This design comes from an exercise in tuning for small area on the open sky130 flow, not from production work.
RTL that was checked went through simulation tests only; none was proved equivalent to the original.
Not every run is shown, and edits may drop behaviour that the tests do not exercise.
For runs 3 to 8, only the layout was checked, not whether the RTL still works.

<file path="design/flow/config.mk">
export PLATFORM = sky130hd
export DESIGN_NAME = ISE
export DESIGN_NICKNAME = ISE
export VERILOG_FILES = /design/flow/design.v
export SDC_FILE = /design/flow/constraint.sdc
export NUM_CORES = 4
export LEC_CHECK = 0
export CAP_MARGIN = 20
export CORE_MARGIN = 2
export CORE_UTILIZATION = 40
export PLACE_DENSITY = 0.6
export SLEW_MARGIN = 20
</file>
<file path="design/flow/constraint.sdc">
create_clock -name core_clock -period 85.0 [get_ports {clk}]
set_input_delay 17.0000 -clock core_clock [delete_from_list [all_inputs] [get_ports {clk}]]
set_output_delay 17.0000 -clock core_clock [all_outputs]
set_load 0.01 [all_outputs]
</file>
<file path="design/flow/design.v">
`timescale 1ns/10ps
module ISE(
 input               clk
,input               reset
,input       [4:0]   image_in_index
,input       [23:0]  pixel_in
,output reg          busy
,output reg          out_valid
,output reg  [1:0]   color_index
,output reg  [4:0]   image_out_index
);
reg     [21:0]  sum;
reg     [13:0]  cnt;
reg     [15:0]  avg_arr         [0:31];
reg     [ 4:0]  index_arr       [0:31];
reg     [ 1:0]  color_arr       [0:31];
reg     [ 4:0]  i;
reg             sort_end,sort_period;
wire    [7:0]   r_data          =       pixel_in[23:16];
wire    [7:0]   g_data          =       pixel_in[15: 8];
wire    [7:0]   b_data          =       pixel_in[ 7: 0];
wire            r_en            =       ( r_data >= g_data ) && ( r_data >= b_data );
wire            g_en            =       ( g_data >  r_data ) && ( g_data >= b_data );
wire            b_en            =       ( b_data >  r_data ) && ( b_data >  g_data );
reg     [13:0]  pixel_cnt;
wire    [13:0]  pixel_cnt_pre   =    busy | ( &pixel_cnt[13:0] )       ?           14'd0           :
                                                                           pixel_cnt + 14'd1       ;
reg     [13:0]  r_cnt, g_cnt, b_cnt;
wire    [13:0]  r_cnt_pre       =       busy    ?       14'd0           :
                                        r_en    ?   r_cnt + 14'd1       :
                                                    r_cnt;
wire    [13:0]  g_cnt_pre       =       busy    ?       14'd0           :
                                        g_en    ?   g_cnt + 14'd1       :
                                                    g_cnt;
wire    [13:0]  b_cnt_pre       =       busy    ?       14'd0           :
                                        b_en    ?   b_cnt + 14'd1       :
                                                    b_cnt;
reg     [21:0]  r_sum, g_sum, b_sum;
wire    [21:0]  r_sum_pre       =       busy    ?       22'd0           :
                                        r_en    ?   r_sum + r_data      :
                                                    r_sum;
wire    [21:0]  g_sum_pre       =       busy    ?       22'd0           :
                                        g_en    ?   g_sum + g_data      :
                                                    g_sum;
wire    [21:0]  b_sum_pre       =       busy    ?       22'd0           :
                                        b_en    ?   b_sum + b_data      :
                                                    b_sum;
reg     [ 1:0]  image;
wire    [ 1:0]  image_pre       =     
                                    ( &pixel_cnt[13:0] )                         ?
                                     ( ( r_cnt > g_cnt ) && ( r_cnt > b_cnt )    ?   2'h0        :
                                       ( g_cnt > r_cnt ) && ( g_cnt > b_cnt )    ?   2'h1        :
                                                                                     2'h2    )   :  image;
reg             busy_keep;
wire            busy_keep_pre   =       (&image_in_index)  && (~|pixel_cnt_pre[13:0]) ? 1'b1 : busy_keep  ;
wire            busy_pre        =  
                                    ( busy_keep )?  1'b1   :                                                
                                   ( &pixel_cnt[13:0] ) ? 1'b1:1'b0 ;
reg             image_in_index_keep;
wire            image_in_index_keep_pre   =       (&image_in_index) ? 1'b1 : image_in_index_keep  ;
wire     [5:0]  image_in_index_1          =       busy_keep_pre     ? 6'd32 :  image_in_index ;
wire            sort_end_pre    =   ( i== ( ~ ( ~image_in_index_1 + 6'd1 ) ) ) & sort_period  ;
reg             final_sort_end;
wire            final_sort_end_pre =   sort_end_pre & busy_keep ? 1'b1 : final_sort_end;
wire            sort_period_pre =   ( final_sort_end| sort_end_pre) ? 1'b0:
                                    ( busy )      ? 1'b1 :
                                       sort_period;
reg      [4:0]  out_cnt;    
wire     [4:0]  out_cnt_pre             =       out_valid ? out_cnt +1 : out_cnt;
reg             out_done;
wire            out_done_pre            =  ( out_valid & (&out_cnt) ) | out_done ;
wire            out_valid_pre           =  (&out_cnt) | out_done  ? 1'b0 :   final_sort_end  & busy_keep ;
wire     [1:0]  color_index_pre         =       out_valid_pre ? color_arr[out_cnt_pre] : color_index;
wire     [4:0]  image_out_index_pre     =       out_valid_pre ? index_arr[out_cnt_pre] : image_out_index;
wire          [4:0]  i_pre           =   ( sort_end_pre        ) ?   5'd0   :
                                           sort_period           ?   i+5'd1 :
                                                                          i ;
wire     [15:0]  avg_arr_tmp0        =  avg_arr[0]  ;
wire     [ 4:0]  index_arr_tmp0      =  index_arr[0];
wire     [ 1:0]  color_arr_tmp0      =  color_arr[0];
wire     [15:0]  avg_arr_tmp1        =  avg_arr[1]  ;
wire     [ 4:0]  index_arr_tmp1      =  index_arr[1];
wire     [ 1:0]  color_arr_tmp1      =  color_arr[1];
wire     [15:0]  avg_arr_tmp2        =  avg_arr[2]  ;
wire     [ 4:0]  index_arr_tmp2      =  index_arr[2];
wire     [ 1:0]  color_arr_tmp2      =  color_arr[2];
wire     [15:0]  avg_arr_tmp3        =  avg_arr[3]  ;
wire     [ 4:0]  index_arr_tmp3      =  index_arr[3];
wire     [ 1:0]  color_arr_tmp3      =  color_arr[3];
wire     [15:0]  avg_arr_tmp4        =  avg_arr[4]  ;
wire     [ 4:0]  index_arr_tmp4      =  index_arr[4];
wire     [ 1:0]  color_arr_tmp4      =  color_arr[4];
wire     [15:0]  avg_arr_tmp5        =  avg_arr[5]  ;
wire     [ 4:0]  index_arr_tmp5      =  index_arr[5];
wire     [ 1:0]  color_arr_tmp5      =  color_arr[5];
wire     [15:0]  avg_arr_tmp6        =  avg_arr[6]  ;
wire     [ 4:0]  index_arr_tmp6      =  index_arr[6];
wire     [ 1:0]  color_arr_tmp6      =  color_arr[6];
wire     [15:0]  avg_arr_tmp7        =  avg_arr[7]  ;
wire     [ 4:0]  index_arr_tmp7      =  index_arr[7];
wire     [ 1:0]  color_arr_tmp7      =  color_arr[7];
wire     [15:0]  avg_arr_tmp8        =  avg_arr[8]  ;
wire     [ 4:0]  index_arr_tmp8      =  index_arr[8];
wire     [ 1:0]  color_arr_tmp8      =  color_arr[8];
wire     [15:0]  avg_arr_tmp9        =  avg_arr[9]  ;
wire     [ 4:0]  index_arr_tmp9      =  index_arr[9];
wire     [ 1:0]  color_arr_tmp9      =  color_arr[9];
wire     [15:0]  avg_arr_tmp10        =  avg_arr[10]  ;
wire     [ 4:0]  index_arr_tmp10      =  index_arr[10];
wire     [ 1:0]  color_arr_tmp10      =  color_arr[10];
wire     [15:0]  avg_arr_tmp11        =  avg_arr[11]  ;
wire     [ 4:0]  index_arr_tmp11      =  index_arr[11];
wire     [ 1:0]  color_arr_tmp11      =  color_arr[11];
wire     [15:0]  avg_arr_tmp12        =  avg_arr[12]  ;
wire     [ 4:0]  index_arr_tmp12      =  index_arr[12];
wire     [ 1:0]  color_arr_tmp12      =  color_arr[12];
wire     [15:0]  avg_arr_tmp13        =  avg_arr[13]  ;
wire     [ 4:0]  index_arr_tmp13      =  index_arr[13];
wire     [ 1:0]  color_arr_tmp13      =  color_arr[13];
wire     [15:0]  avg_arr_tmp14        =  avg_arr[14]  ;
wire     [ 4:0]  index_arr_tmp14      =  index_arr[14];
wire     [ 1:0]  color_arr_tmp14      =  color_arr[14];
wire     [15:0]  avg_arr_tmp15        =  avg_arr[15]  ;
wire     [ 4:0]  index_arr_tmp15      =  index_arr[15];
wire     [ 1:0]  color_arr_tmp15      =  color_arr[15];
wire     [15:0]  avg_arr_tmp16        =  avg_arr[16]  ;
wire     [ 4:0]  index_arr_tmp16      =  index_arr[16];
wire     [ 1:0]  color_arr_tmp16      =  color_arr[16];
wire     [15:0]  avg_arr_tmp17        =  avg_arr[17]  ;
wire     [ 4:0]  index_arr_tmp17      =  index_arr[17];
wire     [ 1:0]  color_arr_tmp17      =  color_arr[17];
wire     [15:0]  avg_arr_tmp18        =  avg_arr[18]  ;
wire     [ 4:0]  index_arr_tmp18      =  index_arr[18];
wire     [ 1:0]  color_arr_tmp18      =  color_arr[18];
wire     [15:0]  avg_arr_tmp19        =  avg_arr[19]  ;
wire     [ 4:0]  index_arr_tmp19      =  index_arr[19];
wire     [ 1:0]  color_arr_tmp19      =  color_arr[19];
wire     [15:0]  avg_arr_tmp20        =  avg_arr[20]  ;
wire     [ 4:0]  index_arr_tmp20      =  index_arr[20];
wire     [ 1:0]  color_arr_tmp20      =  color_arr[20];
wire     [15:0]  avg_arr_tmp21        =  avg_arr[21]  ;
wire     [ 4:0]  index_arr_tmp21      =  index_arr[21];
wire     [ 1:0]  color_arr_tmp21      =  color_arr[21];
wire     [15:0]  avg_arr_tmp22        =  avg_arr[22]  ;
wire     [ 4:0]  index_arr_tmp22      =  index_arr[22];
wire     [ 1:0]  color_arr_tmp22      =  color_arr[22];
wire     [15:0]  avg_arr_tmp23        =  avg_arr[23]  ;
wire     [ 4:0]  index_arr_tmp23      =  index_arr[23];
wire     [ 1:0]  color_arr_tmp23      =  color_arr[23];
wire     [15:0]  avg_arr_tmp24        =  avg_arr[24]  ;
wire     [ 4:0]  index_arr_tmp24      =  index_arr[24];
wire     [ 1:0]  color_arr_tmp24      =  color_arr[24];
wire     [15:0]  avg_arr_tmp25        =  avg_arr[25]  ;
wire     [ 4:0]  index_arr_tmp25      =  index_arr[25];
wire     [ 1:0]  color_arr_tmp25      =  color_arr[25];
wire     [15:0]  avg_arr_tmp26        =  avg_arr[26]  ;
wire     [ 4:0]  index_arr_tmp26      =  index_arr[26];
wire     [ 1:0]  color_arr_tmp26      =  color_arr[26];
wire     [15:0]  avg_arr_tmp27        =  avg_arr[27]  ;
wire     [ 4:0]  index_arr_tmp27      =  index_arr[27];
wire     [ 1:0]  color_arr_tmp27      =  color_arr[27];
wire     [15:0]  avg_arr_tmp28        =  avg_arr[28]  ;
wire     [ 4:0]  index_arr_tmp28      =  index_arr[28];
wire     [ 1:0]  color_arr_tmp28      =  color_arr[28];
wire     [15:0]  avg_arr_tmp29        =  avg_arr[29]  ;
wire     [ 4:0]  index_arr_tmp29      =  index_arr[29];
wire     [ 1:0]  color_arr_tmp29      =  color_arr[29];
wire     [15:0]  avg_arr_tmp30        =  avg_arr[30]  ;
wire     [ 4:0]  index_arr_tmp30      =  index_arr[30];
wire     [ 1:0]  color_arr_tmp30      =  color_arr[30];
wire     [15:0]  avg_arr_tmp31        =  avg_arr[31]  ;
wire     [ 4:0]  index_arr_tmp31      =  index_arr[31];
wire     [ 1:0]  color_arr_tmp31      =  color_arr[31];
always @(*)
begin
    case(image_pre)
        2'h0 : cnt = r_cnt;
        2'h1 : cnt = g_cnt;
        2'h2 : cnt = b_cnt;
       default : cnt = 14'd0 ;
    endcase
end
always @(*)
begin
    case(image_pre)
        2'h0 : sum = r_sum;
        2'h1 : sum = g_sum;
        2'h2 : sum = b_sum;
       default : sum = 22'd0 ;
    endcase
end
reg     [15:0]  image_avg ;
wire    [15:0]  image_avg_pre       =       {sum,8'd0} / cnt ;
always @(posedge clk )
begin
    if( &pixel_cnt[13:0] & busy_keep_pre )
    begin
        color_arr[image_in_index_1-1]  <=      image_pre ;
        avg_arr[image_in_index_1-1]    <=      image_avg_pre ;
        index_arr[image_in_index_1-1]  <=      image_in_index_1-1;
    end
    else if( &pixel_cnt[13:0] )
    begin
        color_arr[image_in_index_1]  <=      image_pre ;
        avg_arr[image_in_index_1]    <=      image_avg_pre ;
        index_arr[image_in_index_1]  <=      image_in_index_1;
    end
    else if(sort_period)
    begin
        if( color_arr[i] < color_arr [image_in_index_1-5'd1] )
        begin
        end
        else if ( ( avg_arr[i] < avg_arr[image_in_index_1-5'd1] ) && ( color_arr[i] ==color_arr [image_in_index_1-5'd1] )  )
        begin
        end    
        else
        begin
            color_arr[i]  <=   color_arr[image_in_index_1-1];
            avg_arr[i]    <=   avg_arr[image_in_index_1-1]  ;
            index_arr[i]  <=   index_arr[image_in_index_1-1];
            color_arr[image_in_index_1-1] <=   color_arr[i];
            avg_arr[image_in_index_1-1]   <=   avg_arr[i]  ;
            index_arr[image_in_index_1-1] <=   index_arr[i];
        end      
    end
end
always @(posedge clk or posedge reset)
begin
   if (reset)
   begin
       r_cnt               <=  14'd0;
       g_cnt               <=  14'd0;
       b_cnt               <=  14'd0;
       r_sum               <=  22'd0;
       g_sum               <=  22'd0;
       b_sum               <=  22'd0;
       pixel_cnt           <=  14'd0;
       busy                <=   1'd0;
       busy_keep                <=   1'd0;
       image               <=   2'd3;
       image_avg           <=  16'd0;
       i                   <=   5'd0;
       sort_period         <=   1'd0;
       sort_end            <=   1'd0;
       final_sort_end            <=   1'b0;
       color_index             <=   2'd0;
       image_out_index         <=   5'd0;
       image_in_index_keep     <=   1'd0;
        out_valid              <=   1'd0;
        out_cnt              <=   1'd0;
        out_done             <=   1'd0;
   end
   else
   begin
       r_cnt               <=  r_cnt_pre;
       g_cnt               <=  g_cnt_pre;
       b_cnt               <=  b_cnt_pre;
       r_sum               <=  r_sum_pre;
       g_sum               <=  g_sum_pre;
       b_sum               <=  b_sum_pre;
       pixel_cnt           <=  pixel_cnt_pre;
       busy                <=  busy_pre;
       busy_keep                <=  busy_keep_pre;
       image               <=  image_pre;
       image_avg           <=  image_avg_pre;
       i                   <=  i_pre;
       sort_period         <=   sort_period_pre;
       sort_end            <=   sort_end_pre;
       final_sort_end            <=   final_sort_end_pre;
        out_valid              <=   out_valid_pre;
        out_cnt              <=   out_cnt_pre;
        out_done             <=   out_done_pre;
       color_index             <=   color_index_pre;
       image_out_index         <=   image_out_index_pre;
       image_in_index_keep     <=    image_in_index_keep_pre;
   end
end
endmodule
</file>
<file path="design/flow/run.sh">
#!/bin/bash
# synth_recipe.tcl (not shown) runs the flow's synth.tcl, then flattens the netlist and writes it again
# the make line also repeats each setting of config.mk as NAME=value (left out here)
make -C /OpenROAD-flow-scripts/flow DESIGN_CONFIG=/design/flow/config.mk WORK_HOME=/design/flow/orfs CLKGATE_MAP_FILE= SYNTH_SCRIPT=/design/flow/synth_recipe.tcl finish
</file>
run_1/met1.png
Bar = 100 µm.
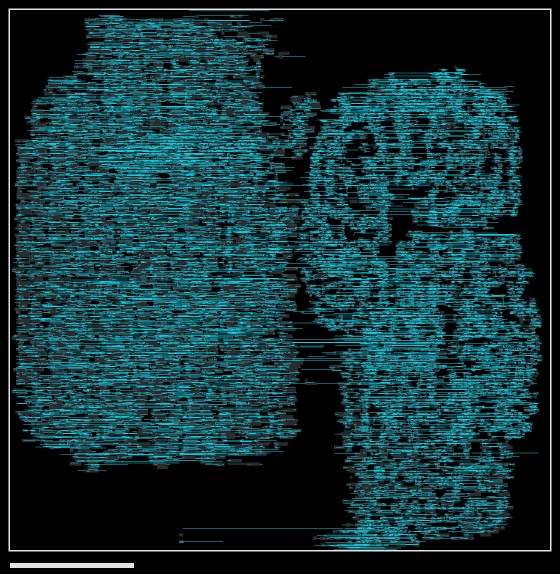
wire length on this layer: 105 mm
share of all routed wire: 39%
main direction: horizontal

run_1/met2.png
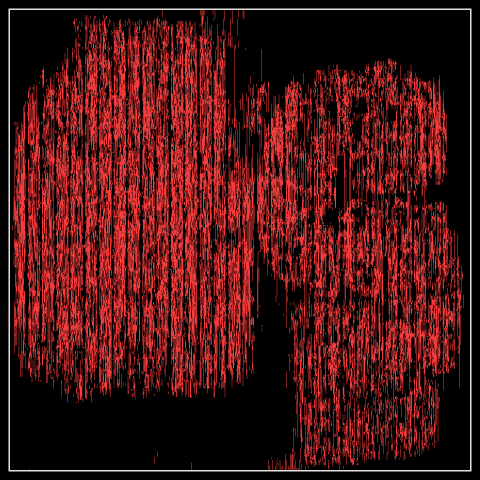
wire length on this layer: 124 mm
longest straight run: 163 µm
main direction: vertical
nets with wire on the layer: 6511

run_1/met3.png
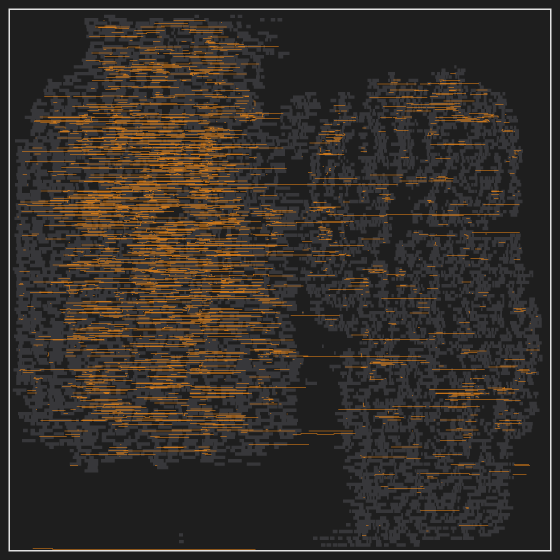
longest straight run: 225 µm
nets with wire on the layer: 758
main direction: horizontal
share of all routed wire: 10%

==> impl_metrics.json, run 1 <==
{
  "outcome": "no timing/DRC/antenna violations",
  "fmax_mhz": 12.55,
  "setup_violations": 0,
  "drc": 0,
  "synthFlopType": "edfxtp_1",
  "place_area_um2": 79540,
  "path_class": "flop to flop",
  "die_w_um": 436.3,
  "hold_slack_ns": 0.4734,
  "final_area_um2": 83980,
  "reg2reg_to": "avg_arr[30][0]",
  "wl_per_cell_um": 28.60,
  "ys_seq_elements": 883,
  "ys_seq_area_share_pct": 34.50,
  "place_inst": 9236,
  "hold_start": "out_done",
  "hold_class": "flop to flop",
  "firstDrtPassIters": 6,
  "hpwl_um": 176900,
  "hold_viol_final": 0,
  "die_area_um2": 190300,
  "startpoint": "g_cnt[4]",
  "synth_simple_gate_area_share_pct": 11.71,
  "cts_tree": "yes",
  "cp-endpoint": "avg_arr[30][0]",
  "io_buffers": 39,
  "syn_to_final_growth_pct": 12.37
}
## run 1: routing by layer
metal  global-route usage [%]  vias up  part of all wire (%)
li1                         -    26820                     -
met1                    35.72    30710                    39
met2                    43.84     3494                    46
met3                    5.864      813                    10
met4                    13.85        0                   5.7
met5                        0        -                     0
## run 1: cells in the mapped netlist (32+ instances only)
library cell / number
o21bai_1: 33
nor3_1: 214
o22ai_1: 80
a21o_1: 91
nor4_1: 42
o21a_1: 216
nor2_1: 546
mux2_2: 86
dfrtp_1: 145
mux2i_1: 786
o31ai_1: 63
xor2_1: 105
mux4_2: 484
o211ai_1: 35
or2_2: 46
xnor2_1: 161
edfxtp_1: 736
buf_1: 63
nand4_1: 59
ha_1: 440
nor2b_1: 57
and3_1: 46
a31oi_1: 32
nand2_1: 417
or3_1: 47
nand3_1: 108
clkbuf_1: 365
inv_1: 146
and2_1: 51
a21oi_1: 342
nand2b_1: 66
o21ai_0: 279
## run 1: per-stage QoR
stage	setup slack, ns	TNS, ns	util (%)
after floorplan	0.1061	0	-
after global placement	-0.1804	-4.647	42.84
after detailed placement	-1.888	-59.13	42.85
after CTS	0.02363	0	44.68
after global routing	-0.4971	-14.87	45.24
final	5.307	0	45.24
## run 1: worst register-to-register path: cells and delay by family (launching register included)
family,cells,cell delay [ns]
buffers and inverters,20,3.18
adder cells (fa/ha/maj),30,9.17
flip-flops,1,0.50
AO/OA/AOI/OAI,256,45.74
AND/OR/NAND/NOR,107,17.76
multiplexers,11,3.08
## run 1: what timing repair did
action	in CTS	in global routing
pin swaps	0	38
gates cloned	0	6
gates resized for setup	17	149
setup endpoints to repair	32	96
setup buffers	0	54
## run 1: area by class of cell
cell class              count  area (µm²)
fillers                 17020      101600
multi-input cells        5367       47830
flip-flops and latches    883       25810
repair buffers            410        3302
well taps                2480        3103
clock buffers             120        2660
clock inverters            69       679.4
inverters                 156       596.8
diodes                      2       5.005
run_1/met4.png
Bar = 100 µm.
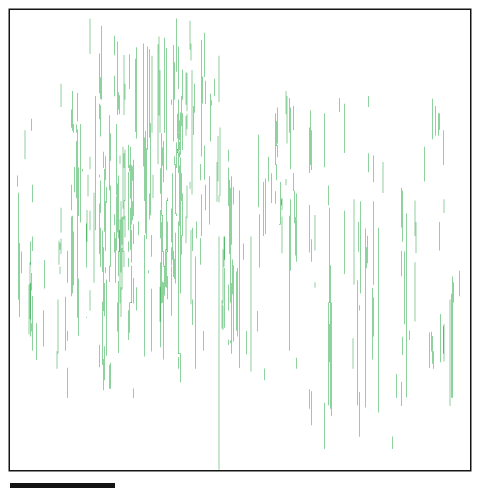

## Run 2: files that changed since run 1, shown whole
==> design/flow/design.v <==
`timescale 1ns/10ps
module ISE(
 input               clk
,input               reset
,input       [4:0]   image_in_index
,input       [23:0]  pixel_in
,output              busy
,output reg          out_valid
,output reg  [1:0]   color_index
,output reg  [4:0]   image_out_index
);
reg     [13:0]  pc;          
reg             bcyc;        
reg             fin;         
assign busy = bcyc | fin;
wire            pc_last = &pc;
wire            hi_zero = ~|pc[13:5];
wire            pc_zero = hi_zero & ~|pc[4:0];
wire            wr      = hi_zero & (&pc[4:0]);
wire            step    = hi_zero & ~pc[4] & ~bcyc;
wire            freeze  = fin & pc[10] & pc[5];
always @(posedge clk or posedge reset)
begin
    if (reset) begin
        pc   <= 14'd0;
        bcyc <= 1'b0;
        fin  <= 1'b0;
    end else begin
        bcyc <= pc_last;
        fin  <= fin | (pc_last & (&image_in_index));
        if (pc_last | bcyc)
            pc <= 14'd0;
        else if (!freeze)
            pc <= pc + 14'd1;
    end
end
wire    [7:0]   r_data = pixel_in[23:16];
wire    [7:0]   g_data = pixel_in[15: 8];
wire    [7:0]   b_data = pixel_in[ 7: 0];
wire            r_en   = (r_data >= g_data) && (r_data >= b_data);
wire            g_en   = !r_en && (g_data >= b_data);
wire            b_en   = !r_en && !g_en;
wire            cnt_en = !busy && !pc_last;
reg     [13:0]  r_cnt, g_cnt, b_cnt;
reg     [21:0]  r_sum, g_sum, b_sum;
always @(posedge clk)
begin
    r_cnt <= (pc_zero ? 14'd0 : r_cnt) + {13'd0, cnt_en & r_en};
    g_cnt <= (pc_zero ? 14'd0 : g_cnt) + {13'd0, cnt_en & g_en};
    b_cnt <= (pc_zero ? 14'd0 : b_cnt) + {13'd0, cnt_en & b_en};
    r_sum <= (pc_zero ? 22'd0 : r_sum) + {14'd0, (cnt_en & r_en) ? r_data : 8'd0};
    g_sum <= (pc_zero ? 22'd0 : g_sum) + {14'd0, (cnt_en & g_en) ? g_data : 8'd0};
    b_sum <= (pc_zero ? 22'd0 : b_sum) + {14'd0, (cnt_en & b_en) ? b_data : 8'd0};
end
wire            dom_r = (r_cnt > g_cnt) && (r_cnt > b_cnt);
wire            dom_g = !dom_r && (g_cnt > r_cnt) && (g_cnt > b_cnt);
wire    [1:0]   dom   = dom_r ? 2'd0 : dom_g ? 2'd1 : 2'd2;
wire    [13:0]  n_sel = dom_r ? r_cnt : dom_g ? g_cnt : b_cnt;
wire    [21:0]  s_sel = dom_r ? r_sum : dom_g ? g_sum : b_sum;
reg     [1:0]   d_col;
reg     [13:0]  d_n;
reg     [13:0]  d_r;
reg     [15:0]  d_q;
wire    [15:0]  d_t  = {1'b0, d_r, d_q[15]} - {2'b00, d_n};
wire            d_ge = ~d_t[15];
always @(posedge clk)
begin
    if (bcyc) begin
        d_col <= dom;
        d_n   <= n_sel;
        d_r   <= s_sel[21:8];
        d_q   <= {s_sel[7:0], 8'd0};
    end else if (step) begin
        d_r   <= d_ge ? d_t[13:0] : {d_r[12:0], d_q[15]};
        d_q   <= {d_q[14:0], d_ge};
    end
end
reg     [575:0] ring;
wire    [17:0]  tail  = ring[575:558];
wire    [4:0]   tidx  = pc[4:0];
wire            sent  = (tidx == image_out_index) && (color_index != 2'd3);
wire    [17:0]  head  = wr   ? {d_col, d_q} :
                        sent ? {2'd3, tail[15:0]} :
                               tail;
always @(posedge clk)
    ring <= {ring[557:0], head};
reg     [17:0]  best;
reg     [4:0]   best_idx;
wire            take      = (tidx == 5'd0) || (head <= best);
wire    [17:0]  best_nxt  = take ? head : best;
wire    [4:0]   bidx_nxt  = take ? tidx : best_idx;
always @(posedge clk)
begin
    best     <= best_nxt;
    best_idx <= bidx_nxt;
end
wire            pass_end = fin & (&pc[4:0]) & ~hi_zero;
always @(posedge clk or posedge reset)
begin
    if (reset) begin
        out_valid       <= 1'b0;
        color_index     <= 2'd3;
        image_out_index <= 5'd0;
    end else begin
        out_valid       <= pass_end;
        if (pass_end) begin
            color_index     <= best_nxt[17:16];
            image_out_index <= bidx_nxt;
        end
    end
end
endmodule
run_2/met4.png
Bar = 50 µm.
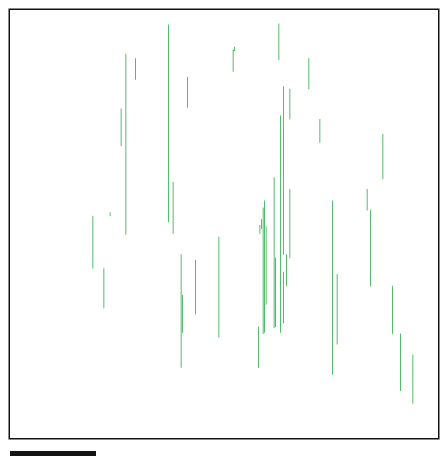
longest straight run: 127 µm
wire length on this layer: 1610 µm

run_2/final_congestion.png
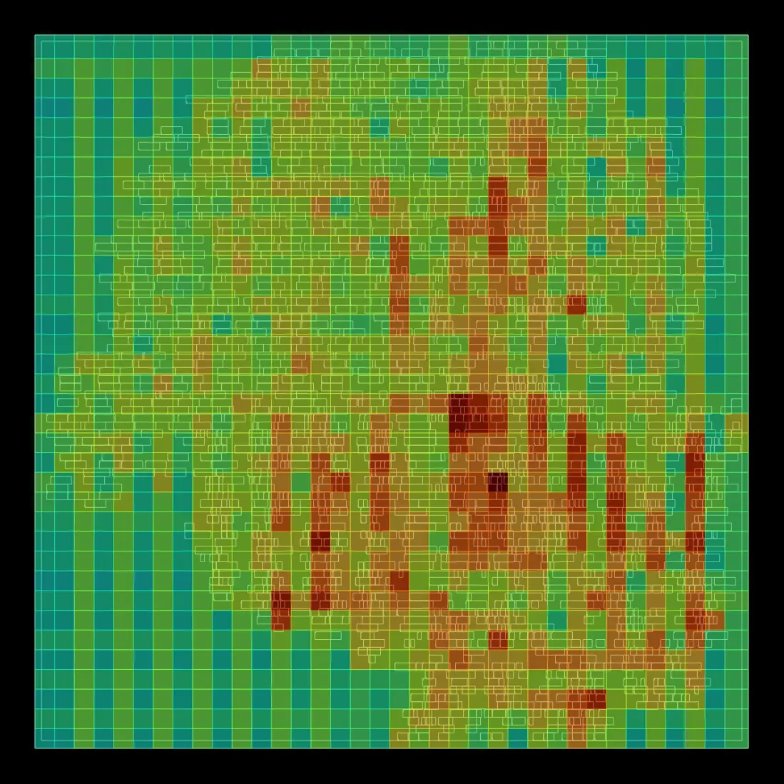
All-Layer GR Usage: 14.74%
Routed wire per std cell: 15.63 µm
Final Util: 46.58%
met2 Usage GRT: 22.31%

run_2/met1.png
Bar = 50 µm.
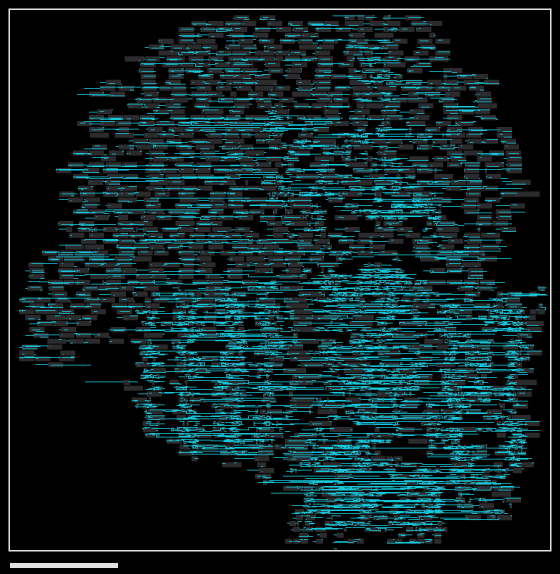
vias post-DR: 13910
met1 usage: 20.47%
Routed WL: 44680 µm

==> run 2 against run 1 <==
First-iteration DRC count shrank 88%; synthesized cell count decreased by 72%; wire length shrank 84%; sequential share of layout area is 27 points higher; core utilization is 1.3 points higher; area after synthesis shrank 68%; flip-flop and latch count decreased by 106; critical endpoint is now g_sum[14].
==> impl_metrics.json, run 2 <==
{
  "outcome": "no timing/DRC/antenna violations",
  "max-cap-violations": 0,
  "io_buffers": 39,
  "hold_path_depth": 0,
  "antenna-diode-count": 0,
  "hold_class": "flop to flop",
  "setup_violations": 0,
  "hold_start": "ring[504]",
  "antenna_found_initial": 3,
  "synth_common_cells": "dfxtp_1, nor2_1, ha_1, inv_1, nand2_1",
  "place.gp.congestion": 0.8676,
  "synthFlopType": "dfxtp_1",
  "synth.distinct_cells": 80,
  "path_class": "input pin to flop",
  "nNetsFinal": 2183,
  "reg2reg_to": "r_sum[20]",
  "cts_buffer_depth": 3,
  "cts_tree": "yes",
  "synthMostInstantiatedCell": "dfxtp_1",
  "firstDrtPassIters": 5,
  "hold_slack_ns": 0.3117,
  "ys_seq_area_share_pct": 67.16,
  "tns_ns": 0,
  "fmax_mhz": 46.49,
  "die_area_um2": 62350,
  "drc": 0,
  "syn_to_final_growth_pct": 15.78,
  "die_w_um": 249.7,
  "place_inst": 2721,
  "cts-resized-gates": 0,
  "post_cts_buffers": 0,
  "critPathArrivalTime_ns": 22.02,
  "hpwl_um": 29960,
  "grt_setup_unrepaired": "no",
  "hold_viol_final": 0,
  "overflow": 0,
  "worstPathRequired_ns": 85.51,
  "yosysTopAreaCell": "dfxtp_1",
  "start_util_pct": 40.23,
  "num_rows": 90
}
[run 2: cell count changes in the layout (fill, tap and decap cells not counted), moves of 85 or more]
cell,before,now
mux2i_1,756,19
o21a_1,214,10
nand2_1,380,85
o21ai_0,225,48
nor2_1,535,135
dfxtp_1,0,699
nor3_1,207,26
buf_4,361,9
mux4_2,484,0
a21oi_1,307,57
xnor2_1,161,76
ha_1,439,131
dfrtp_1,131,21
edfxtp_1,736,54
[run 2: metal layers]
metal  track usage, %  up-vias  wire length [µm]
met5                0        -                 0
met4            6.609        0              1605
met3            2.837       93              2007
met2            22.31      286             18960
met1            20.47     6665             22110
li1                 -     6870                 -
[run 2: worst max-delay path, delay by kind of cell]
family                     cells  cell delay (ns)
AOI/OAI and AO/OA             10             2.92
adders and majority gates      3             0.93
buffers and inverters          3             0.58
and+or+nand+nor                3             0.41
xor gates and xnor gates       1             0.18
[run 2: through the flow]
stage	setup slack, ns	util [%]	instance area (µm²)
after floorplan	64.23	-	24150
after global placement	63.00	42.27	25370
after detailed placement	62.87	42.27	25370
after CTS	63.53	46.53	27930
after global routing	62.95	46.58	27960
final	63.49	46.58	27960
[run 2: cell families (layout without fill, tap and decap cells)]
logic type,after synthesis,after routing,share of synthesized area (%)
fa+ha+maj,135,135,7.119
xor+xnor,100,100,3.627
compound gates,279,279,8.280
simple gates,441,441,9.031
mux,48,48,2.135
buf+inv,160,296,2.648
flops,777,777,67.16
[run 2: final cells by class]
class                   instances  area (µm²)
well taps                     782       978.4
multi-input cells            1003        7303
clock inverters                38       436.7
fillers                      5269       32060
clock buffers                  98        2120
repair buffers                 49       485.5
flip-flops and latches        777       16220
inverters                     111       416.7
[run 2: how the worst max path moves through the flow]
stage / to / start / cells past startpoint
after floorplan: b_sum[21] / pixel_in[8] / 17
after global placement: b_sum[21] / pixel_in[16] / 18
after detailed placement: b_sum[21] / pixel_in[16] / 18
after CTS: b_sum[21] / pixel_in[16] / 18
after global routing: b_sum[21] / pixel_in[16] / 18
final: g_sum[14] / pixel_in[16] / 20
run_2/met3.png
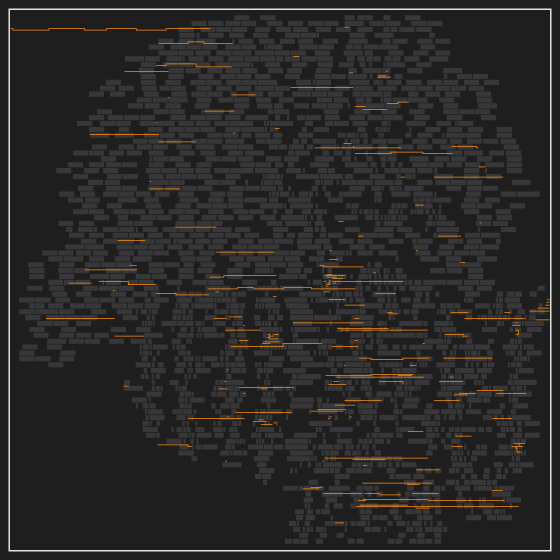

## Run 3: what changed since run 2
==> design/flow/design.v (replaced) <==
`timescale 1ns/10ps
module ISE(
 input               clk
,input               reset
,input       [4:0]   image_in_index
,input       [23:0]  pixel_in
,output              busy
,output              out_valid
,output      [1:0]   color_index
,output reg  [4:0]   image_out_index
);
reg     [13:0]  pc;          
reg             bcyc;        
reg             fin;         
assign busy = bcyc | fin;
wire            pc_last  = &pc;
wire            pc_zero5 = ~|pc[4:0];
wire            pc_zero  = ~|pc[13:5] & pc_zero5;
wire            lo_zone  = ~|pc[13:9];                  
wire            step     = lo_zone & (&pc[4:0]);        
wire            sorting  = fin & ~lo_zone;              
wire            after1   = fin & (pc[10] | (pc[9] & (|pc[8:5])));  
wire            freeze   = fin & pc[10] & pc[9] & pc[0];
always @(posedge clk or posedge reset)
begin
    if (reset) begin
        pc   <= 14'd0;
        bcyc <= 1'b0;
        fin  <= 1'b0;
    end else begin
        bcyc <= pc_last;
        fin  <= fin | (pc_last & (&image_in_index));
        if (pc_last | bcyc)
            pc <= 14'd0;
        else if (!freeze)
            pc <= pc + 14'd1;
    end
end
wire    [7:0]   r_data = pixel_in[23:16];
wire    [7:0]   g_data = pixel_in[15: 8];
wire    [7:0]   b_data = pixel_in[ 7: 0];
wire            r_en   = (r_data >= g_data) && (r_data >= b_data);
wire            g_en   = !r_en && (g_data >= b_data);
wire            b_en   = !r_en && !g_en;
wire            cnt_en = !busy && !pc_last;
reg     [13:0]  r_cnt, g_cnt;
reg     [21:0]  r_sum, g_sum, b_sum;
always @(posedge clk)
begin
    r_cnt <= (pc_zero ? 14'd0 : r_cnt) + {13'd0, cnt_en & r_en};
    g_cnt <= (pc_zero ? 14'd0 : g_cnt) + {13'd0, cnt_en & g_en};
    r_sum <= (pc_zero ? 22'd0 : r_sum) + {14'd0, (cnt_en & r_en) ? r_data : 8'd0};
    g_sum <= (pc_zero ? 22'd0 : g_sum) + {14'd0, (cnt_en & g_en) ? g_data : 8'd0};
    b_sum <= (pc_zero ? 22'd0 : b_sum) + {14'd0, (cnt_en & b_en) ? b_data : 8'd0};
end
wire    [13:0]  b_cnt = ~(r_cnt + g_cnt);
wire            dom_r = (r_cnt > g_cnt) && (r_cnt > b_cnt);
wire            dom_g = !dom_r && (g_cnt > r_cnt) && (g_cnt > b_cnt);
wire    [1:0]   dom   = dom_r ? 2'd0 : dom_g ? 2'd1 : 2'd2;
wire    [13:0]  n_sel = dom_r ? r_cnt : dom_g ? g_cnt : b_cnt;
wire    [21:0]  s_sel = dom_r ? r_sum : dom_g ? g_sum : b_sum;
reg     [575:0] ring;
wire    [17:0]  tail = ring[575:558];
wire    [4:0]   tidx = pc[4:0];          
reg     [27:0]  xr;
wire    [13:0]  d_r = xr[13:0];
wire    [13:0]  d_n = xr[27:14];
wire    [17:0]  best     = xr[17:0];
wire    [4:0]   best_idx = xr[22:18];
wire    [15:0]  d_t  = {1'b0, d_r, tail[15]} - {2'b00, d_n};
wire            d_ge = ~d_t[15];
wire            sent = after1 && (tidx == image_out_index);
wire    [17:0]  head = bcyc ? {dom, s_sel[7:0], 8'd0} :
                       step ? {tail[17:16], tail[14:0], d_ge} :
                       sent ? {2'd3, tail[15:0]} :
                              tail;
always @(posedge clk)
    ring <= {ring[557:0], head};
wire            take     = (tidx == 5'd0) || (head <= best);
wire    [4:0]   bidx_nxt = take ? tidx : best_idx;
always @(posedge clk)
begin
    if (bcyc)
        xr <= {n_sel, s_sel[21:8]};
    else if (step)
        xr[13:0] <= d_ge ? d_t[13:0] : {d_r[12:0], tail[15]};
    else if (sorting && take)
        xr[22:0] <= {tidx, head};
end
wire            pass_end = sorting & (&pc[4:0]);
assign out_valid   = after1 & pc_zero5;
assign color_index = best[17:16];
always @(posedge clk)
    if (pass_end)
        image_out_index <= bidx_nxt;
endmodule
--- a/design/flow/config.mk
+++ b/design/flow/config.mk
@@ -9,4 +9,5 @@
 export CORE_MARGIN = 2
-export CORE_UTILIZATION = 40
-export PLACE_DENSITY = 0.6
+export CORE_UTILIZATION = 70
+export CTS_BUF_LIST = sky130_fd_sc_hd__clkbuf_4
+export PLACE_DENSITY = 0.8
 export SLEW_MARGIN = 20
run_3/met3.png
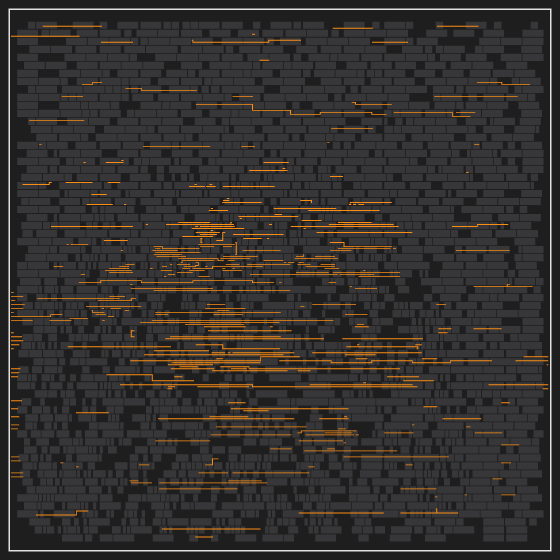
vias post-DR: 14100
met3 Use GR: 8.856%

run_3/met2.png
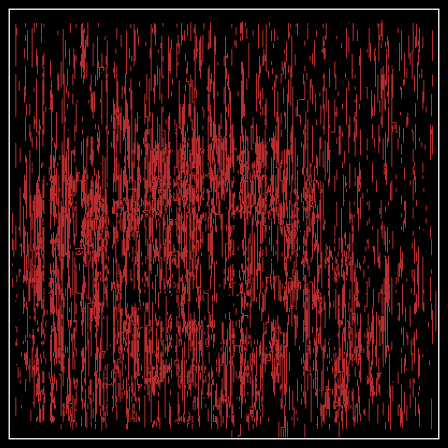
wire length on this layer: 20.9 mm
longest straight run: 49.3 µm
nets with wire on the layer: 1943
main direction: vertical
share of all routed wire: 46%
Routed WL: 45350 µm
met2 Usage GRT: 44.94%

==> run 3 against run 2 <==
Wire length rose by 1.5%; highest routed layer unchanged; area after synthesis is 6.8% lower; final area decreased by 9.5%; critical path type unchanged; count of clock-buffer cells in the layout is 132 higher.
==> impl_metrics.json, run 3 <==
{
  "outcome": "no timing/DRC/antenna violations",
  "setup_violations": 0,
  "post-route-period-util_pct": 24.90,
  "syn_area_um2": 22510,
  "synthFlopType": "dfxtp_1",
  "cp-endpoint": "g_sum[16]",
  "wl_per_cell_um": 17.69,
  "crit_buf_inv": 2,
  "grt_usage_pct": 28.17,
  "place.gp.congestion": 0.9374,
  "path_class": "input pin to flop",
  "firstDrtPassIters": 6,
  "nNetsFinal": 2227,
  "cts_tree": "yes",
  "hold_buffers": 0,
  "cts-resized-gates": 0,
  "post_cts_buffers": 0,
  "start_util_pct": 71.16,
  "antenna_found_initial": 2,
  "worstPathRequired_ns": 85.71,
  "core-area_um2": 31640,
  "ys_seq_elements": 719,
  "hold_viol_final": 0,
  "fmax_mhz": 47.24,
  "reg2reg_to": "xr[13]",
  "synth_common_cells": "dfxtp_1, ha_1, nor2_1, inv_1, nand2_1",
  "num_rows": 65,
  "hold_slack_ns": 0.2701,
  "syn_to_final_growth_pct": 12.38,
  "max-cap-violations": 0,
  "slowest_delay_ns": 0.70,
  "tns_ns": 0,
  "critPathTopFamily": "compound AO/OA/AOI/OAI gates",
  "routed-wl-met2_um": 20930,
  "hpwl_um": 29200,
  "wl_met3_um": 3587,
  "yosysTopAreaCell": "dfxtp_1",
  "die_w_um": 183.3,
  "die_area_um2": 33610,
  "critPathArrivalTime_ns": 21.87,
  "top_layer_used": "met4",
  "grt_setup_unrepaired": "no",
  "overflow": 0,
  "synth.distinct_cells": 66,
  "drc": 0,
  "cp_num_cells": 21,
  "synth_area_leaders": "dfxtp_1, ha_1, edfxtp_1",
  "max_slew_margin_pct": 34.24,
  "ys_seq_area_share_pct": 65.76,
  "startpoint": "pixel_in[0]",
  "hold_class": "flop to flop",
  "synthMostInstantiatedCell": "dfxtp_1",
  "wl_met1_um": 19120,
  "io_buffers": 39,
  "cts_buffer_depth": 3
}
run_3/met4.png
Bar = 50 µm.
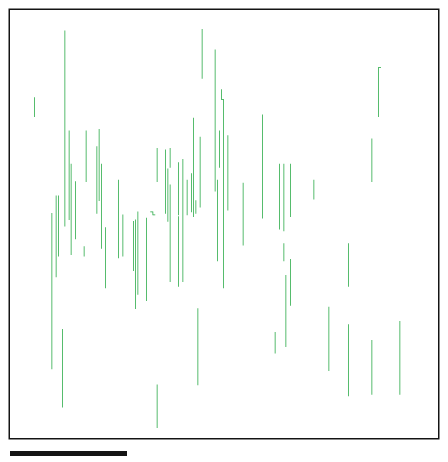
main direction: vertical
nets with wire on the layer: 53

-- run 3: metrics by stage --
stage                     setup WS (ns)  cell area [µm²]  util (%)  std cells
after floorplan                   64.14            22510         -       1878
after global placement            63.19            23270     73.56       2286
after detailed placement          63.07            23270     73.56       2286
after CTS                         63.97            25290     79.94       2561
after global routing              63.57            25300     79.98       2564
final                             63.83            25300     79.98       2564
-- run 3: worst reg2reg max path, stage by stage, from the launching register on --
cell and delay [ns]:
dfxtp_1 0.46, inv_1 0.13, ha_1 0.41, inv_1 0.09
a22o_1 0.26, o31ai_1 0.37, o2111ai_1 0.25, a31oi_1 0.20
o21bai_1 0.10, xnor2_1 0.27, ha_1 0.30, and3_1 0.20
a221oi_1 0.37, o31ai_1 0.14, and3_1 0.21, buf_4 0.26
a22o_1 0.30, a221oi_1 0.76, ha_1 0.39, a21oi_1 0.15
nor2b_1 0.05, o21ai_0 0.18, o2111ai_1 0.18, o21ai_0 0.28
nand3b_1 0.14, nand2_1 0.57
-- run 3: cells by family (layout without fill, tap and decap cells) --
logic type	after synthesis	after routing	share of synthesized area (%)
buffers and inverters	162	444	2.968
XOR/XNOR	108	108	4.201
AO/OA/AOI/OAI	286	286	8.631
multiplexers	10	10	0.4502
AND/OR/NAND/NOR	447	447	9.714
adder cells (fa/ha/maj)	146	146	8.281
other	0	2	0
flip-flops	719	719	65.76
-- run 3: final cells by class --
class                           instances  area [µm²]
Sequential cell                       719       14800
Inverter                              118       442.9
Tap cell                              402       503.0
Multi-Input combinational cell        997        7048
Antenna cell                            2       5.005
Timing Repair Buffer                   51       478.0
Fill cell                            1905        6335
Clock inverter                         45       294.0
Clock buffer                          230        1727
-- run 3: worst min path at each step --
stage	end	startpoint	cells past startpoint
5_1_grt	ring[552]	ring[534]	0
2_1_floorplan	ring[100]	ring[82]	0
3_3_place_gp	ring[20]	ring[2]	0
6_report	ring[552]	ring[534]	0
3_5_place_dp	ring[116]	ring[98]	0
4_1_cts	ring[552]	ring[534]	0
-- run 3: per-layer routing --
metal	up-vias	GRT usage [%]
met5	-	0
met3	137	8.856
li1	6814	-
met2	526	44.94
met4	0	13.98
met1	6622	34.79
run_3/final_congestion.png
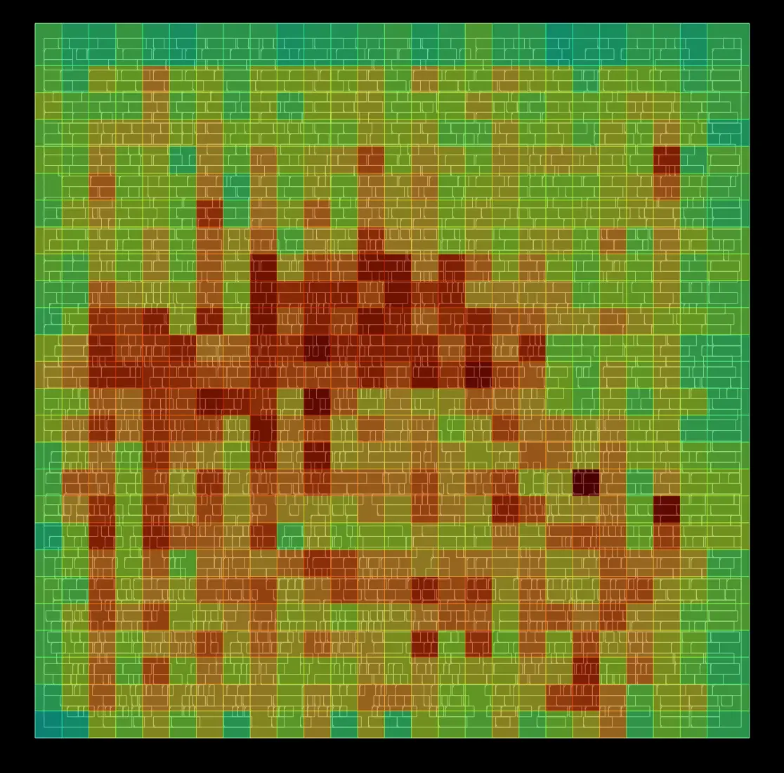

## Run 4: what changed since run 3
--- a/design/flow/config.mk
+++ b/design/flow/config.mk
@@ -9,5 +9,4 @@
 export CORE_MARGIN = 2
-export CORE_UTILIZATION = 70
-export CTS_BUF_LIST = sky130_fd_sc_hd__clkbuf_4
-export PLACE_DENSITY = 0.8
+export CORE_UTILIZATION = 40
+export PLACE_DENSITY = 0.6
 export SLEW_MARGIN = 20
run_4/final_congestion.png
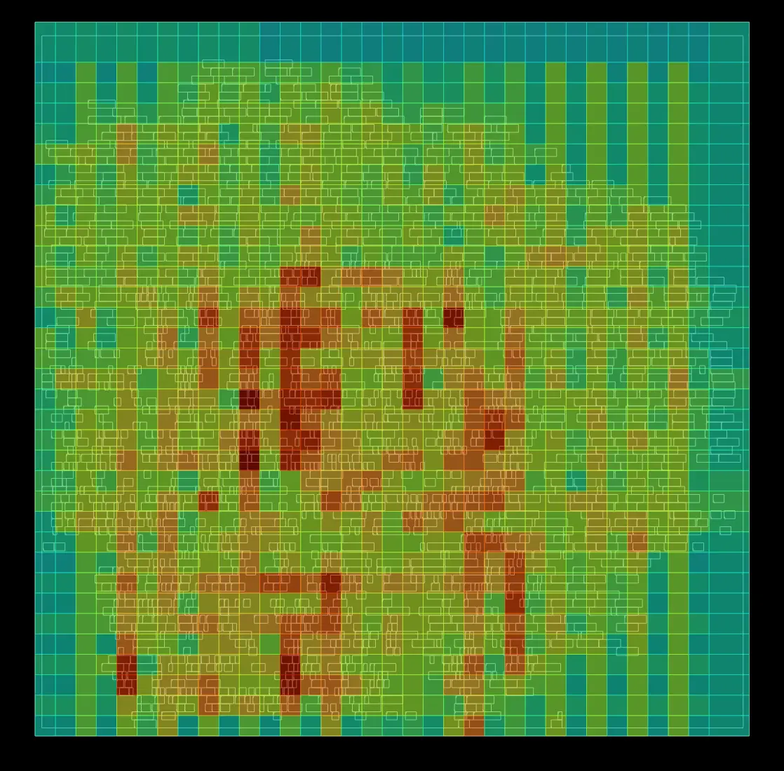
met1 usage: 22.59%
Routed wire per std cell: 15.95 µm

run_4/met4.png
Bar = 50 µm.
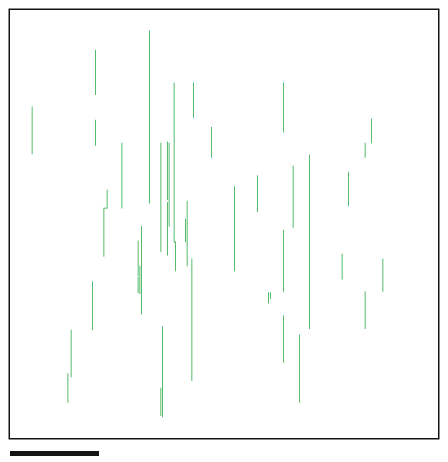
share of all routed wire: 3.0%
wire length on this layer: 1330 µm
longest straight run: 97.9 µm
Routed WL: 44100 µm
vias post-DR: 13180

run_4/met1.png
Bar = 50 µm.
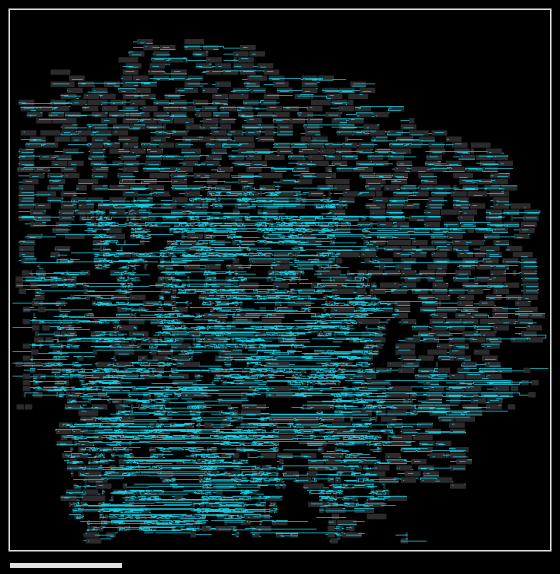

==> run 4 against run 3 <==
Still clean; wire length shrank 2.8%; via count fell by 6.5%; die area increased by 73%; global-route usage decreased by 13 points; core utilization fell by 33 points; flip-flop and latch count unchanged; worst setup slack worse by 0.19 ns; clock skew down 0.040 ns; sequential share of layout area fell by 2.1 points; area after synthesis unchanged; critical path type unchanged.
==> impl_metrics.json, run 4 <==
{
  "outcome": "no timing/DRC/antenna violations",
  "fin_crit_ns": 21.35,
  "hold_viol_final": 0,
  "synthFlopType": "dfxtp_1",
  "path_class": "input pin to flop",
  "drc": 0,
  "die_w_um": 241.2,
  "cp-endpoint": "b_sum[18]",
  "setup_violations": 0,
  "max-cap-violations": 0,
  "ys_seq_area_share_pct": 65.76,
  "fmax_mhz": 46.83,
  "firstDrtPassIters": 5,
  "startpoint": "pixel_in[8]",
  "grt_setup_unrepaired": "no",
  "num_rows": 86,
  "die_area_um2": 58200,
  "synth_common_cells": "dfxtp_1, ha_1, nor2_1, inv_1, nand2_1",
  "finalNonFillerCells": 2765,
  "h-tree-depth": 3,
  "crit_buf_inv": 3,
  "antenna_found_initial": 0,
  "place_inst": 2633,
  "cts_buffer_depth": 3,
  "hpwl_um": 30040,
  "nNetsFinal": 2135,
  "io_buffers": 39,
  "place.gp.congestion": 0.8720,
  "worstPathRequired_ns": 85.46,
  "cp_num_cells": 22,
  "grt_usage_pct": 15.63,
  "post_cts_buffers": 0,
  "synth.distinct_cells": 66,
  "cts_tree": "yes",
  "syn_to_final_growth_pct": 16.59,
  "max_slew_margin_pct": 28.97,
  "core-area_um2": 55420,
  "slowest_delay_ns": 0.73,
  "hold_buffers": 0,
  "path_max_fanout": 9,
  "grt_pass1_wl_um": 71030,
  "critPathArrivalTime_ns": 21.81,
  "antenna-diode-count": 0,
  "ys_seq_elements": 719,
  "tns_ns": 0,
  "syn_area_um2": 22510,
  "post-route-period-util_pct": 25.12,
  "reg2reg_to": "xr[5]",
  "cp-end-kind": "flop",
  "start_util_pct": 40.63,
  "synth_area_leaders": "dfxtp_1, ha_1, edfxtp_1",
  "startpoint_type": "input pin",
  "overflow": 0,
  "synthMostInstantiatedCell": "dfxtp_1",
  "critPathTopFamily": "compound AO/OA/AOI/OAI gates",
  "yosysTopAreaCell": "dfxtp_1",
  "cts-resized-gates": 0
}
run 4: metal layers:
| metal | track usage [%] | vias up | routed length, µm |
|---|---|---|---|
| li1 | - | 6540 | - |
| met1 | 22.59 | 6248 | 22570 |
| met2 | 22.80 | 297 | 18330 |
| met3 | 3.099 | 97 | 1866 |
| met4 | 6.416 | 0 | 1334 |
| met5 | 0 | - | 0 |
run 4: area by class of cell:
type	instances	area (µm²)
Timing Repair Buffer	51	480.5
Clock buffer	98	2136
Tap cell	748	935.9
Multi-Input combinational cell	997	7052
Inverter	118	442.9
Clock inverter	34	399.1
Sequential cell	719	14800
Fill cell	4944	29170
run 4: logic make-up after synthesis:
family	synth area share, %
buffers and inverters	2.968
XOR/XNOR	4.201
AO/OA/AOI/OAI	8.631
flip-flops	65.76
multiplexers	0.4502
AND/OR/NAND/NOR	9.714
adder cells (fa/ha/maj)	8.281
run 4: metrics by stage:
stage	hold WS [ns]	setup WS (ns)	util [%]	area [µm²]
finish	0.3177	63.65	47.37	26250
global route	0.3285	63.13	47.37	26250
CTS	0.3221	63.63	47.37	26250
detailed placement	0.3121	62.97	42.80	23720
global placement	0.3100	63.06	42.80	23720
floorplan	0.3096	64.14	-	22510
run 4: worst min-delay path by stage:
stage                     startpoint        end  slack, ns  cells after the start
after floorplan             ring[82]  ring[100]       0.31                      0
after global placement     ring[318]  ring[336]       0.31                      0
after detailed placement   ring[100]  ring[118]       0.31                      0
after CTS                  ring[476]  ring[494]       0.32                      0
after global routing       ring[196]  ring[214]       0.33                      0
final                      ring[476]  ring[494]       0.32                      0
run_4/met3.png
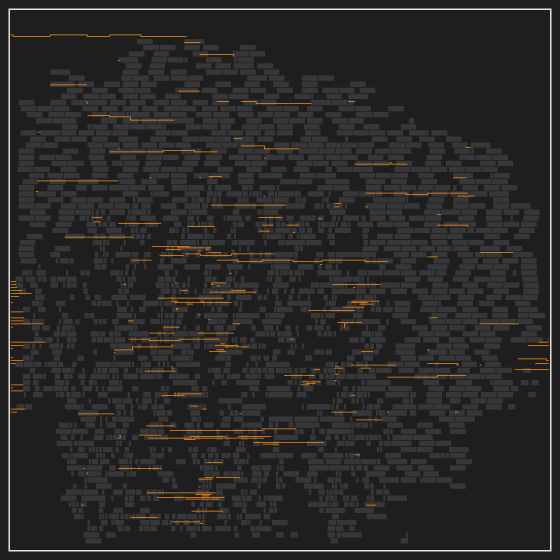

## Run 5: what changed since run 4
--- a/design/flow/config.mk
+++ b/design/flow/config.mk
@@ -9,4 +9,7 @@
 export CORE_MARGIN = 2
-export CORE_UTILIZATION = 40
-export PLACE_DENSITY = 0.6
+export CORE_UTILIZATION = 70
+export CTS_BUF_LIST = sky130_fd_sc_hd__clkbuf_16
+export CTS_CLUSTER_DIAMETER = 100
+export CTS_CLUSTER_SIZE = 30
+export PLACE_DENSITY = 0.8
 export SLEW_MARGIN = 20
run_5/met3.png
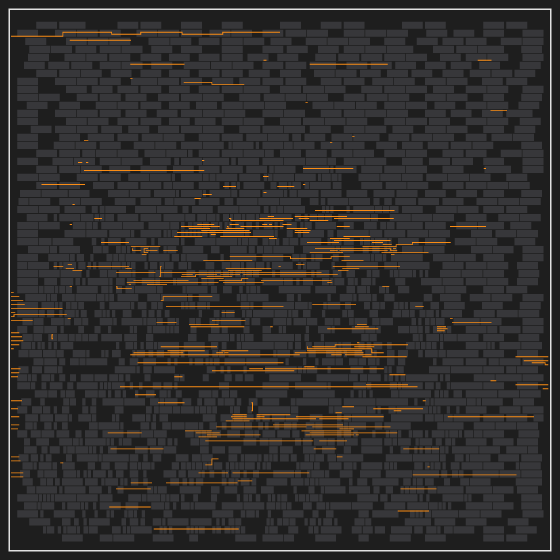
longest straight run: 101 µm
nets with wire on the layer: 157
main direction: horizontal
wire length on this layer: 2600 µm
met3 Use GR: 3.991%
Routed WL: 42550 µm
vias post-DR: 13140

run_5/final_congestion.png
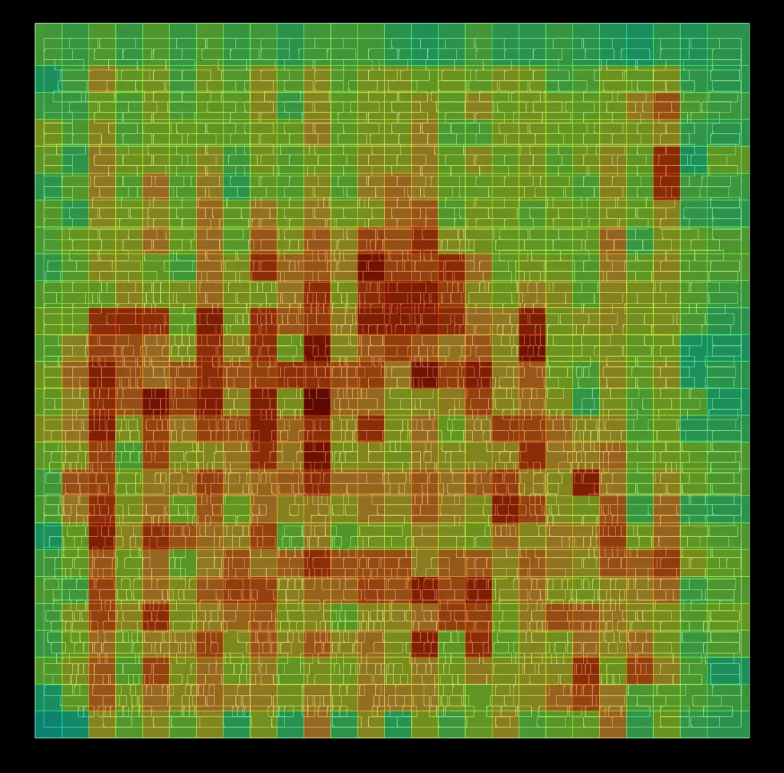
met1 usage: 35.21%
gr busiest metal: met2
Final Util: 76.05%
Routed wire per std cell: 18.29 µm

==> run 5 against run 4 <==
Die area decreased by 42%; largest cell class unchanged; register-to-register slack improved by 1.1 ns; highest routed layer unchanged; core utilization increased by 29 points; clock skew decreased by 0.0047 ns; global-route usage increased by 10 points.
==> impl_metrics.json, run 5 <==
{
  "outcome": "no timing/DRC/antenna violations",
  "syn_to_final_growth_pct": 6.863,
  "yosysTopAreaCell": "dfxtp_1",
  "final_area_um2": 24060,
  "io_buffers": 39,
  "post_cts_buffers": 0,
  "synthMostInstantiatedCell": "dfxtp_1",
  "ys_seq_elements": 719,
  "setup_violations": 0,
  "cts_buffer_depth": 3,
  "nNetsFinal": 2092,
  "path_max_fanout": 9,
  "cts_tree": "yes",
  "hold_class": "flop to flop",
  "hold_slack_ns": 0.3295,
  "antenna_found_initial": 0,
  "startpoint": "pixel_in[8]",
  "synth_common_cells": "dfxtp_1, ha_1, nor2_1, inv_1, nand2_1",
  "place.gp.congestion": 0.9374,
  "num_rows": 65,
  "path_class": "input pin to flop",
  "ys_seq_area_share_pct": 65.76,
  "grt_usage_pct": 25.75,
  "place_area_um2": 23270,
  "die_area_um2": 33610,
  "die_w_um": 183.3,
  "synth.distinct_cells": 66,
  "drc": 0,
  "hold_start": "ring[38]",
  "startpoint_type": "input pin",
  "cp-end-kind": "flop",
  "syn_area_um2": 22510,
  "critPathArrivalTime_ns": 21.83,
  "worstPathRequired_ns": 85.48,
  "hold_buffers": 0,
  "hold_viol_final": 0,
  "synthFlopType": "dfxtp_1",
  "overflow": 0,
  "start_util_pct": 71.16,
  "fin_crit_ns": 21.35,
  "synth_area_leaders": "dfxtp_1, ha_1, edfxtp_1",
  "grt_pass1_wl_um": 68300,
  "ctsRootBufferMaster": "clkbuf_16",
  "fmax_mhz": 46.84,
  "hpwl_um": 29200,
  "core-area_um2": 31640,
  "h-tree-depth": 1
}
run_5/met1.png
Bar = 50 µm.
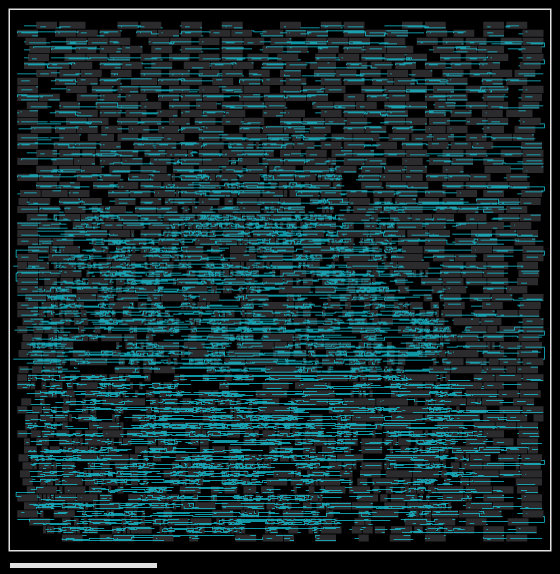

==> run 5: cell counts after synthesis <==
No cell type changed its count.
==> run 5: area by class of cell <==
cell class / instances / area [µm²]
multi-input cells: 997 / 7048
fillers: 2040 / 7577
clock buffers: 28 / 700.7
flip-flops and latches: 719 / 14800
repair buffers: 51 / 478.0
diodes: 1 / 2.502
well taps: 402 / 503.0
clock inverters: 10 / 80.08
inverters: 118 / 442.9
==> run 5: worst paths after layout <==
kind,endpoint,cells after the start
max,b_sum[18],22
min,ring[56],0
max reg2reg,xr[10],25
min reg2reg,ring[56],0
max in group asynchronous,pc[1],2
min in group asynchronous,pc[10],2
==> run 5: worst max-delay path, stage by stage <==
cell and delay (ns):
clkdlybuf4s50_1 0.51, inv_1 0.05, ha_1 0.26, nand2b_1 0.14, a21o_1 0.18, a21o_1 0.17, a211o_1 0.29, a21oi_1 0.13
o21ai_0 0.11, and3b_1 0.35, and2_1 0.17, ha_1 0.16, inv_1 0.05, fa_1 0.40, nor2b_1 0.13, o21ai_0 0.12
a21boi_0 0.26, o21ai_0 0.18, a211oi_1 0.73, nand4_1 0.20, xor2_1 0.17, nor2_1 0.05
==> run 5: stage by stage <==
stage / cells / worst slack, ns / utilization (%)
finish: 2326 / 63.65 / 76.05
global route: 2325 / 63.30 / 76.04
global placement: 2286 / 63.19 / 73.56
detailed placement: 2286 / 63.07 / 73.56
floorplan: 1878 / 64.14 / -
CTS: 2324 / 63.70 / 76.03
==> run 5: metal layers <==
layer	vias to the layer above	wire [µm]	part of all wire, %
met4	0	1272	3.0
met5	-	0	0
met1	6245	19020	45
met3	86	2604	6.1
met2	403	19650	46
li1	6402	-	-
==> run 5: kinds of logic (layout without fill, tap and decap cells) <==
kind of cell / count (synthesis) / count (layout) / synth area share (%)
flip-flops: 719 / 719 / 65.76
AND/OR/NAND/NOR: 447 / 447 / 9.714
AO/OA/AOI/OAI: 286 / 286 / 8.631
buffers and inverters: 162 / 207 / 2.968
adder cells (fa/ha/maj): 146 / 146 / 8.281
XOR/XNOR: 108 / 108 / 4.201
multiplexers: 10 / 10 / 0.4502
other: 0 / 1 / 0
run_5/met2.png
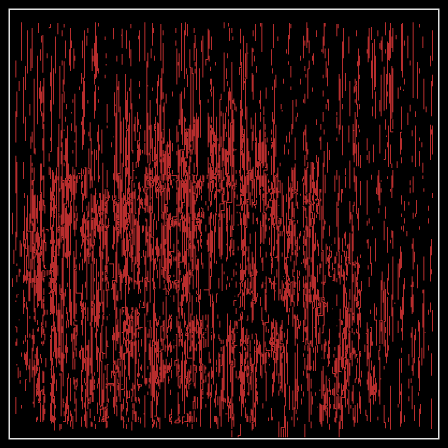

## Run 6: what changed since run 5
--- a/design/flow/config.mk
+++ b/design/flow/config.mk
@@ -10,5 +10,5 @@
 export CORE_UTILIZATION = 70
-export CTS_BUF_LIST = sky130_fd_sc_hd__clkbuf_16
-export CTS_CLUSTER_DIAMETER = 100
-export CTS_CLUSTER_SIZE = 30
+export CTS_BUF_LIST = sky130_fd_sc_hd__clkbuf_8
+export CTS_CLUSTER_DIAMETER = 60
+export CTS_CLUSTER_SIZE = 16
 export PLACE_DENSITY = 0.8
run_6/met2.png
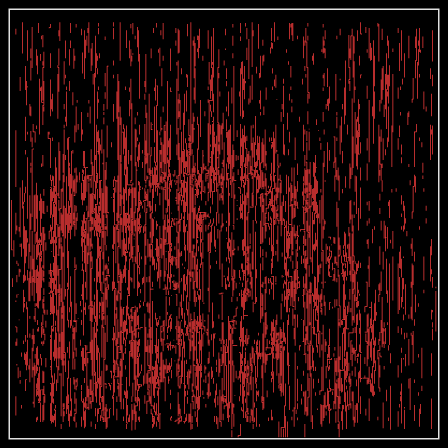
Routed WL: 42150 µm
met2 Usage GRT: 41.15%
vias post-DR: 13210

run_6/final_congestion.png
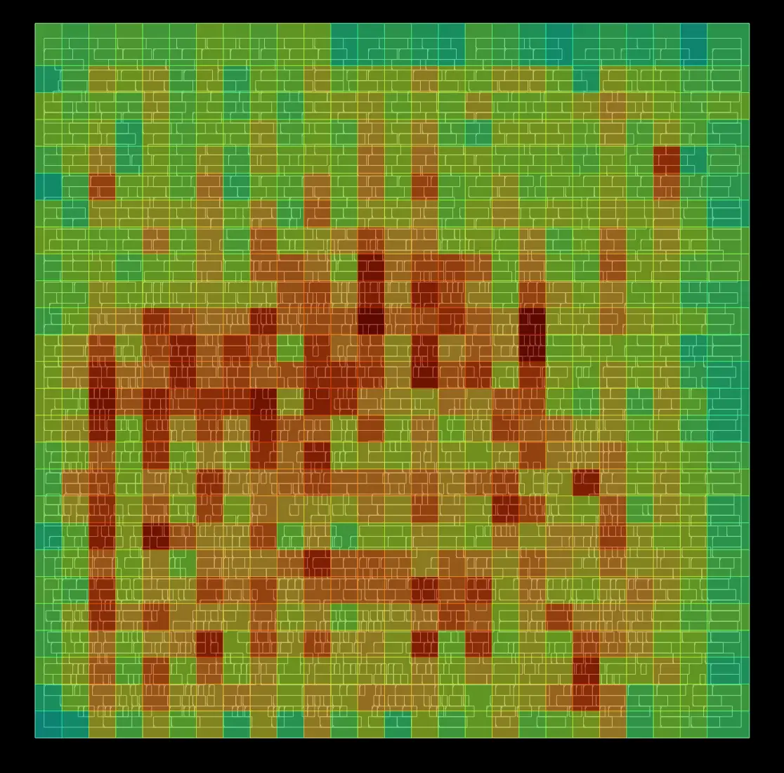
Routed wire per std cell: 17.87 µm
Final Util: 76.46%

run_6/met1.png
Bar = 50 µm.
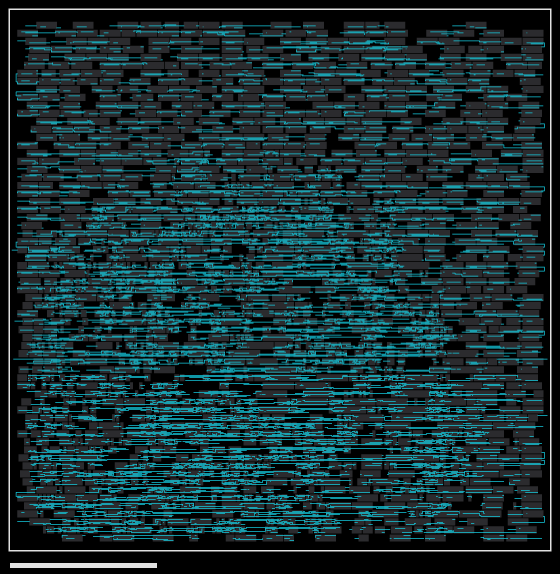
share of all routed wire: 45%
wire length on this layer: 19000 µm
longest straight run: 58.0 µm
main direction: horizontal
met1 usage: 35.41%

==> run 6 against run 5 <==
Core utilization up 0.41 points; critical path type unchanged; clock skew up 0.028 ns; die area unchanged; still clean; fmax about the same; largest cell class unchanged; register-to-register slack better by 0.09 ns; non-clock buffer count unchanged.
==> impl_metrics.json, run 6 <==
{
  "outcome": "no timing/DRC/antenna violations",
  "num_rows": 65,
  "synth.distinct_cells": 66,
  "critPathTopFamily": "compound AO/OA/AOI/OAI gates",
  "core-area_um2": 31640,
  "place_area_um2": 23270,
  "hold_class": "flop to flop",
  "hold_start": "ring[11]",
  "slowest_delay_ns": 0.72,
  "synth_area_leaders": "dfxtp_1, ha_1, edfxtp_1",
  "max-cap-violations": 0,
  "cp-end-kind": "flop",
  "start_util_pct": 71.16,
  "ys_seq_elements": 719,
  "path_max_fanout": 9,
  "post-route-period-util_pct": 25.12,
  "startpoint_type": "input pin",
  "cp_common_cell": "o21ai_0",
  "hpwl_um": 29200,
  "cts_buffer_depth": 3,
  "drc": 0,
  "reg2reg_to": "xr[3]",
  "critical_path.slowest_cell": "a21oi_1",
  "dp_slack_ns": 63.07,
  "nNetsFinal": 2118,
  "synth_common_cells": "dfxtp_1, ha_1, nor2_1, inv_1, nand2_1",
  "synthMostInstantiatedCell": "dfxtp_1",
  "yosysTopAreaCell": "dfxtp_1",
  "synthFlopType": "dfxtp_1",
  "final_area_um2": 24190,
  "die_area_um2": 33610,
  "ctsRootBufferMaster": "clkbuf_8",
  "fin_ws_ns": 63.65,
  "hold_path_depth": 0,
  "post_cts_buffers": 0,
  "firstDrtPassIters": 5,
  "grt_usage_pct": 25.82,
  "gr-max-usage-layer": "met2",
  "hold_viol_final": 0
}
-- run 6: routing by layer --
metal / routed length [µm] / vias to the layer above / part of all wire [%]
li1: - / 6462 / -
met1: 19010 / 6236 / 45
met4: 1399 / 0 / 3.3
met2: 18950 / 411 / 45
met3: 2798 / 99 / 6.6
met5: 0 / - / 0
-- run 6: final cells by class --
type / instances / area [µm²]
sequential: 719 / 14800
fill: 2023 / 7448
multi-input combinational: 997 / 7048
clock buffer: 55 / 757.0
tap: 402 / 503.0
timing repair buffer: 51 / 478.0
inverter: 118 / 442.9
clock inverter: 17 / 155.1
-- run 6: how the worst max path moves through the flow --
stage / startpoint / to / slack (ns) / cells after the start
finish: pixel_in[16] / r_sum[18] / 63.65 / 20
global route: pixel_in[8] / b_sum[20] / 63.32 / 22
CTS: pixel_in[8] / b_sum[20] / 63.75 / 22
detailed placement: pixel_in[8] / b_sum[20] / 63.07 / 22
global placement: pixel_in[8] / b_sum[18] / 63.19 / 22
floorplan: pixel_in[8] / b_sum[18] / 64.14 / 22
-- run 6: cells by family after synthesis --
kind of cell,Yosys count,share of synthesized area (%)
xor gates and xnor gates,108,4.201
and+or+nand+nor,447,9.714
adders and majority gates,146,8.281
buffers and inverters,162,2.968
AOI/OAI and AO/OA,286,8.631
DFF,719,65.76
muxes,10,0.4502
run_6/met3.png
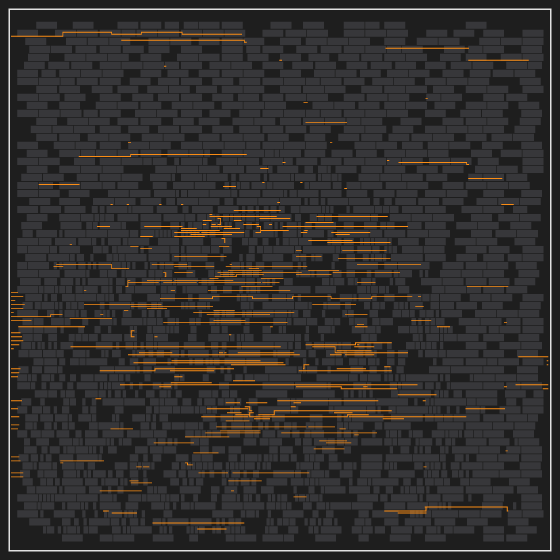

## Run 7: what changed since run 6
==> design/flow/flow/run.sh (new file) <==
#!/bin/bash
# Standard ORFS layout (standard.sh, unchanged synthesis), with:
#  - port buffers of the smallest buffer cell,
#  - clock tree synthesis without dummy loads.
set -euo pipefail
export BUFFER_PORTS_ARGS="-buffer_cell sky130_fd_sc_hd__buf_1"
export CTS_ARGS="-sink_clustering_enable -repair_clock_nets -buf_list sky130_fd_sc_hd__clkbuf_8 -sink_clustering_size 16 -sink_clustering_max_diameter 60 -dont_use_dummy_load"
bash standard.sh > standard_flow.log 2>&1
==> design/flow/standard.sh (new file) <==
#!/bin/bash
# synth_recipe.tcl (not shown) runs the flow's synth.tcl, then flattens the netlist and writes it again
# the make line also repeats each setting of config.mk as NAME=value (left out here)
make -C /OpenROAD-flow-scripts/flow DESIGN_CONFIG=/design/flow/config.mk WORK_HOME=/design/flow/orfs CLKGATE_MAP_FILE= SYNTH_SCRIPT=/design/flow/synth_recipe.tcl "${@:-finish}"
removed: design/flow/run.sh
run_7/met3.png
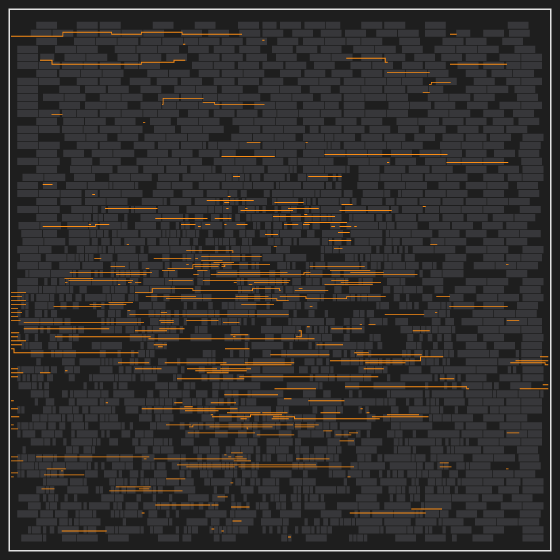
vias post-DR: 13210
met3 Use GR: 4.468%
Routed WL: 42960 µm

run_7/met4.png
Bar = 50 µm.
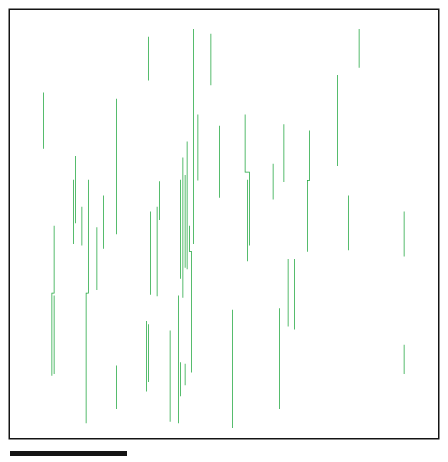
share of all routed wire: 3.7%
main direction: vertical

run_7/met2.png
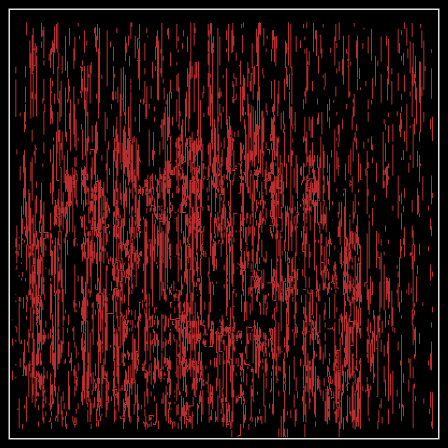
wire length on this layer: 19400 µm
share of all routed wire: 45%
main direction: vertical
longest straight run: 56.1 µm
met2 Usage GRT: 42.36%

==> run 7 against run 6 <==
Hold slack worse by 0.024 ns; non-clock buffer count shrank 3; global-route usage increased by 0.52 points; via count barely moved.
==> impl_metrics.json, run 7 <==
{
  "outcome": "no timing/DRC/antenna violations",
  "ys_seq_area_share_pct": 65.76,
  "hpwl_um": 30830,
  "cp-end-kind": "flop",
  "fin_crit_ns": 20.95,
  "synth_top_family_by_area": "simple AND/OR/NAND/NOR gates",
  "multi_input_area_um2": 7048,
  "muxShareOfSynthArea_pct": 0.4502,
  "setup_violations": 0,
  "cts-resized-gates": 0,
  "synth_compound_area_share_pct": 8.631,
  "antenna_found_initial": 0,
  "cts_tree": "yes",
  "wl_per_cell_um": 18.38,
  "synth_xor_xnor_area_share_pct": 4.201,
  "io_buffers": 39,
  "synthFlopType": "dfxtp_1",
  "slowest_delay_ns": 0.74,
  "fillers": 2060,
  "start_util_pct": 71.16,
  "place.gp.congestion": 0.9046,
  "tns_ns": 0,
  "startpoint_type": "input pin",
  "grt_pass1_wl_um": 69380,
  "critPathTopFamily": "compound AO/OA/AOI/OAI gates"
}
run 7: cell counts after synthesis:
Identical to the previous run, type by type.
run 7: through the flow:
| stage | cells | area [µm²] | util [%] |
|---|---|---|---|
| finish | 2337 | 23740 | 75.04 |
| global route | 2337 | 23740 | 75.04 |
| CTS | 2337 | 23740 | 75.04 |
| detailed placement | 2284 | 23010 | 72.74 |
| global placement | 2284 | 23010 | 72.74 |
| floorplan | 1878 | 22510 | - |
run 7: path summary, 6_finish.rpt:
| path | start | end | slack, ns | cells past startpoint |
|---|---|---|---|---|
| max in group asynchronous | reset | pc[7] | 68.17 | 2 |
| min in group asynchronous | reset | pc[1] | 16.42 | 2 |
| max reg2reg | r_cnt[2] | xr[12] | 77.23 | 24 |
| max | pixel_in[8] | b_sum[18] | 64.05 | 22 |
| min reg2reg | ring[118] | ring[136] | 0.27 | 0 |
| min | ring[118] | ring[136] | 0.27 | 0 |
run 7: logic make-up (layout without fill, tap and decap cells):
group	count (synthesis)	after routing
AOI/OAI and AO/OA	286	286
xor gates and xnor gates	108	108
adders and majority gates	146	146
buffers and inverters	162	219
DFF	719	719
muxes	10	10
and+or+nand+nor	447	447
run 7: worst register-to-register path, delay by kind of cell, from the launching register on:
family / cells / cell delay, ns
flops: 1 / 0.47
buf+inv: 2 / 0.35
simple gates: 4 / 1.15
compound gates: 14 / 4.06
xor+xnor: 1 / 0.29
fa+ha+maj: 3 / 1.08
run 7: routing by layer:
| layer | part of all wire, % | track usage, % |
|---|---|---|
| met5 | 0 | 0 |
| met4 | 3.7 | 10.30 |
| met1 | 45 | 35.91 |
| met3 | 6.4 | 4.468 |
| met2 | 45 | 42.36 |
run 7: layout make-up:
cell class	instances	share of cell area, %
multi-input combinational	997	29.69
sequential	719	62.36
timing repair buffer	48	0.9012
clock buffer	53	3.072
inverter	118	1.866
tap	402	2.119
run_7/met1.png
Bar = 50 µm.
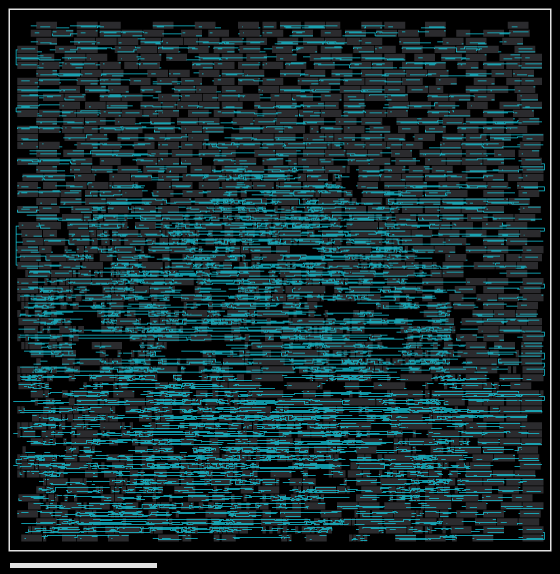

## Run 8: what changed since run 7
==> design/flow/flow/run.sh (replaced) <==
#!/bin/bash
# The standard layout (standard.sh), with three changes:
#  - synthesis: the standard flow's script, but ABC maps with flow/area.abc (area oriented) and no
#    adder cells are forced in (ADDER_MAP_FILE empty); registers are unchanged,
#  - port buffers of the smallest buffer cell,
#  - clock tree synthesis without dummy loads.
# Each tool's output goes to ORFS's own logs; make's output to standard_flow.log.
set -euo pipefail
W=$PWD
{ head -n 1 synth_recipe.tcl; cat flow/abc_override.tcl; tail -n +2 synth_recipe.tcl; } > area_synth.tcl
export AREA_ABC_SCRIPT=$W/flow/area.abc
export BUFFER_PORTS_ARGS="-buffer_cell sky130_fd_sc_hd__buf_1"
export CTS_ARGS="-sink_clustering_enable -repair_clock_nets -buf_list sky130_fd_sc_hd__clkbuf_8 -sink_clustering_size 16 -sink_clustering_max_diameter 60 -dont_use_dummy_load"
bash standard.sh SYNTH_SCRIPT=$W/area_synth.tcl ADDER_MAP_FILE= finish > standard_flow.log 2>&1
==> design/flow/flow/abc_override.tcl (new file) <==
# Map with an area-oriented ABC script instead of the one ORFS's synthesis names;
# everything else in the synthesis is the standard one.
proc abc {args} {
  set i [lsearch -exact $args -script]
  if { $i >= 0 } {
    set args [lreplace $args [expr {$i+1}] [expr {$i+1}] $::env(AREA_ABC_SCRIPT)]
  }
  yosys abc {*}$args
}
==> design/flow/flow/area.abc (new file) <==
strash
ifraig
scorr
dc2
strash
dch -f
amap
topo
run_8/met1.png
Bar = 50 µm.
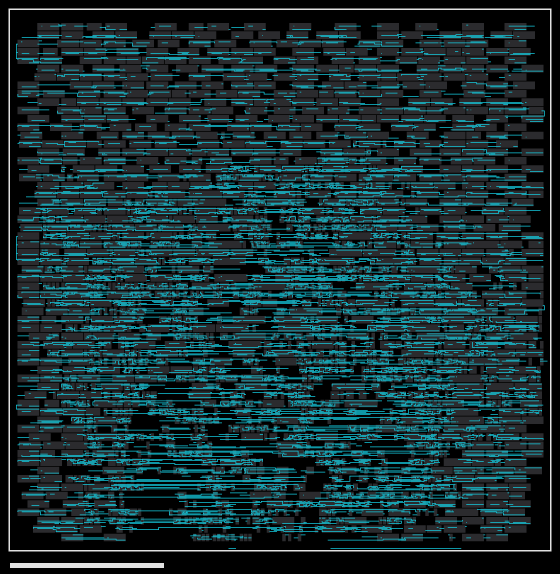
share of all routed wire: 42%
wire length on this layer: 18600 µm
nets with wire on the layer: 1943
main direction: horizontal
Routed WL: 44430 µm
met1 usage: 38.36%

run_8/final_congestion.png
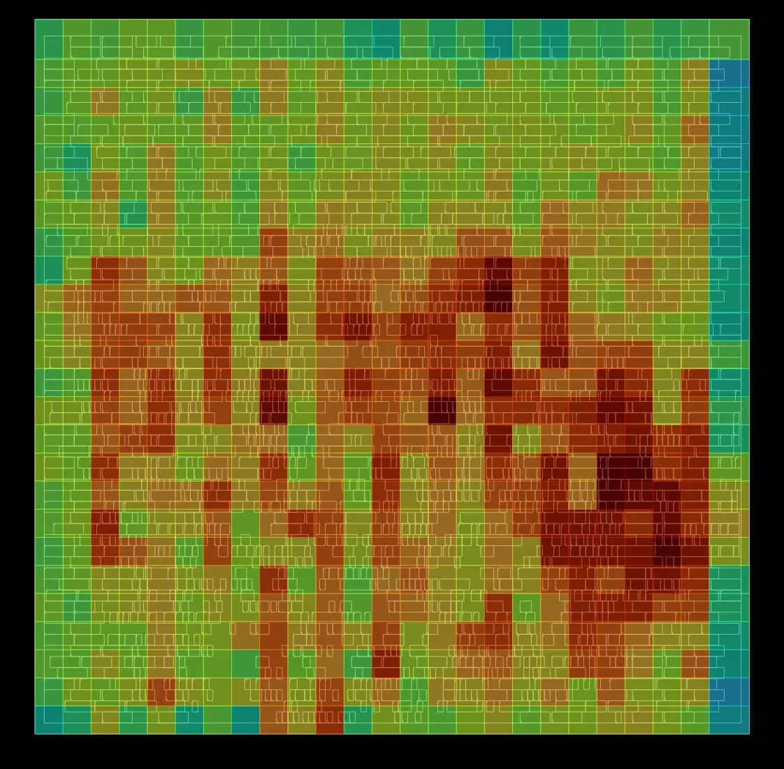
met3 Use GR: 4.545%
Routed wire per std cell: 18.93 µm

run_8/met3.png
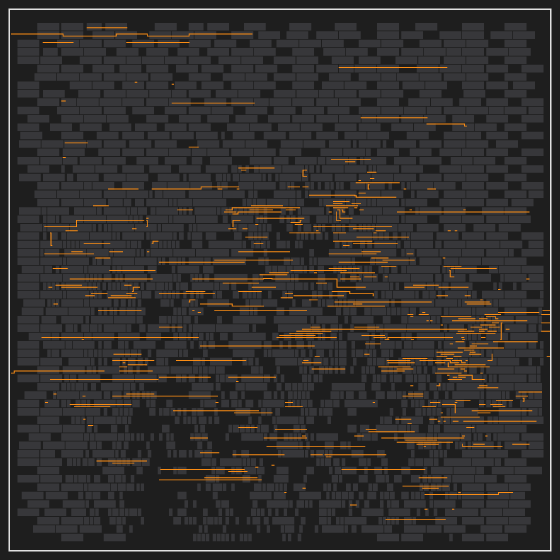
vias post-DR: 13610

==> run 8 against run 7 <==
Still clean on timing, DRC and antenna; flip-flop and latch count did not move; clock skew rose by 0.053 ns; non-clock buffer count rose by 2; core utilization rose by 1.2 points; final area fell by 7.4%.
==> impl_metrics.json, run 8 <==
{
  "reg2reg_to": "xr[6]",
  "cts_tree": "yes",
  "cp_common_cell": "nor2_1",
  "worst_r2r_path_depth": 46,
  "finalNonFillerCells": 2347,
  "cts-resized-gates": 0,
  "fillers": 1785,
  "firstDrtPassIters": 5,
  "grt_usage_pct": 29.17,
  "synth_common_cells": "dfxtp_1, nor2_1, clkinv_1, nand2_1, a21oi_1",
  "slowest_delay_ns": 0.34,
  "fmax_mhz": 43.78,
  "antenna-diode-count": 0,
  "yosysTopAreaCell": "dfxtp_1",
  "critical_path.slowest_cell": "nor2_1",
  "ys_seq_elements": 719,
  "multi_input_area_um2": 5134,
  "outcome": "no timing/DRC/antenna violations",
  "die_w_um": 175.4,
  "cts_buffer_depth": 3,
  "post-route-period-util_pct": 26.87,
  "h-tree-depth": 2,
  "drc": 0,
  "syn_to_final_growth_pct": 6.896,
  "cp-end-kind": "flop",
  "max-cap-violations": 0,
  "place_area_um2": 21280,
  "cp-endpoint": "g_sum[20]"
}
==> run 8: cell types whose count changed in the layout (fill, tap and decap cells not counted), moves of 48 or more <==
cell,before,now
clkinv_1,0,168
ha_1,141,0
inv_1,118,0
nor2_1,136,304
o21a_1,17,68
o22ai_1,8,58
xnor2_1,51,3
xor2_1,57,1
==> run 8: area by class of cell <==
cell class	instances	share of cell area [%]
Clock buffer	52	3.254
Tap cell	384	2.185
Sequential cell	719	67.31
Inverter	168	2.867
Timing Repair Buffer	50	1.041
Multi-Input combinational cell	974	23.34
==> run 8: layer usage <==
metal / routed length, µm / track usage (%) / vias to the layer above
met5: 0 / 0 / -
met3: 2841 / 4.545 / 158
met4: 2128 / 13.53 / 0
met2: 20840 / 47.98 / 584
met1: 18620 / 38.36 / 6333
li1: - / - / 6533
==> run 8: cell families after synthesis <==
group / share of synthesized area (%)
XOR/XNOR: 0.1703
buffers and inverters: 3.138
AO/OA/AOI/OAI: 14.39
flip-flops: 71.95
AND/OR/NAND/NOR: 10.34
==> run 8: worst min path at each step <==
stage,from,endpoint
finish,ring[392],ring[410]
global route,ring[392],ring[410]
CTS,ring[392],ring[410]
detailed placement,ring[158],ring[176]
global placement,ring[17],ring[35]
floorplan,ring[82],ring[100]
==> run 8: worst max-delay path: cells and delay by family <==
family                 cells  cell delay [ns]
AOI/OAI and AO/OA         16             1.88
buffers and inverters      5             0.85
and+or+nand+nor           22             3.66
run_8/met2.png
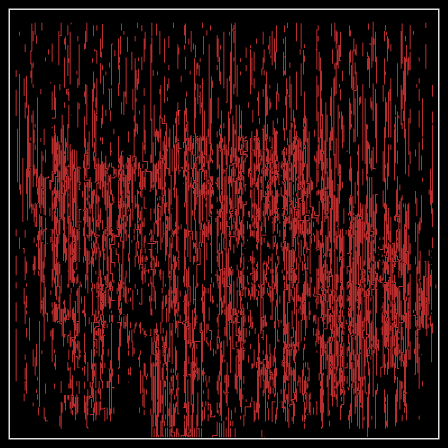

## Run 9: what changed since run 8
--- a/design/flow/design.v
+++ b/design/flow/design.v
@@ -11,2 +11,15 @@
 );
+function carry18;
+    input [17:0] a;
+    input [17:0] b;
+    input        cin;
+    integer      i;
+    reg          c;
+    begin
+        c = cin;
+        for (i = 0; i < 18; i = i + 1)
+            c = (a[i] & b[i]) | (a[i] & c) | (b[i] & c);
+        carry18 = c;
+    end
+endfunction
 reg     [13:0]  pc;          
@@ -56,4 +69,8 @@
 wire    [13:0]  b_cnt = ~(r_cnt + g_cnt);
-wire            dom_r = (r_cnt > g_cnt) && (r_cnt > b_cnt);
-wire            dom_g = !dom_r && (g_cnt > r_cnt) && (g_cnt > b_cnt);
+wire            r_gt_g = carry18({4'hf, r_cnt}, {4'h0, ~g_cnt}, 1'b0);
+wire            g_gt_r = carry18({4'hf, g_cnt}, {4'h0, ~r_cnt}, 1'b0);
+wire            r_gt_b = r_cnt[13] | carry18({4'hf, r_cnt[12:0], 1'b0}, {4'h0, g_cnt}, 1'b0);
+wire            g_gt_b = g_cnt[13] | carry18({4'hf, g_cnt[12:0], 1'b0}, {4'h0, r_cnt}, 1'b0);
+wire            dom_r = r_gt_g && r_gt_b;
+wire            dom_g = g_gt_r && g_gt_b;
 wire    [1:0]   dom   = dom_r ? 2'd0 : dom_g ? 2'd1 : 2'd2;
@@ -78,3 +95,3 @@
     ring <= {ring[557:0], head};
-wire            take     = (tidx == 5'd0) || (head <= best);
+wire            take     = (tidx == 5'd0) || carry18(best, ~head, 1'b1);    
 wire    [4:0]   bidx_nxt = take ? tidx : best_idx;
==> design/flow/flow/area.abc (replaced) <==
strash
ifraig
scorr
dc2
strash
dch -f
amap -F 4
strash
dc2
dch -f
amap -F 4
topo
run_9/met2.png
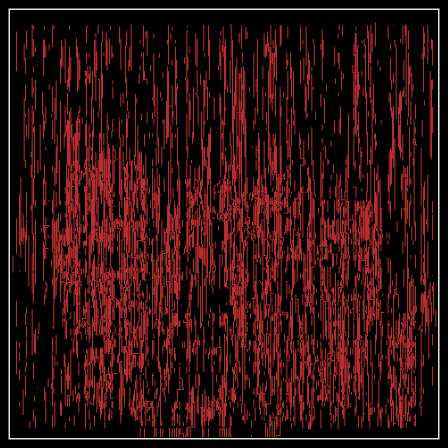
longest straight run: 50.7 µm
nets with wire on the layer: 1673
share of all routed wire: 48%
wire length on this layer: 20.2 mm
main direction: vertical

run_9/final_congestion.png
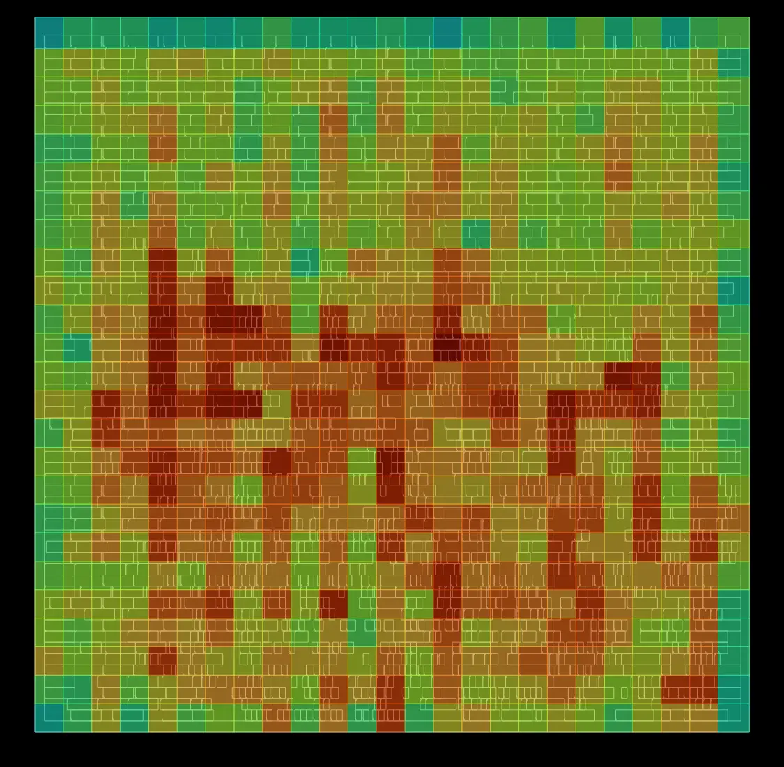
met1 usage: 36.78%
Routed wire per std cell: 19.12 µm
met2 Usage GRT: 47.68%

==> run 9 against run 8 <==
Still clean; area after synthesis decreased by 2.6%; first-iteration DRC count grew 12%; core utilization is 0.33 points higher; hold slack got worse by 0.0043 ns; global-route usage down 0.74 points; critical path type unchanged.
==> impl_metrics.json, run 9 <==
{
  "hold_viol_final": 0,
  "yosysTopAreaCell": "dfxtp_1",
  "syn_area_um2": 20030,
  "antenna-diode-count": 0,
  "cp-end-kind": "flop",
  "drc": 0,
  "hold_buffers": 0,
  "path_max_fanout": 10,
  "num_rows": 61,
  "critical_path.slowest_cell": "nor2_1",
  "slowest_delay_ns": 0.52,
  "syn_to_final_growth_pct": 7.033,
  "start_util_pct": 71.51,
  "reg2reg_from": "xr[0]",
  "tns_ns": 0,
  "cp_common_cell": "nor2_1",
  "post-route-util_pct": 76.54,
  "fillers": 1675,
  "place_area_um2": 20720,
  "synth_common_cells": "dfxtp_1, nor2_1, clkinv_1, nand2_1, a21oi_1",
  "startpoint": "pixel_in[9]",
  "hold_slack_ns": 0.2849,
  "place.gp.congestion": 0.9390,
  "die_area_um2": 29980,
  "startpoint_type": "input pin",
  "overflow": 0,
  "final_area_um2": 21440,
  "firstDrtPassIters": 6,
  "hold_class": "flop to flop",
  "core-area_um2": 28010,
  "fmax_mhz": 42.27,
  "post_cts_buffers": 0,
  "outcome": "no timing/DRC/antenna violations",
  "ys_seq_area_share_pct": 73.91,
  "io_buffers": 39,
  "h-tree-depth": 2,
  "synth.distinct_cells": 43,
  "critPathArrivalTime_ns": 24.19,
  "max_slew_margin_pct": 47.16,
  "die_w_um": 173.2,
  "path_class": "input pin to flop"
}
run_9/met1.png
Bar = 50 µm.
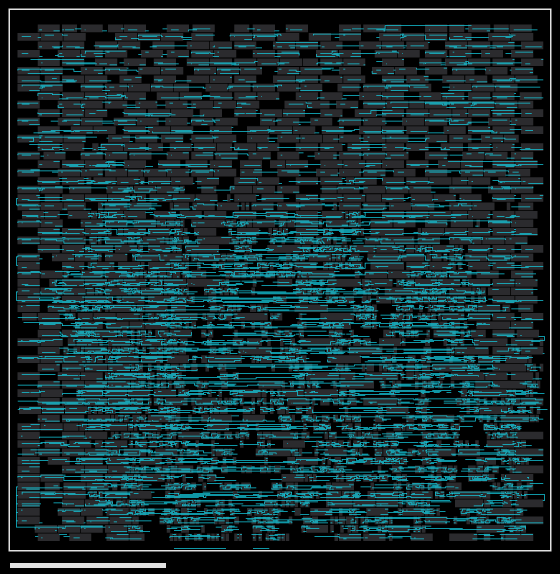
Routed WL: 42440 µm
vias post-DR: 12930

## run 9: layer usage
| layer | wire length (µm) | GRT usage [%] | vias to the layer above | part of all wire, % |
|---|---|---|---|---|
| li1 | - | - | 6165 | - |
| met5 | 0 | 0 | - | 0 |
| met4 | 1564 | 11.05 | 0 | 3.7 |
| met2 | 20230 | 47.68 | 563 | 48 |
| met3 | 3319 | 5.453 | 120 | 7.8 |
| met1 | 17320 | 36.78 | 6084 | 41 |
## run 9: through the flow
step | setup slack [ns] | std cells
global placement | 62.13 | 2168
floorplan | 62.90 | 1743
CTS | 61.53 | 2220
finish | 61.34 | 2220
detailed placement | 61.25 | 2168
global route | 60.60 | 2220
## run 9: kinds of logic after synthesis
kind of cell / after synthesis / synth area share, %
AOI/OAI and AO/OA: 451 / 14.45
buffers and inverters: 141 / 2.680
DFF: 719 / 73.91
and+or+nand+nor: 432 / 8.964
## run 9: path summary, 6_finish.rpt
path | endpoint | slack [ns] | cells past startpoint
worst min-delay path | ring[87] | 0.28 | 0
min in group asynchronous | pc[2] | 16.37 | 2
worst max-delay path | g_sum[21] | 61.34 | 40
max in group asynchronous | pc[1] | 68.34 | 2
worst min register to register | ring[87] | 0.28 | 0
worst max register to register | xr[1] | 75.17 | 55
## run 9: critical path: cells and delay by family
kind                   cells  cell delay, ns
buffers and inverters      3            0.51
AOI/OAI and AO/OA          9            1.41
and+or+nand+nor           28            5.29
## run 9: final cells by class
type / instances / area share (%)
timing repair buffer: 49 / 1.033
sequential: 719 / 69.05
tap: 378 / 2.206
multi-input combinational: 883 / 21.94
inverter: 139 / 2.434
clock buffer: 52 / 3.338
run_9/met3.png
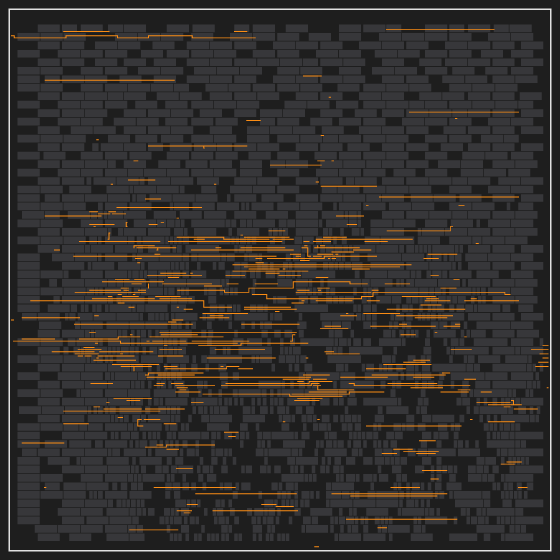

## Run 10: what changed since run 9
--- a/design/flow/design.v
+++ b/design/flow/design.v
@@ -31,7 +31,10 @@
 wire            pc_zero  = ~|pc[13:5] & pc_zero5;
-wire            lo_zone  = ~|pc[13:9];                  
-wire            step     = lo_zone & (&pc[4:0]);        
-wire            sorting  = fin & ~lo_zone;              
-wire            after1   = fin & (pc[10] | (pc[9] & (|pc[8:5])));  
-wire            freeze   = fin & pc[10] & pc[9] & pc[0];
+wire            ge544    = (|pc[13:10]) | (pc[9] & (|pc[8:5]));   
+wire            ge576    = (|pc[13:10]) | (pc[9] & (|pc[8:6]));   
+wire            visit    = ~ge544 & (&pc[4:0]);                   
+wire            serial   = ~ge544 & (|pc[13:5]) & ~pc[4] & ~(&pc[3:0]);  
+wire            bit14    = pc[3:0] == 4'd14;
+wire            sorting  = fin & ge544;                           
+wire            after1   = fin & ge576;
+wire            freeze   = fin & pc[10] & pc[9] & pc[5] & pc[0];
 always @(posedge clk or posedge reset)
@@ -81,14 +84,19 @@
 wire    [4:0]   tidx = pc[4:0];          
-reg     [27:0]  xr;
-wire    [13:0]  d_r = xr[13:0];
-wire    [13:0]  d_n = xr[27:14];
+reg     [28:0]  xr;
+wire    [14:0]  d_r = xr[14:0];
+wire    [13:0]  d_n = xr[28:15];
 wire    [17:0]  best     = xr[17:0];
 wire    [4:0]   best_idx = xr[22:18];
-wire    [15:0]  d_t  = {1'b0, d_r, tail[15]} - {2'b00, d_n};
-wire            d_ge = ~d_t[15];
+reg             d_q;         
+reg             d_s;         
+reg             d_c;         
+wire            s_m  = (~bit14 & d_n[0]) ^ d_q;
+wire            s_ci = (pc[3:0] == 4'd0) ? d_q : d_c;
+wire            s_o  = d_s ^ s_m ^ s_ci;
+wire            s_co = (d_s & s_m) | (d_s & s_ci) | (s_m & s_ci);
 wire            sent = after1 && (tidx == image_out_index);
-wire    [17:0]  head = bcyc ? {dom, s_sel[7:0], 8'd0} :
-                       step ? {tail[17:16], tail[14:0], d_ge} :
-                       sent ? {2'd3, tail[15:0]} :
-                              tail;
+wire    [17:0]  head = bcyc  ? {dom, s_sel[7:0], 8'd0} :
+                       visit ? {tail[17:16], tail[14:0], d_q} :
+                       sent  ? {2'd3, tail[15:0]} :
+                               tail;
 always @(posedge clk)
@@ -99,8 +107,19 @@
 begin
-    if (bcyc)
-        xr <= {n_sel, s_sel[21:8]};
-    else if (step)
-        xr[13:0] <= d_ge ? d_t[13:0] : {d_r[12:0], tail[15]};
-    else if (sorting && take)
+    if (bcyc) begin
+        xr  <= {n_sel, 1'b0, s_sel[21:8]};
+        d_q <= 1'b1;
+    end else if (serial) begin
+        xr[14:0] <= {s_o, d_r[14:1]};
+        if (!bit14)
+            xr[28:15] <= {d_n[0], d_n[13:1]};
+        else
+            d_q <= ~s_o;
+    end else if (sorting && take)
         xr[22:0] <= {tidx, head};
+    if (visit)
+        d_s <= tail[15];
+    else if (serial)
+        d_s <= d_r[0];
+    if (serial)
+        d_c <= s_co;
 end
--- a/design/flow/flow/run.sh
+++ b/design/flow/flow/run.sh
@@ -12,3 +12,3 @@
 export BUFFER_PORTS_ARGS="-buffer_cell sky130_fd_sc_hd__buf_1"
-export CTS_ARGS="-sink_clustering_enable -repair_clock_nets -buf_list sky130_fd_sc_hd__clkbuf_8 -sink_clustering_size 16 -sink_clustering_max_diameter 60 -dont_use_dummy_load"
+export CTS_ARGS="-sink_clustering_enable -repair_clock_nets -buf_list sky130_fd_sc_hd__clkbuf_16 -sink_clustering_size 24 -sink_clustering_max_diameter 50 -dont_use_dummy_load"
 bash standard.sh SYNTH_SCRIPT=$W/area_synth.tcl ADDER_MAP_FILE= finish > standard_flow.log 2>&1
run_10/met3.png
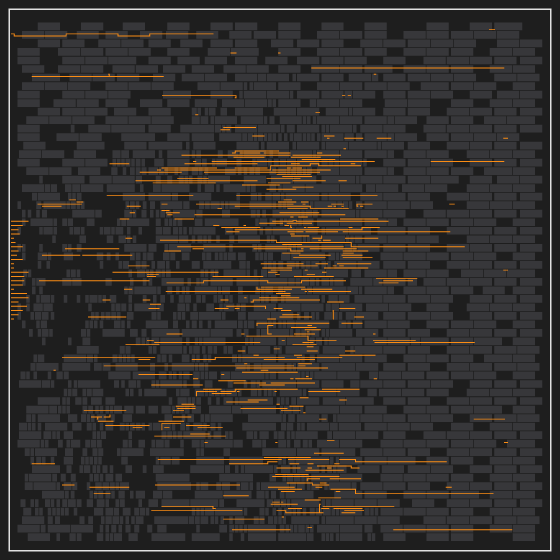
Routed WL: 42200 µm
vias post-DR: 12670
met3 Use GR: 6.508%

run_10/final_congestion.png
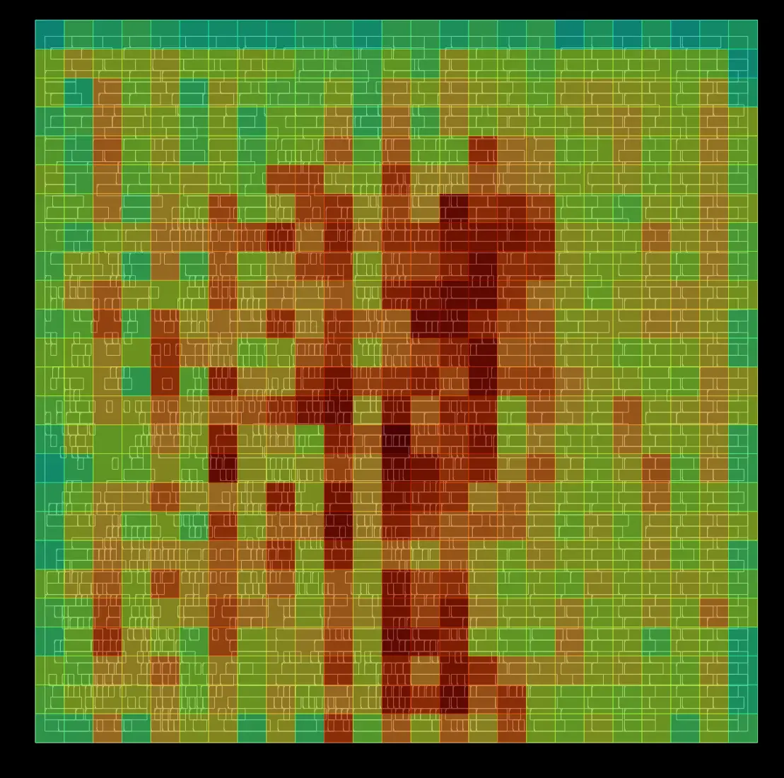
Final Util: 77.64%
met2 Usage GRT: 45.21%
met1 usage: 36.96%

run_10/met1.png
Bar = 50 µm.
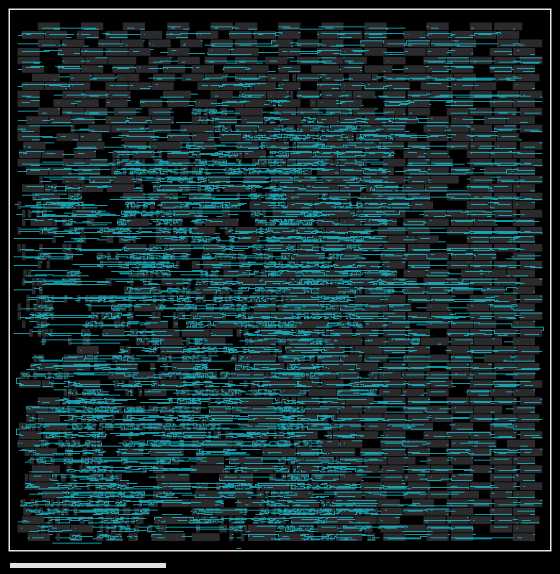

==> run 10 against run 9 <==
Largest cell class unchanged; still clean; highest routed layer is now met5; cell count is 2.2% lower; critical path type unchanged; non-clock buffer count up 1; count of clock-buffer cells in the layout is 10 lower; via count decreased by 2.1%.
==> impl_metrics.json, run 10 <==
{
  "synth_compound_area_share_pct": 13.47,
  "path_max_fanout": 8,
  "fin_ws_ns": 61.81,
  "num_rows": 61,
  "fmax_mhz": 43.13,
  "slowest_delay_ns": 0.61,
  "max-cap-violations": 0,
  "core-area_um2": 27860,
  "tns_ns": 0,
  "syn_to_final_growth_pct": 8.785,
  "hpwl_um": 24950,
  "synth.distinct_cells": 45,
  "overflow": 0,
  "wl_per_cell_um": 19.43,
  "hold_viol_final": 0,
  "place_inst": 2129,
  "muxShareOfSynthArea_pct": 0,
  "cp-end-kind": "flop",
  "ctsRootBufferMaster": "clkbuf_16",
  "hold_buffers": 0,
  "outcome": "no timing/DRC/antenna violations",
  "synth_top_family_by_area": "compound AO/OA/AOI/OAI gates",
  "critPathTopFamily": "simple AND/OR/NAND/NOR gates",
  "grt_usage_pct": 28.26,
  "synth_common_cells": "dfxtp_1, nor2_1, clkinv_1, nand2_1, a21oi_1",
  "h-tree-depth": 2,
  "cts-resized-gates": 0,
  "syn_area_um2": 19880,
  "synthAdderAreaFrac_pct": 0,
  "cts_tree": "yes",
  "gr-max-usage-layer": "met2",
  "synthMostInstantiatedCell": "dfxtp_1",
  "critPathArrivalTime_ns": 23.61,
  "worstPathRequired_ns": 85.43,
  "io_buffers": 39,
  "nNetsFinal": 1826
}
-- run 10: worst paths after layout --
check | start | slack, ns | cells past startpoint | end
min | ring[51] | 0.29 | 0 | ring[69]
min in group asynchronous | reset | 16.41 | 2 | pc[11]
max | pixel_in[9] | 61.81 | 40 | g_sum[21]
min reg2reg | ring[51] | 0.29 | 0 | ring[69]
max in group asynchronous | reset | 68.23 | 2 | pc[7]
max reg2reg | r_cnt[1] | 76.80 | 46 | xr[13]
-- run 10: per-layer routing --
metal  vias up  routed length (µm)
met2       610               19580
met1      5889               17360
li1       6017                   -
met4         2                1810
met3       147                3446
met5         -                   7
-- run 10: area by class of cell --
cell class | count | area [µm²]
multi-input cells | 836 | 4436
inverters | 142 | 533.0
fillers | 1611 | 6230
well taps | 378 | 473.0
flip-flops and latches | 723 | 14900
diodes | 1 | 2.502
repair buffers | 50 | 229.0
clock buffers | 42 | 1051
-- run 10: kinds of logic (layout without fill, tap and decap cells) --
| family | after synthesis | in the layout |
|---|---|---|
| compound gates | 411 | 411 |
| simple gates | 425 | 425 |
| other cells | 0 | 1 |
| buf+inv | 144 | 234 |
| flops | 723 | 723 |
run_10/met2.png
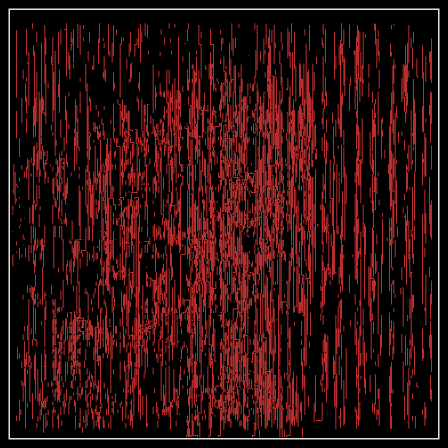

## Run 11: what changed since run 10
--- a/design/flow/flow/run.sh
+++ b/design/flow/flow/run.sh
@@ -12,3 +12,3 @@
 export BUFFER_PORTS_ARGS="-buffer_cell sky130_fd_sc_hd__buf_1"
-export CTS_ARGS="-sink_clustering_enable -repair_clock_nets -buf_list sky130_fd_sc_hd__clkbuf_16 -sink_clustering_size 24 -sink_clustering_max_diameter 50 -dont_use_dummy_load"
+export CTS_ARGS="-sink_clustering_enable -repair_clock_nets -buf_list {sky130_fd_sc_hd__clkbuf_8 sky130_fd_sc_hd__clkbuf_16} -sink_clustering_size 20 -sink_clustering_max_diameter 50 -dont_use_dummy_load"
 bash standard.sh SYNTH_SCRIPT=$W/area_synth.tcl ADDER_MAP_FILE= finish > standard_flow.log 2>&1
run_11/met2.png
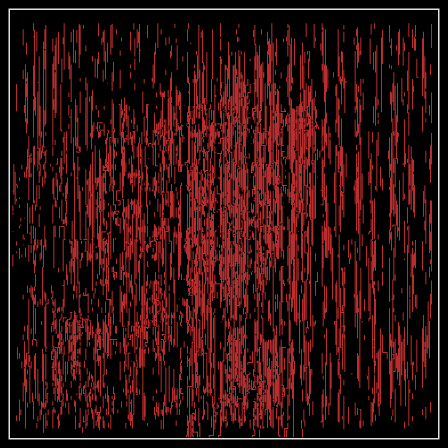
longest straight run: 60.9 µm
nets with wire on the layer: 1651
share of all routed wire: 47%
met2 Usage GRT: 47.64%
Routed WL: 42970 µm
vias post-DR: 12770

run_11/final_congestion.png
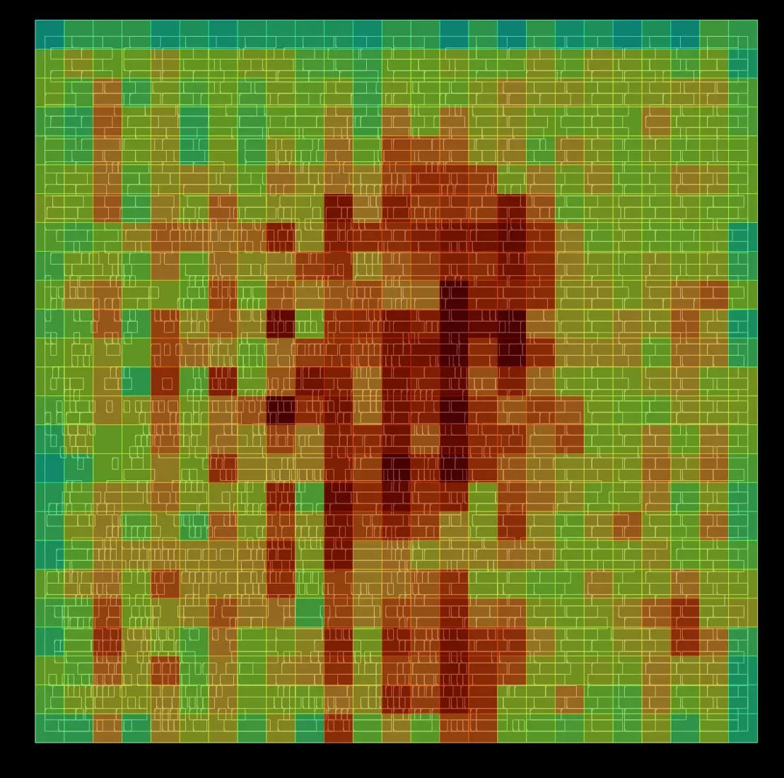
All-Layer GR Usage: 28.91%
Routed wire per std cell: 19.75 µm
met1 usage: 38.03%

==> run 11 against run 10 <==
Still clean; synthesized cell count unchanged; critical path type unchanged; area after synthesis stayed put; non-clock buffer count did not move; core utilization up 0.36 points; first-iteration DRC count decreased by 1.1%; clock skew shrank 0.012 ns.
==> impl_metrics.json, run 11 <==
{
  "critPathArrivalTime_ns": 23.82,
  "ys_seq_area_share_pct": 74.97,
  "firstDrtPassIters": 5,
  "ant_nets": 0,
  "place.gp.congestion": 0.9120,
  "tns_ns": 0,
  "ys_seq_elements": 723,
  "synth.top_cell.area_share_pct": 67.67,
  "post-route-util_pct": 78.00,
  "fmax_mhz": 42.77,
  "ctsRootBufferMaster": "clkbuf_16",
  "syn_to_final_growth_pct": 9.289,
  "post-route-period-util_pct": 27.51,
  "cts_tree": "yes",
  "start_util_pct": 71.37,
  "path_class": "input pin to flop",
  "synth.distinct_cells": 45,
  "critPathTopFamily": "simple AND/OR/NAND/NOR gates",
  "synth_common_cells": "dfxtp_1, nor2_1, clkinv_1, nand2_1, a21oi_1",
  "synthMostInstantiatedCell": "dfxtp_1",
  "h-tree-depth": 2,
  "overflow": 0,
  "critical_path.slowest_cell": "nor4_1",
  "cp_common_cell": "nor2_1",
  "yosysTopAreaCell": "dfxtp_1",
  "fin_crit_ns": 23.38,
  "slowest_delay_ns": 0.67,
  "synthFlopType": "dfxtp_1",
  "post_cts_buffers": 0,
  "outcome": "no timing/DRC/antenna violations",
  "path_max_fanout": 8,
  "max_slew_margin_pct": 38.78,
  "drc": 0,
  "die_area_um2": 29770,
  "io_buffers": 39,
  "hpwl_um": 24950,
  "cts-resized-gates": 0,
  "die_w_um": 172.5,
  "syn_avg_cell_area_um2": 11.67,
  "nNetsFinal": 1830,
  "hold_buffers": 0,
  "setup_violations": 0,
  "final_cell_mix": "dfxtp_1, nor2_1, clkinv_1",
  "worstPathRequired_ns": 85.44,
  "synth_area_leaders": "dfxtp_1, edfxtp_1, nor2_1",
  "num_rows": 61,
  "startpoint_type": "input pin",
  "crit_buf_inv": 4,
  "max-cap-violations": 0,
  "grt_pass1_wl_um": 68480,
  "syn_area_um2": 19880,
  "hold_slack_ns": 0.2691,
  "hold_class": "flop to flop",
  "cts_buffer_depth": 3,
  "antenna_found_initial": 0,
  "grt_pass1_vias": 12710,
  "grt_setup_unrepaired": "no"
}
run_11/met1.png
Bar = 50 µm.
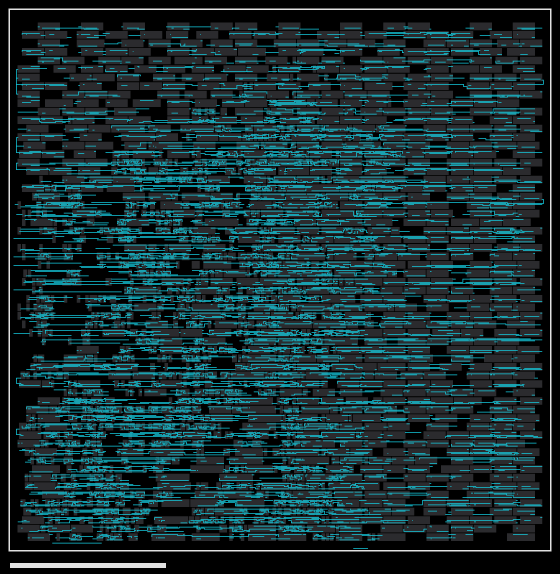
share of all routed wire: 41%
wire length on this layer: 17700 µm
longest straight run: 51.1 µm
nets with wire on the layer: 1780

[run 11: per-layer routing]
layer	vias up	GRT usage (%)	wire length (µm)
met4	0	12.50	1998
li1	6009	-	-
met3	172	5.013	3185
met1	5942	38.03	17670
met2	650	47.64	20120
met5	-	0	0
[run 11: final cells by class]
type | count | area (µm²)
inverter | 142 | 533.0
antenna | 1 | 2.502
clock buffer | 46 | 1151
sequential | 723 | 14900
fill | 1571 | 6130
multi-input combinational | 836 | 4436
tap | 378 | 473.0
timing repair buffer | 50 | 229.0
[run 11: cell families (layout without fill, tap and decap cells)]
family                 Yosys count  count (layout)  share of synthesized area, %
AOI/OAI and AO/OA              411             411                         13.47
other                            0               1                             0
buffers and inverters          144             238                         2.756
DFF                            723             723                         74.97
and+or+nand+nor                425             425                         8.804
[run 11: stage by stage]
stage | instance area (µm²) | worst slack (ns) | std cells
finish | 21730 | 61.62 | 2176
global placement | 20570 | 61.74 | 2129
global route | 21730 | 60.70 | 2175
detailed placement | 20570 | 61.51 | 2129
floorplan | 19880 | 62.79 | 1703
CTS | 21730 | 61.80 | 2175
[run 11: path summary, 6_finish.rpt]
path	from	end	slack [ns]	depth (start not counted)
max reg2reg	r_cnt[2]	xr[13]	76.60	46
max in group asynchronous	reset	pc[7]	68.24	2
min	ring[51]	ring[69]	0.27	0
min reg2reg	ring[51]	ring[69]	0.27	0
max	pixel_in[9]	g_sum[21]	61.62	40
min in group asynchronous	reset	pc[12]	16.39	2

==> gallery <==
Metal 4.
Bar = 50 µm.
panel A
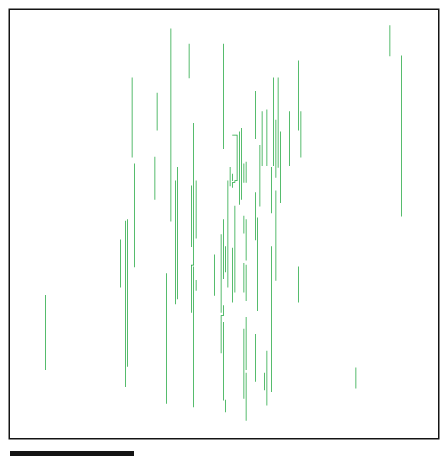
panel B
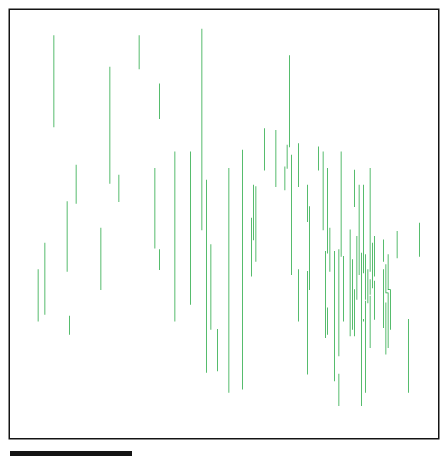
- run 10 = panel A
- run 8 = panel B

Key to panel A:
longest straight run: 77.5 µm
main direction: vertical
nets with wire on the layer: 55

## static timing again, ports no longer ideal
In the flow no input, the clock included, has a driving cell. The finished layouts below were timed again as built, in two steps.
Step 1 (the two cells are an assumption about what drives the block):
set clk [get_ports {clk}]
set_driving_cell -lib_cell sky130_fd_sc_hd__clkbuf_16 $clk
set_driving_cell -lib_cell sky130_fd_sc_hd__buf_2 [delete_from_list [all_inputs] $clk]
Step 2 times the ports against the registers' clock, not the clock port: input delays grow and output delays shrink by t, the midpoint of the rising clock arrivals with the driver on.
a / b / c = no drivers / after step 1 / after step 2; a / b = the first two.
run | shift t [ns] | slack for setup (ns) | worst setup path at the end
run 1 | 0.821 | 5.307 / 5.307 / 5.307 | register to register
run 2 | 0.665 | 63.492 / 63.525 / 62.860 | input to register
run 3 | 0.874 | 63.833 / 63.864 / 62.990 | input to register
run 4 | 0.652 | 63.647 / 63.674 / 63.022 | input to register
run 5 | 0.637 | 63.652 / 63.679 / 63.042 | input to register
run 6 | 0.671 | 63.650 / 63.676 / 63.005 | input to register
run 7 | 0.664 | 64.053 / 64.080 / 63.416 | input to register
run 8 | 0.629 | 62.157 / 62.183 / 61.554 | input to register
run 9 | 0.625 | 61.340 / 61.365 / 60.739 | input to register
run 10 | 0.584 | 61.814 / 61.843 / 61.259 | input to register
run 11 | 0.582 | 61.618 / 61.646 / 61.064 | input to register
After both steps setup and hold are still met in every run listed. For run 3, which loses most, drivers alone change the setup slack by +0.031 ns; drivers and shift together by -0.843 ns.
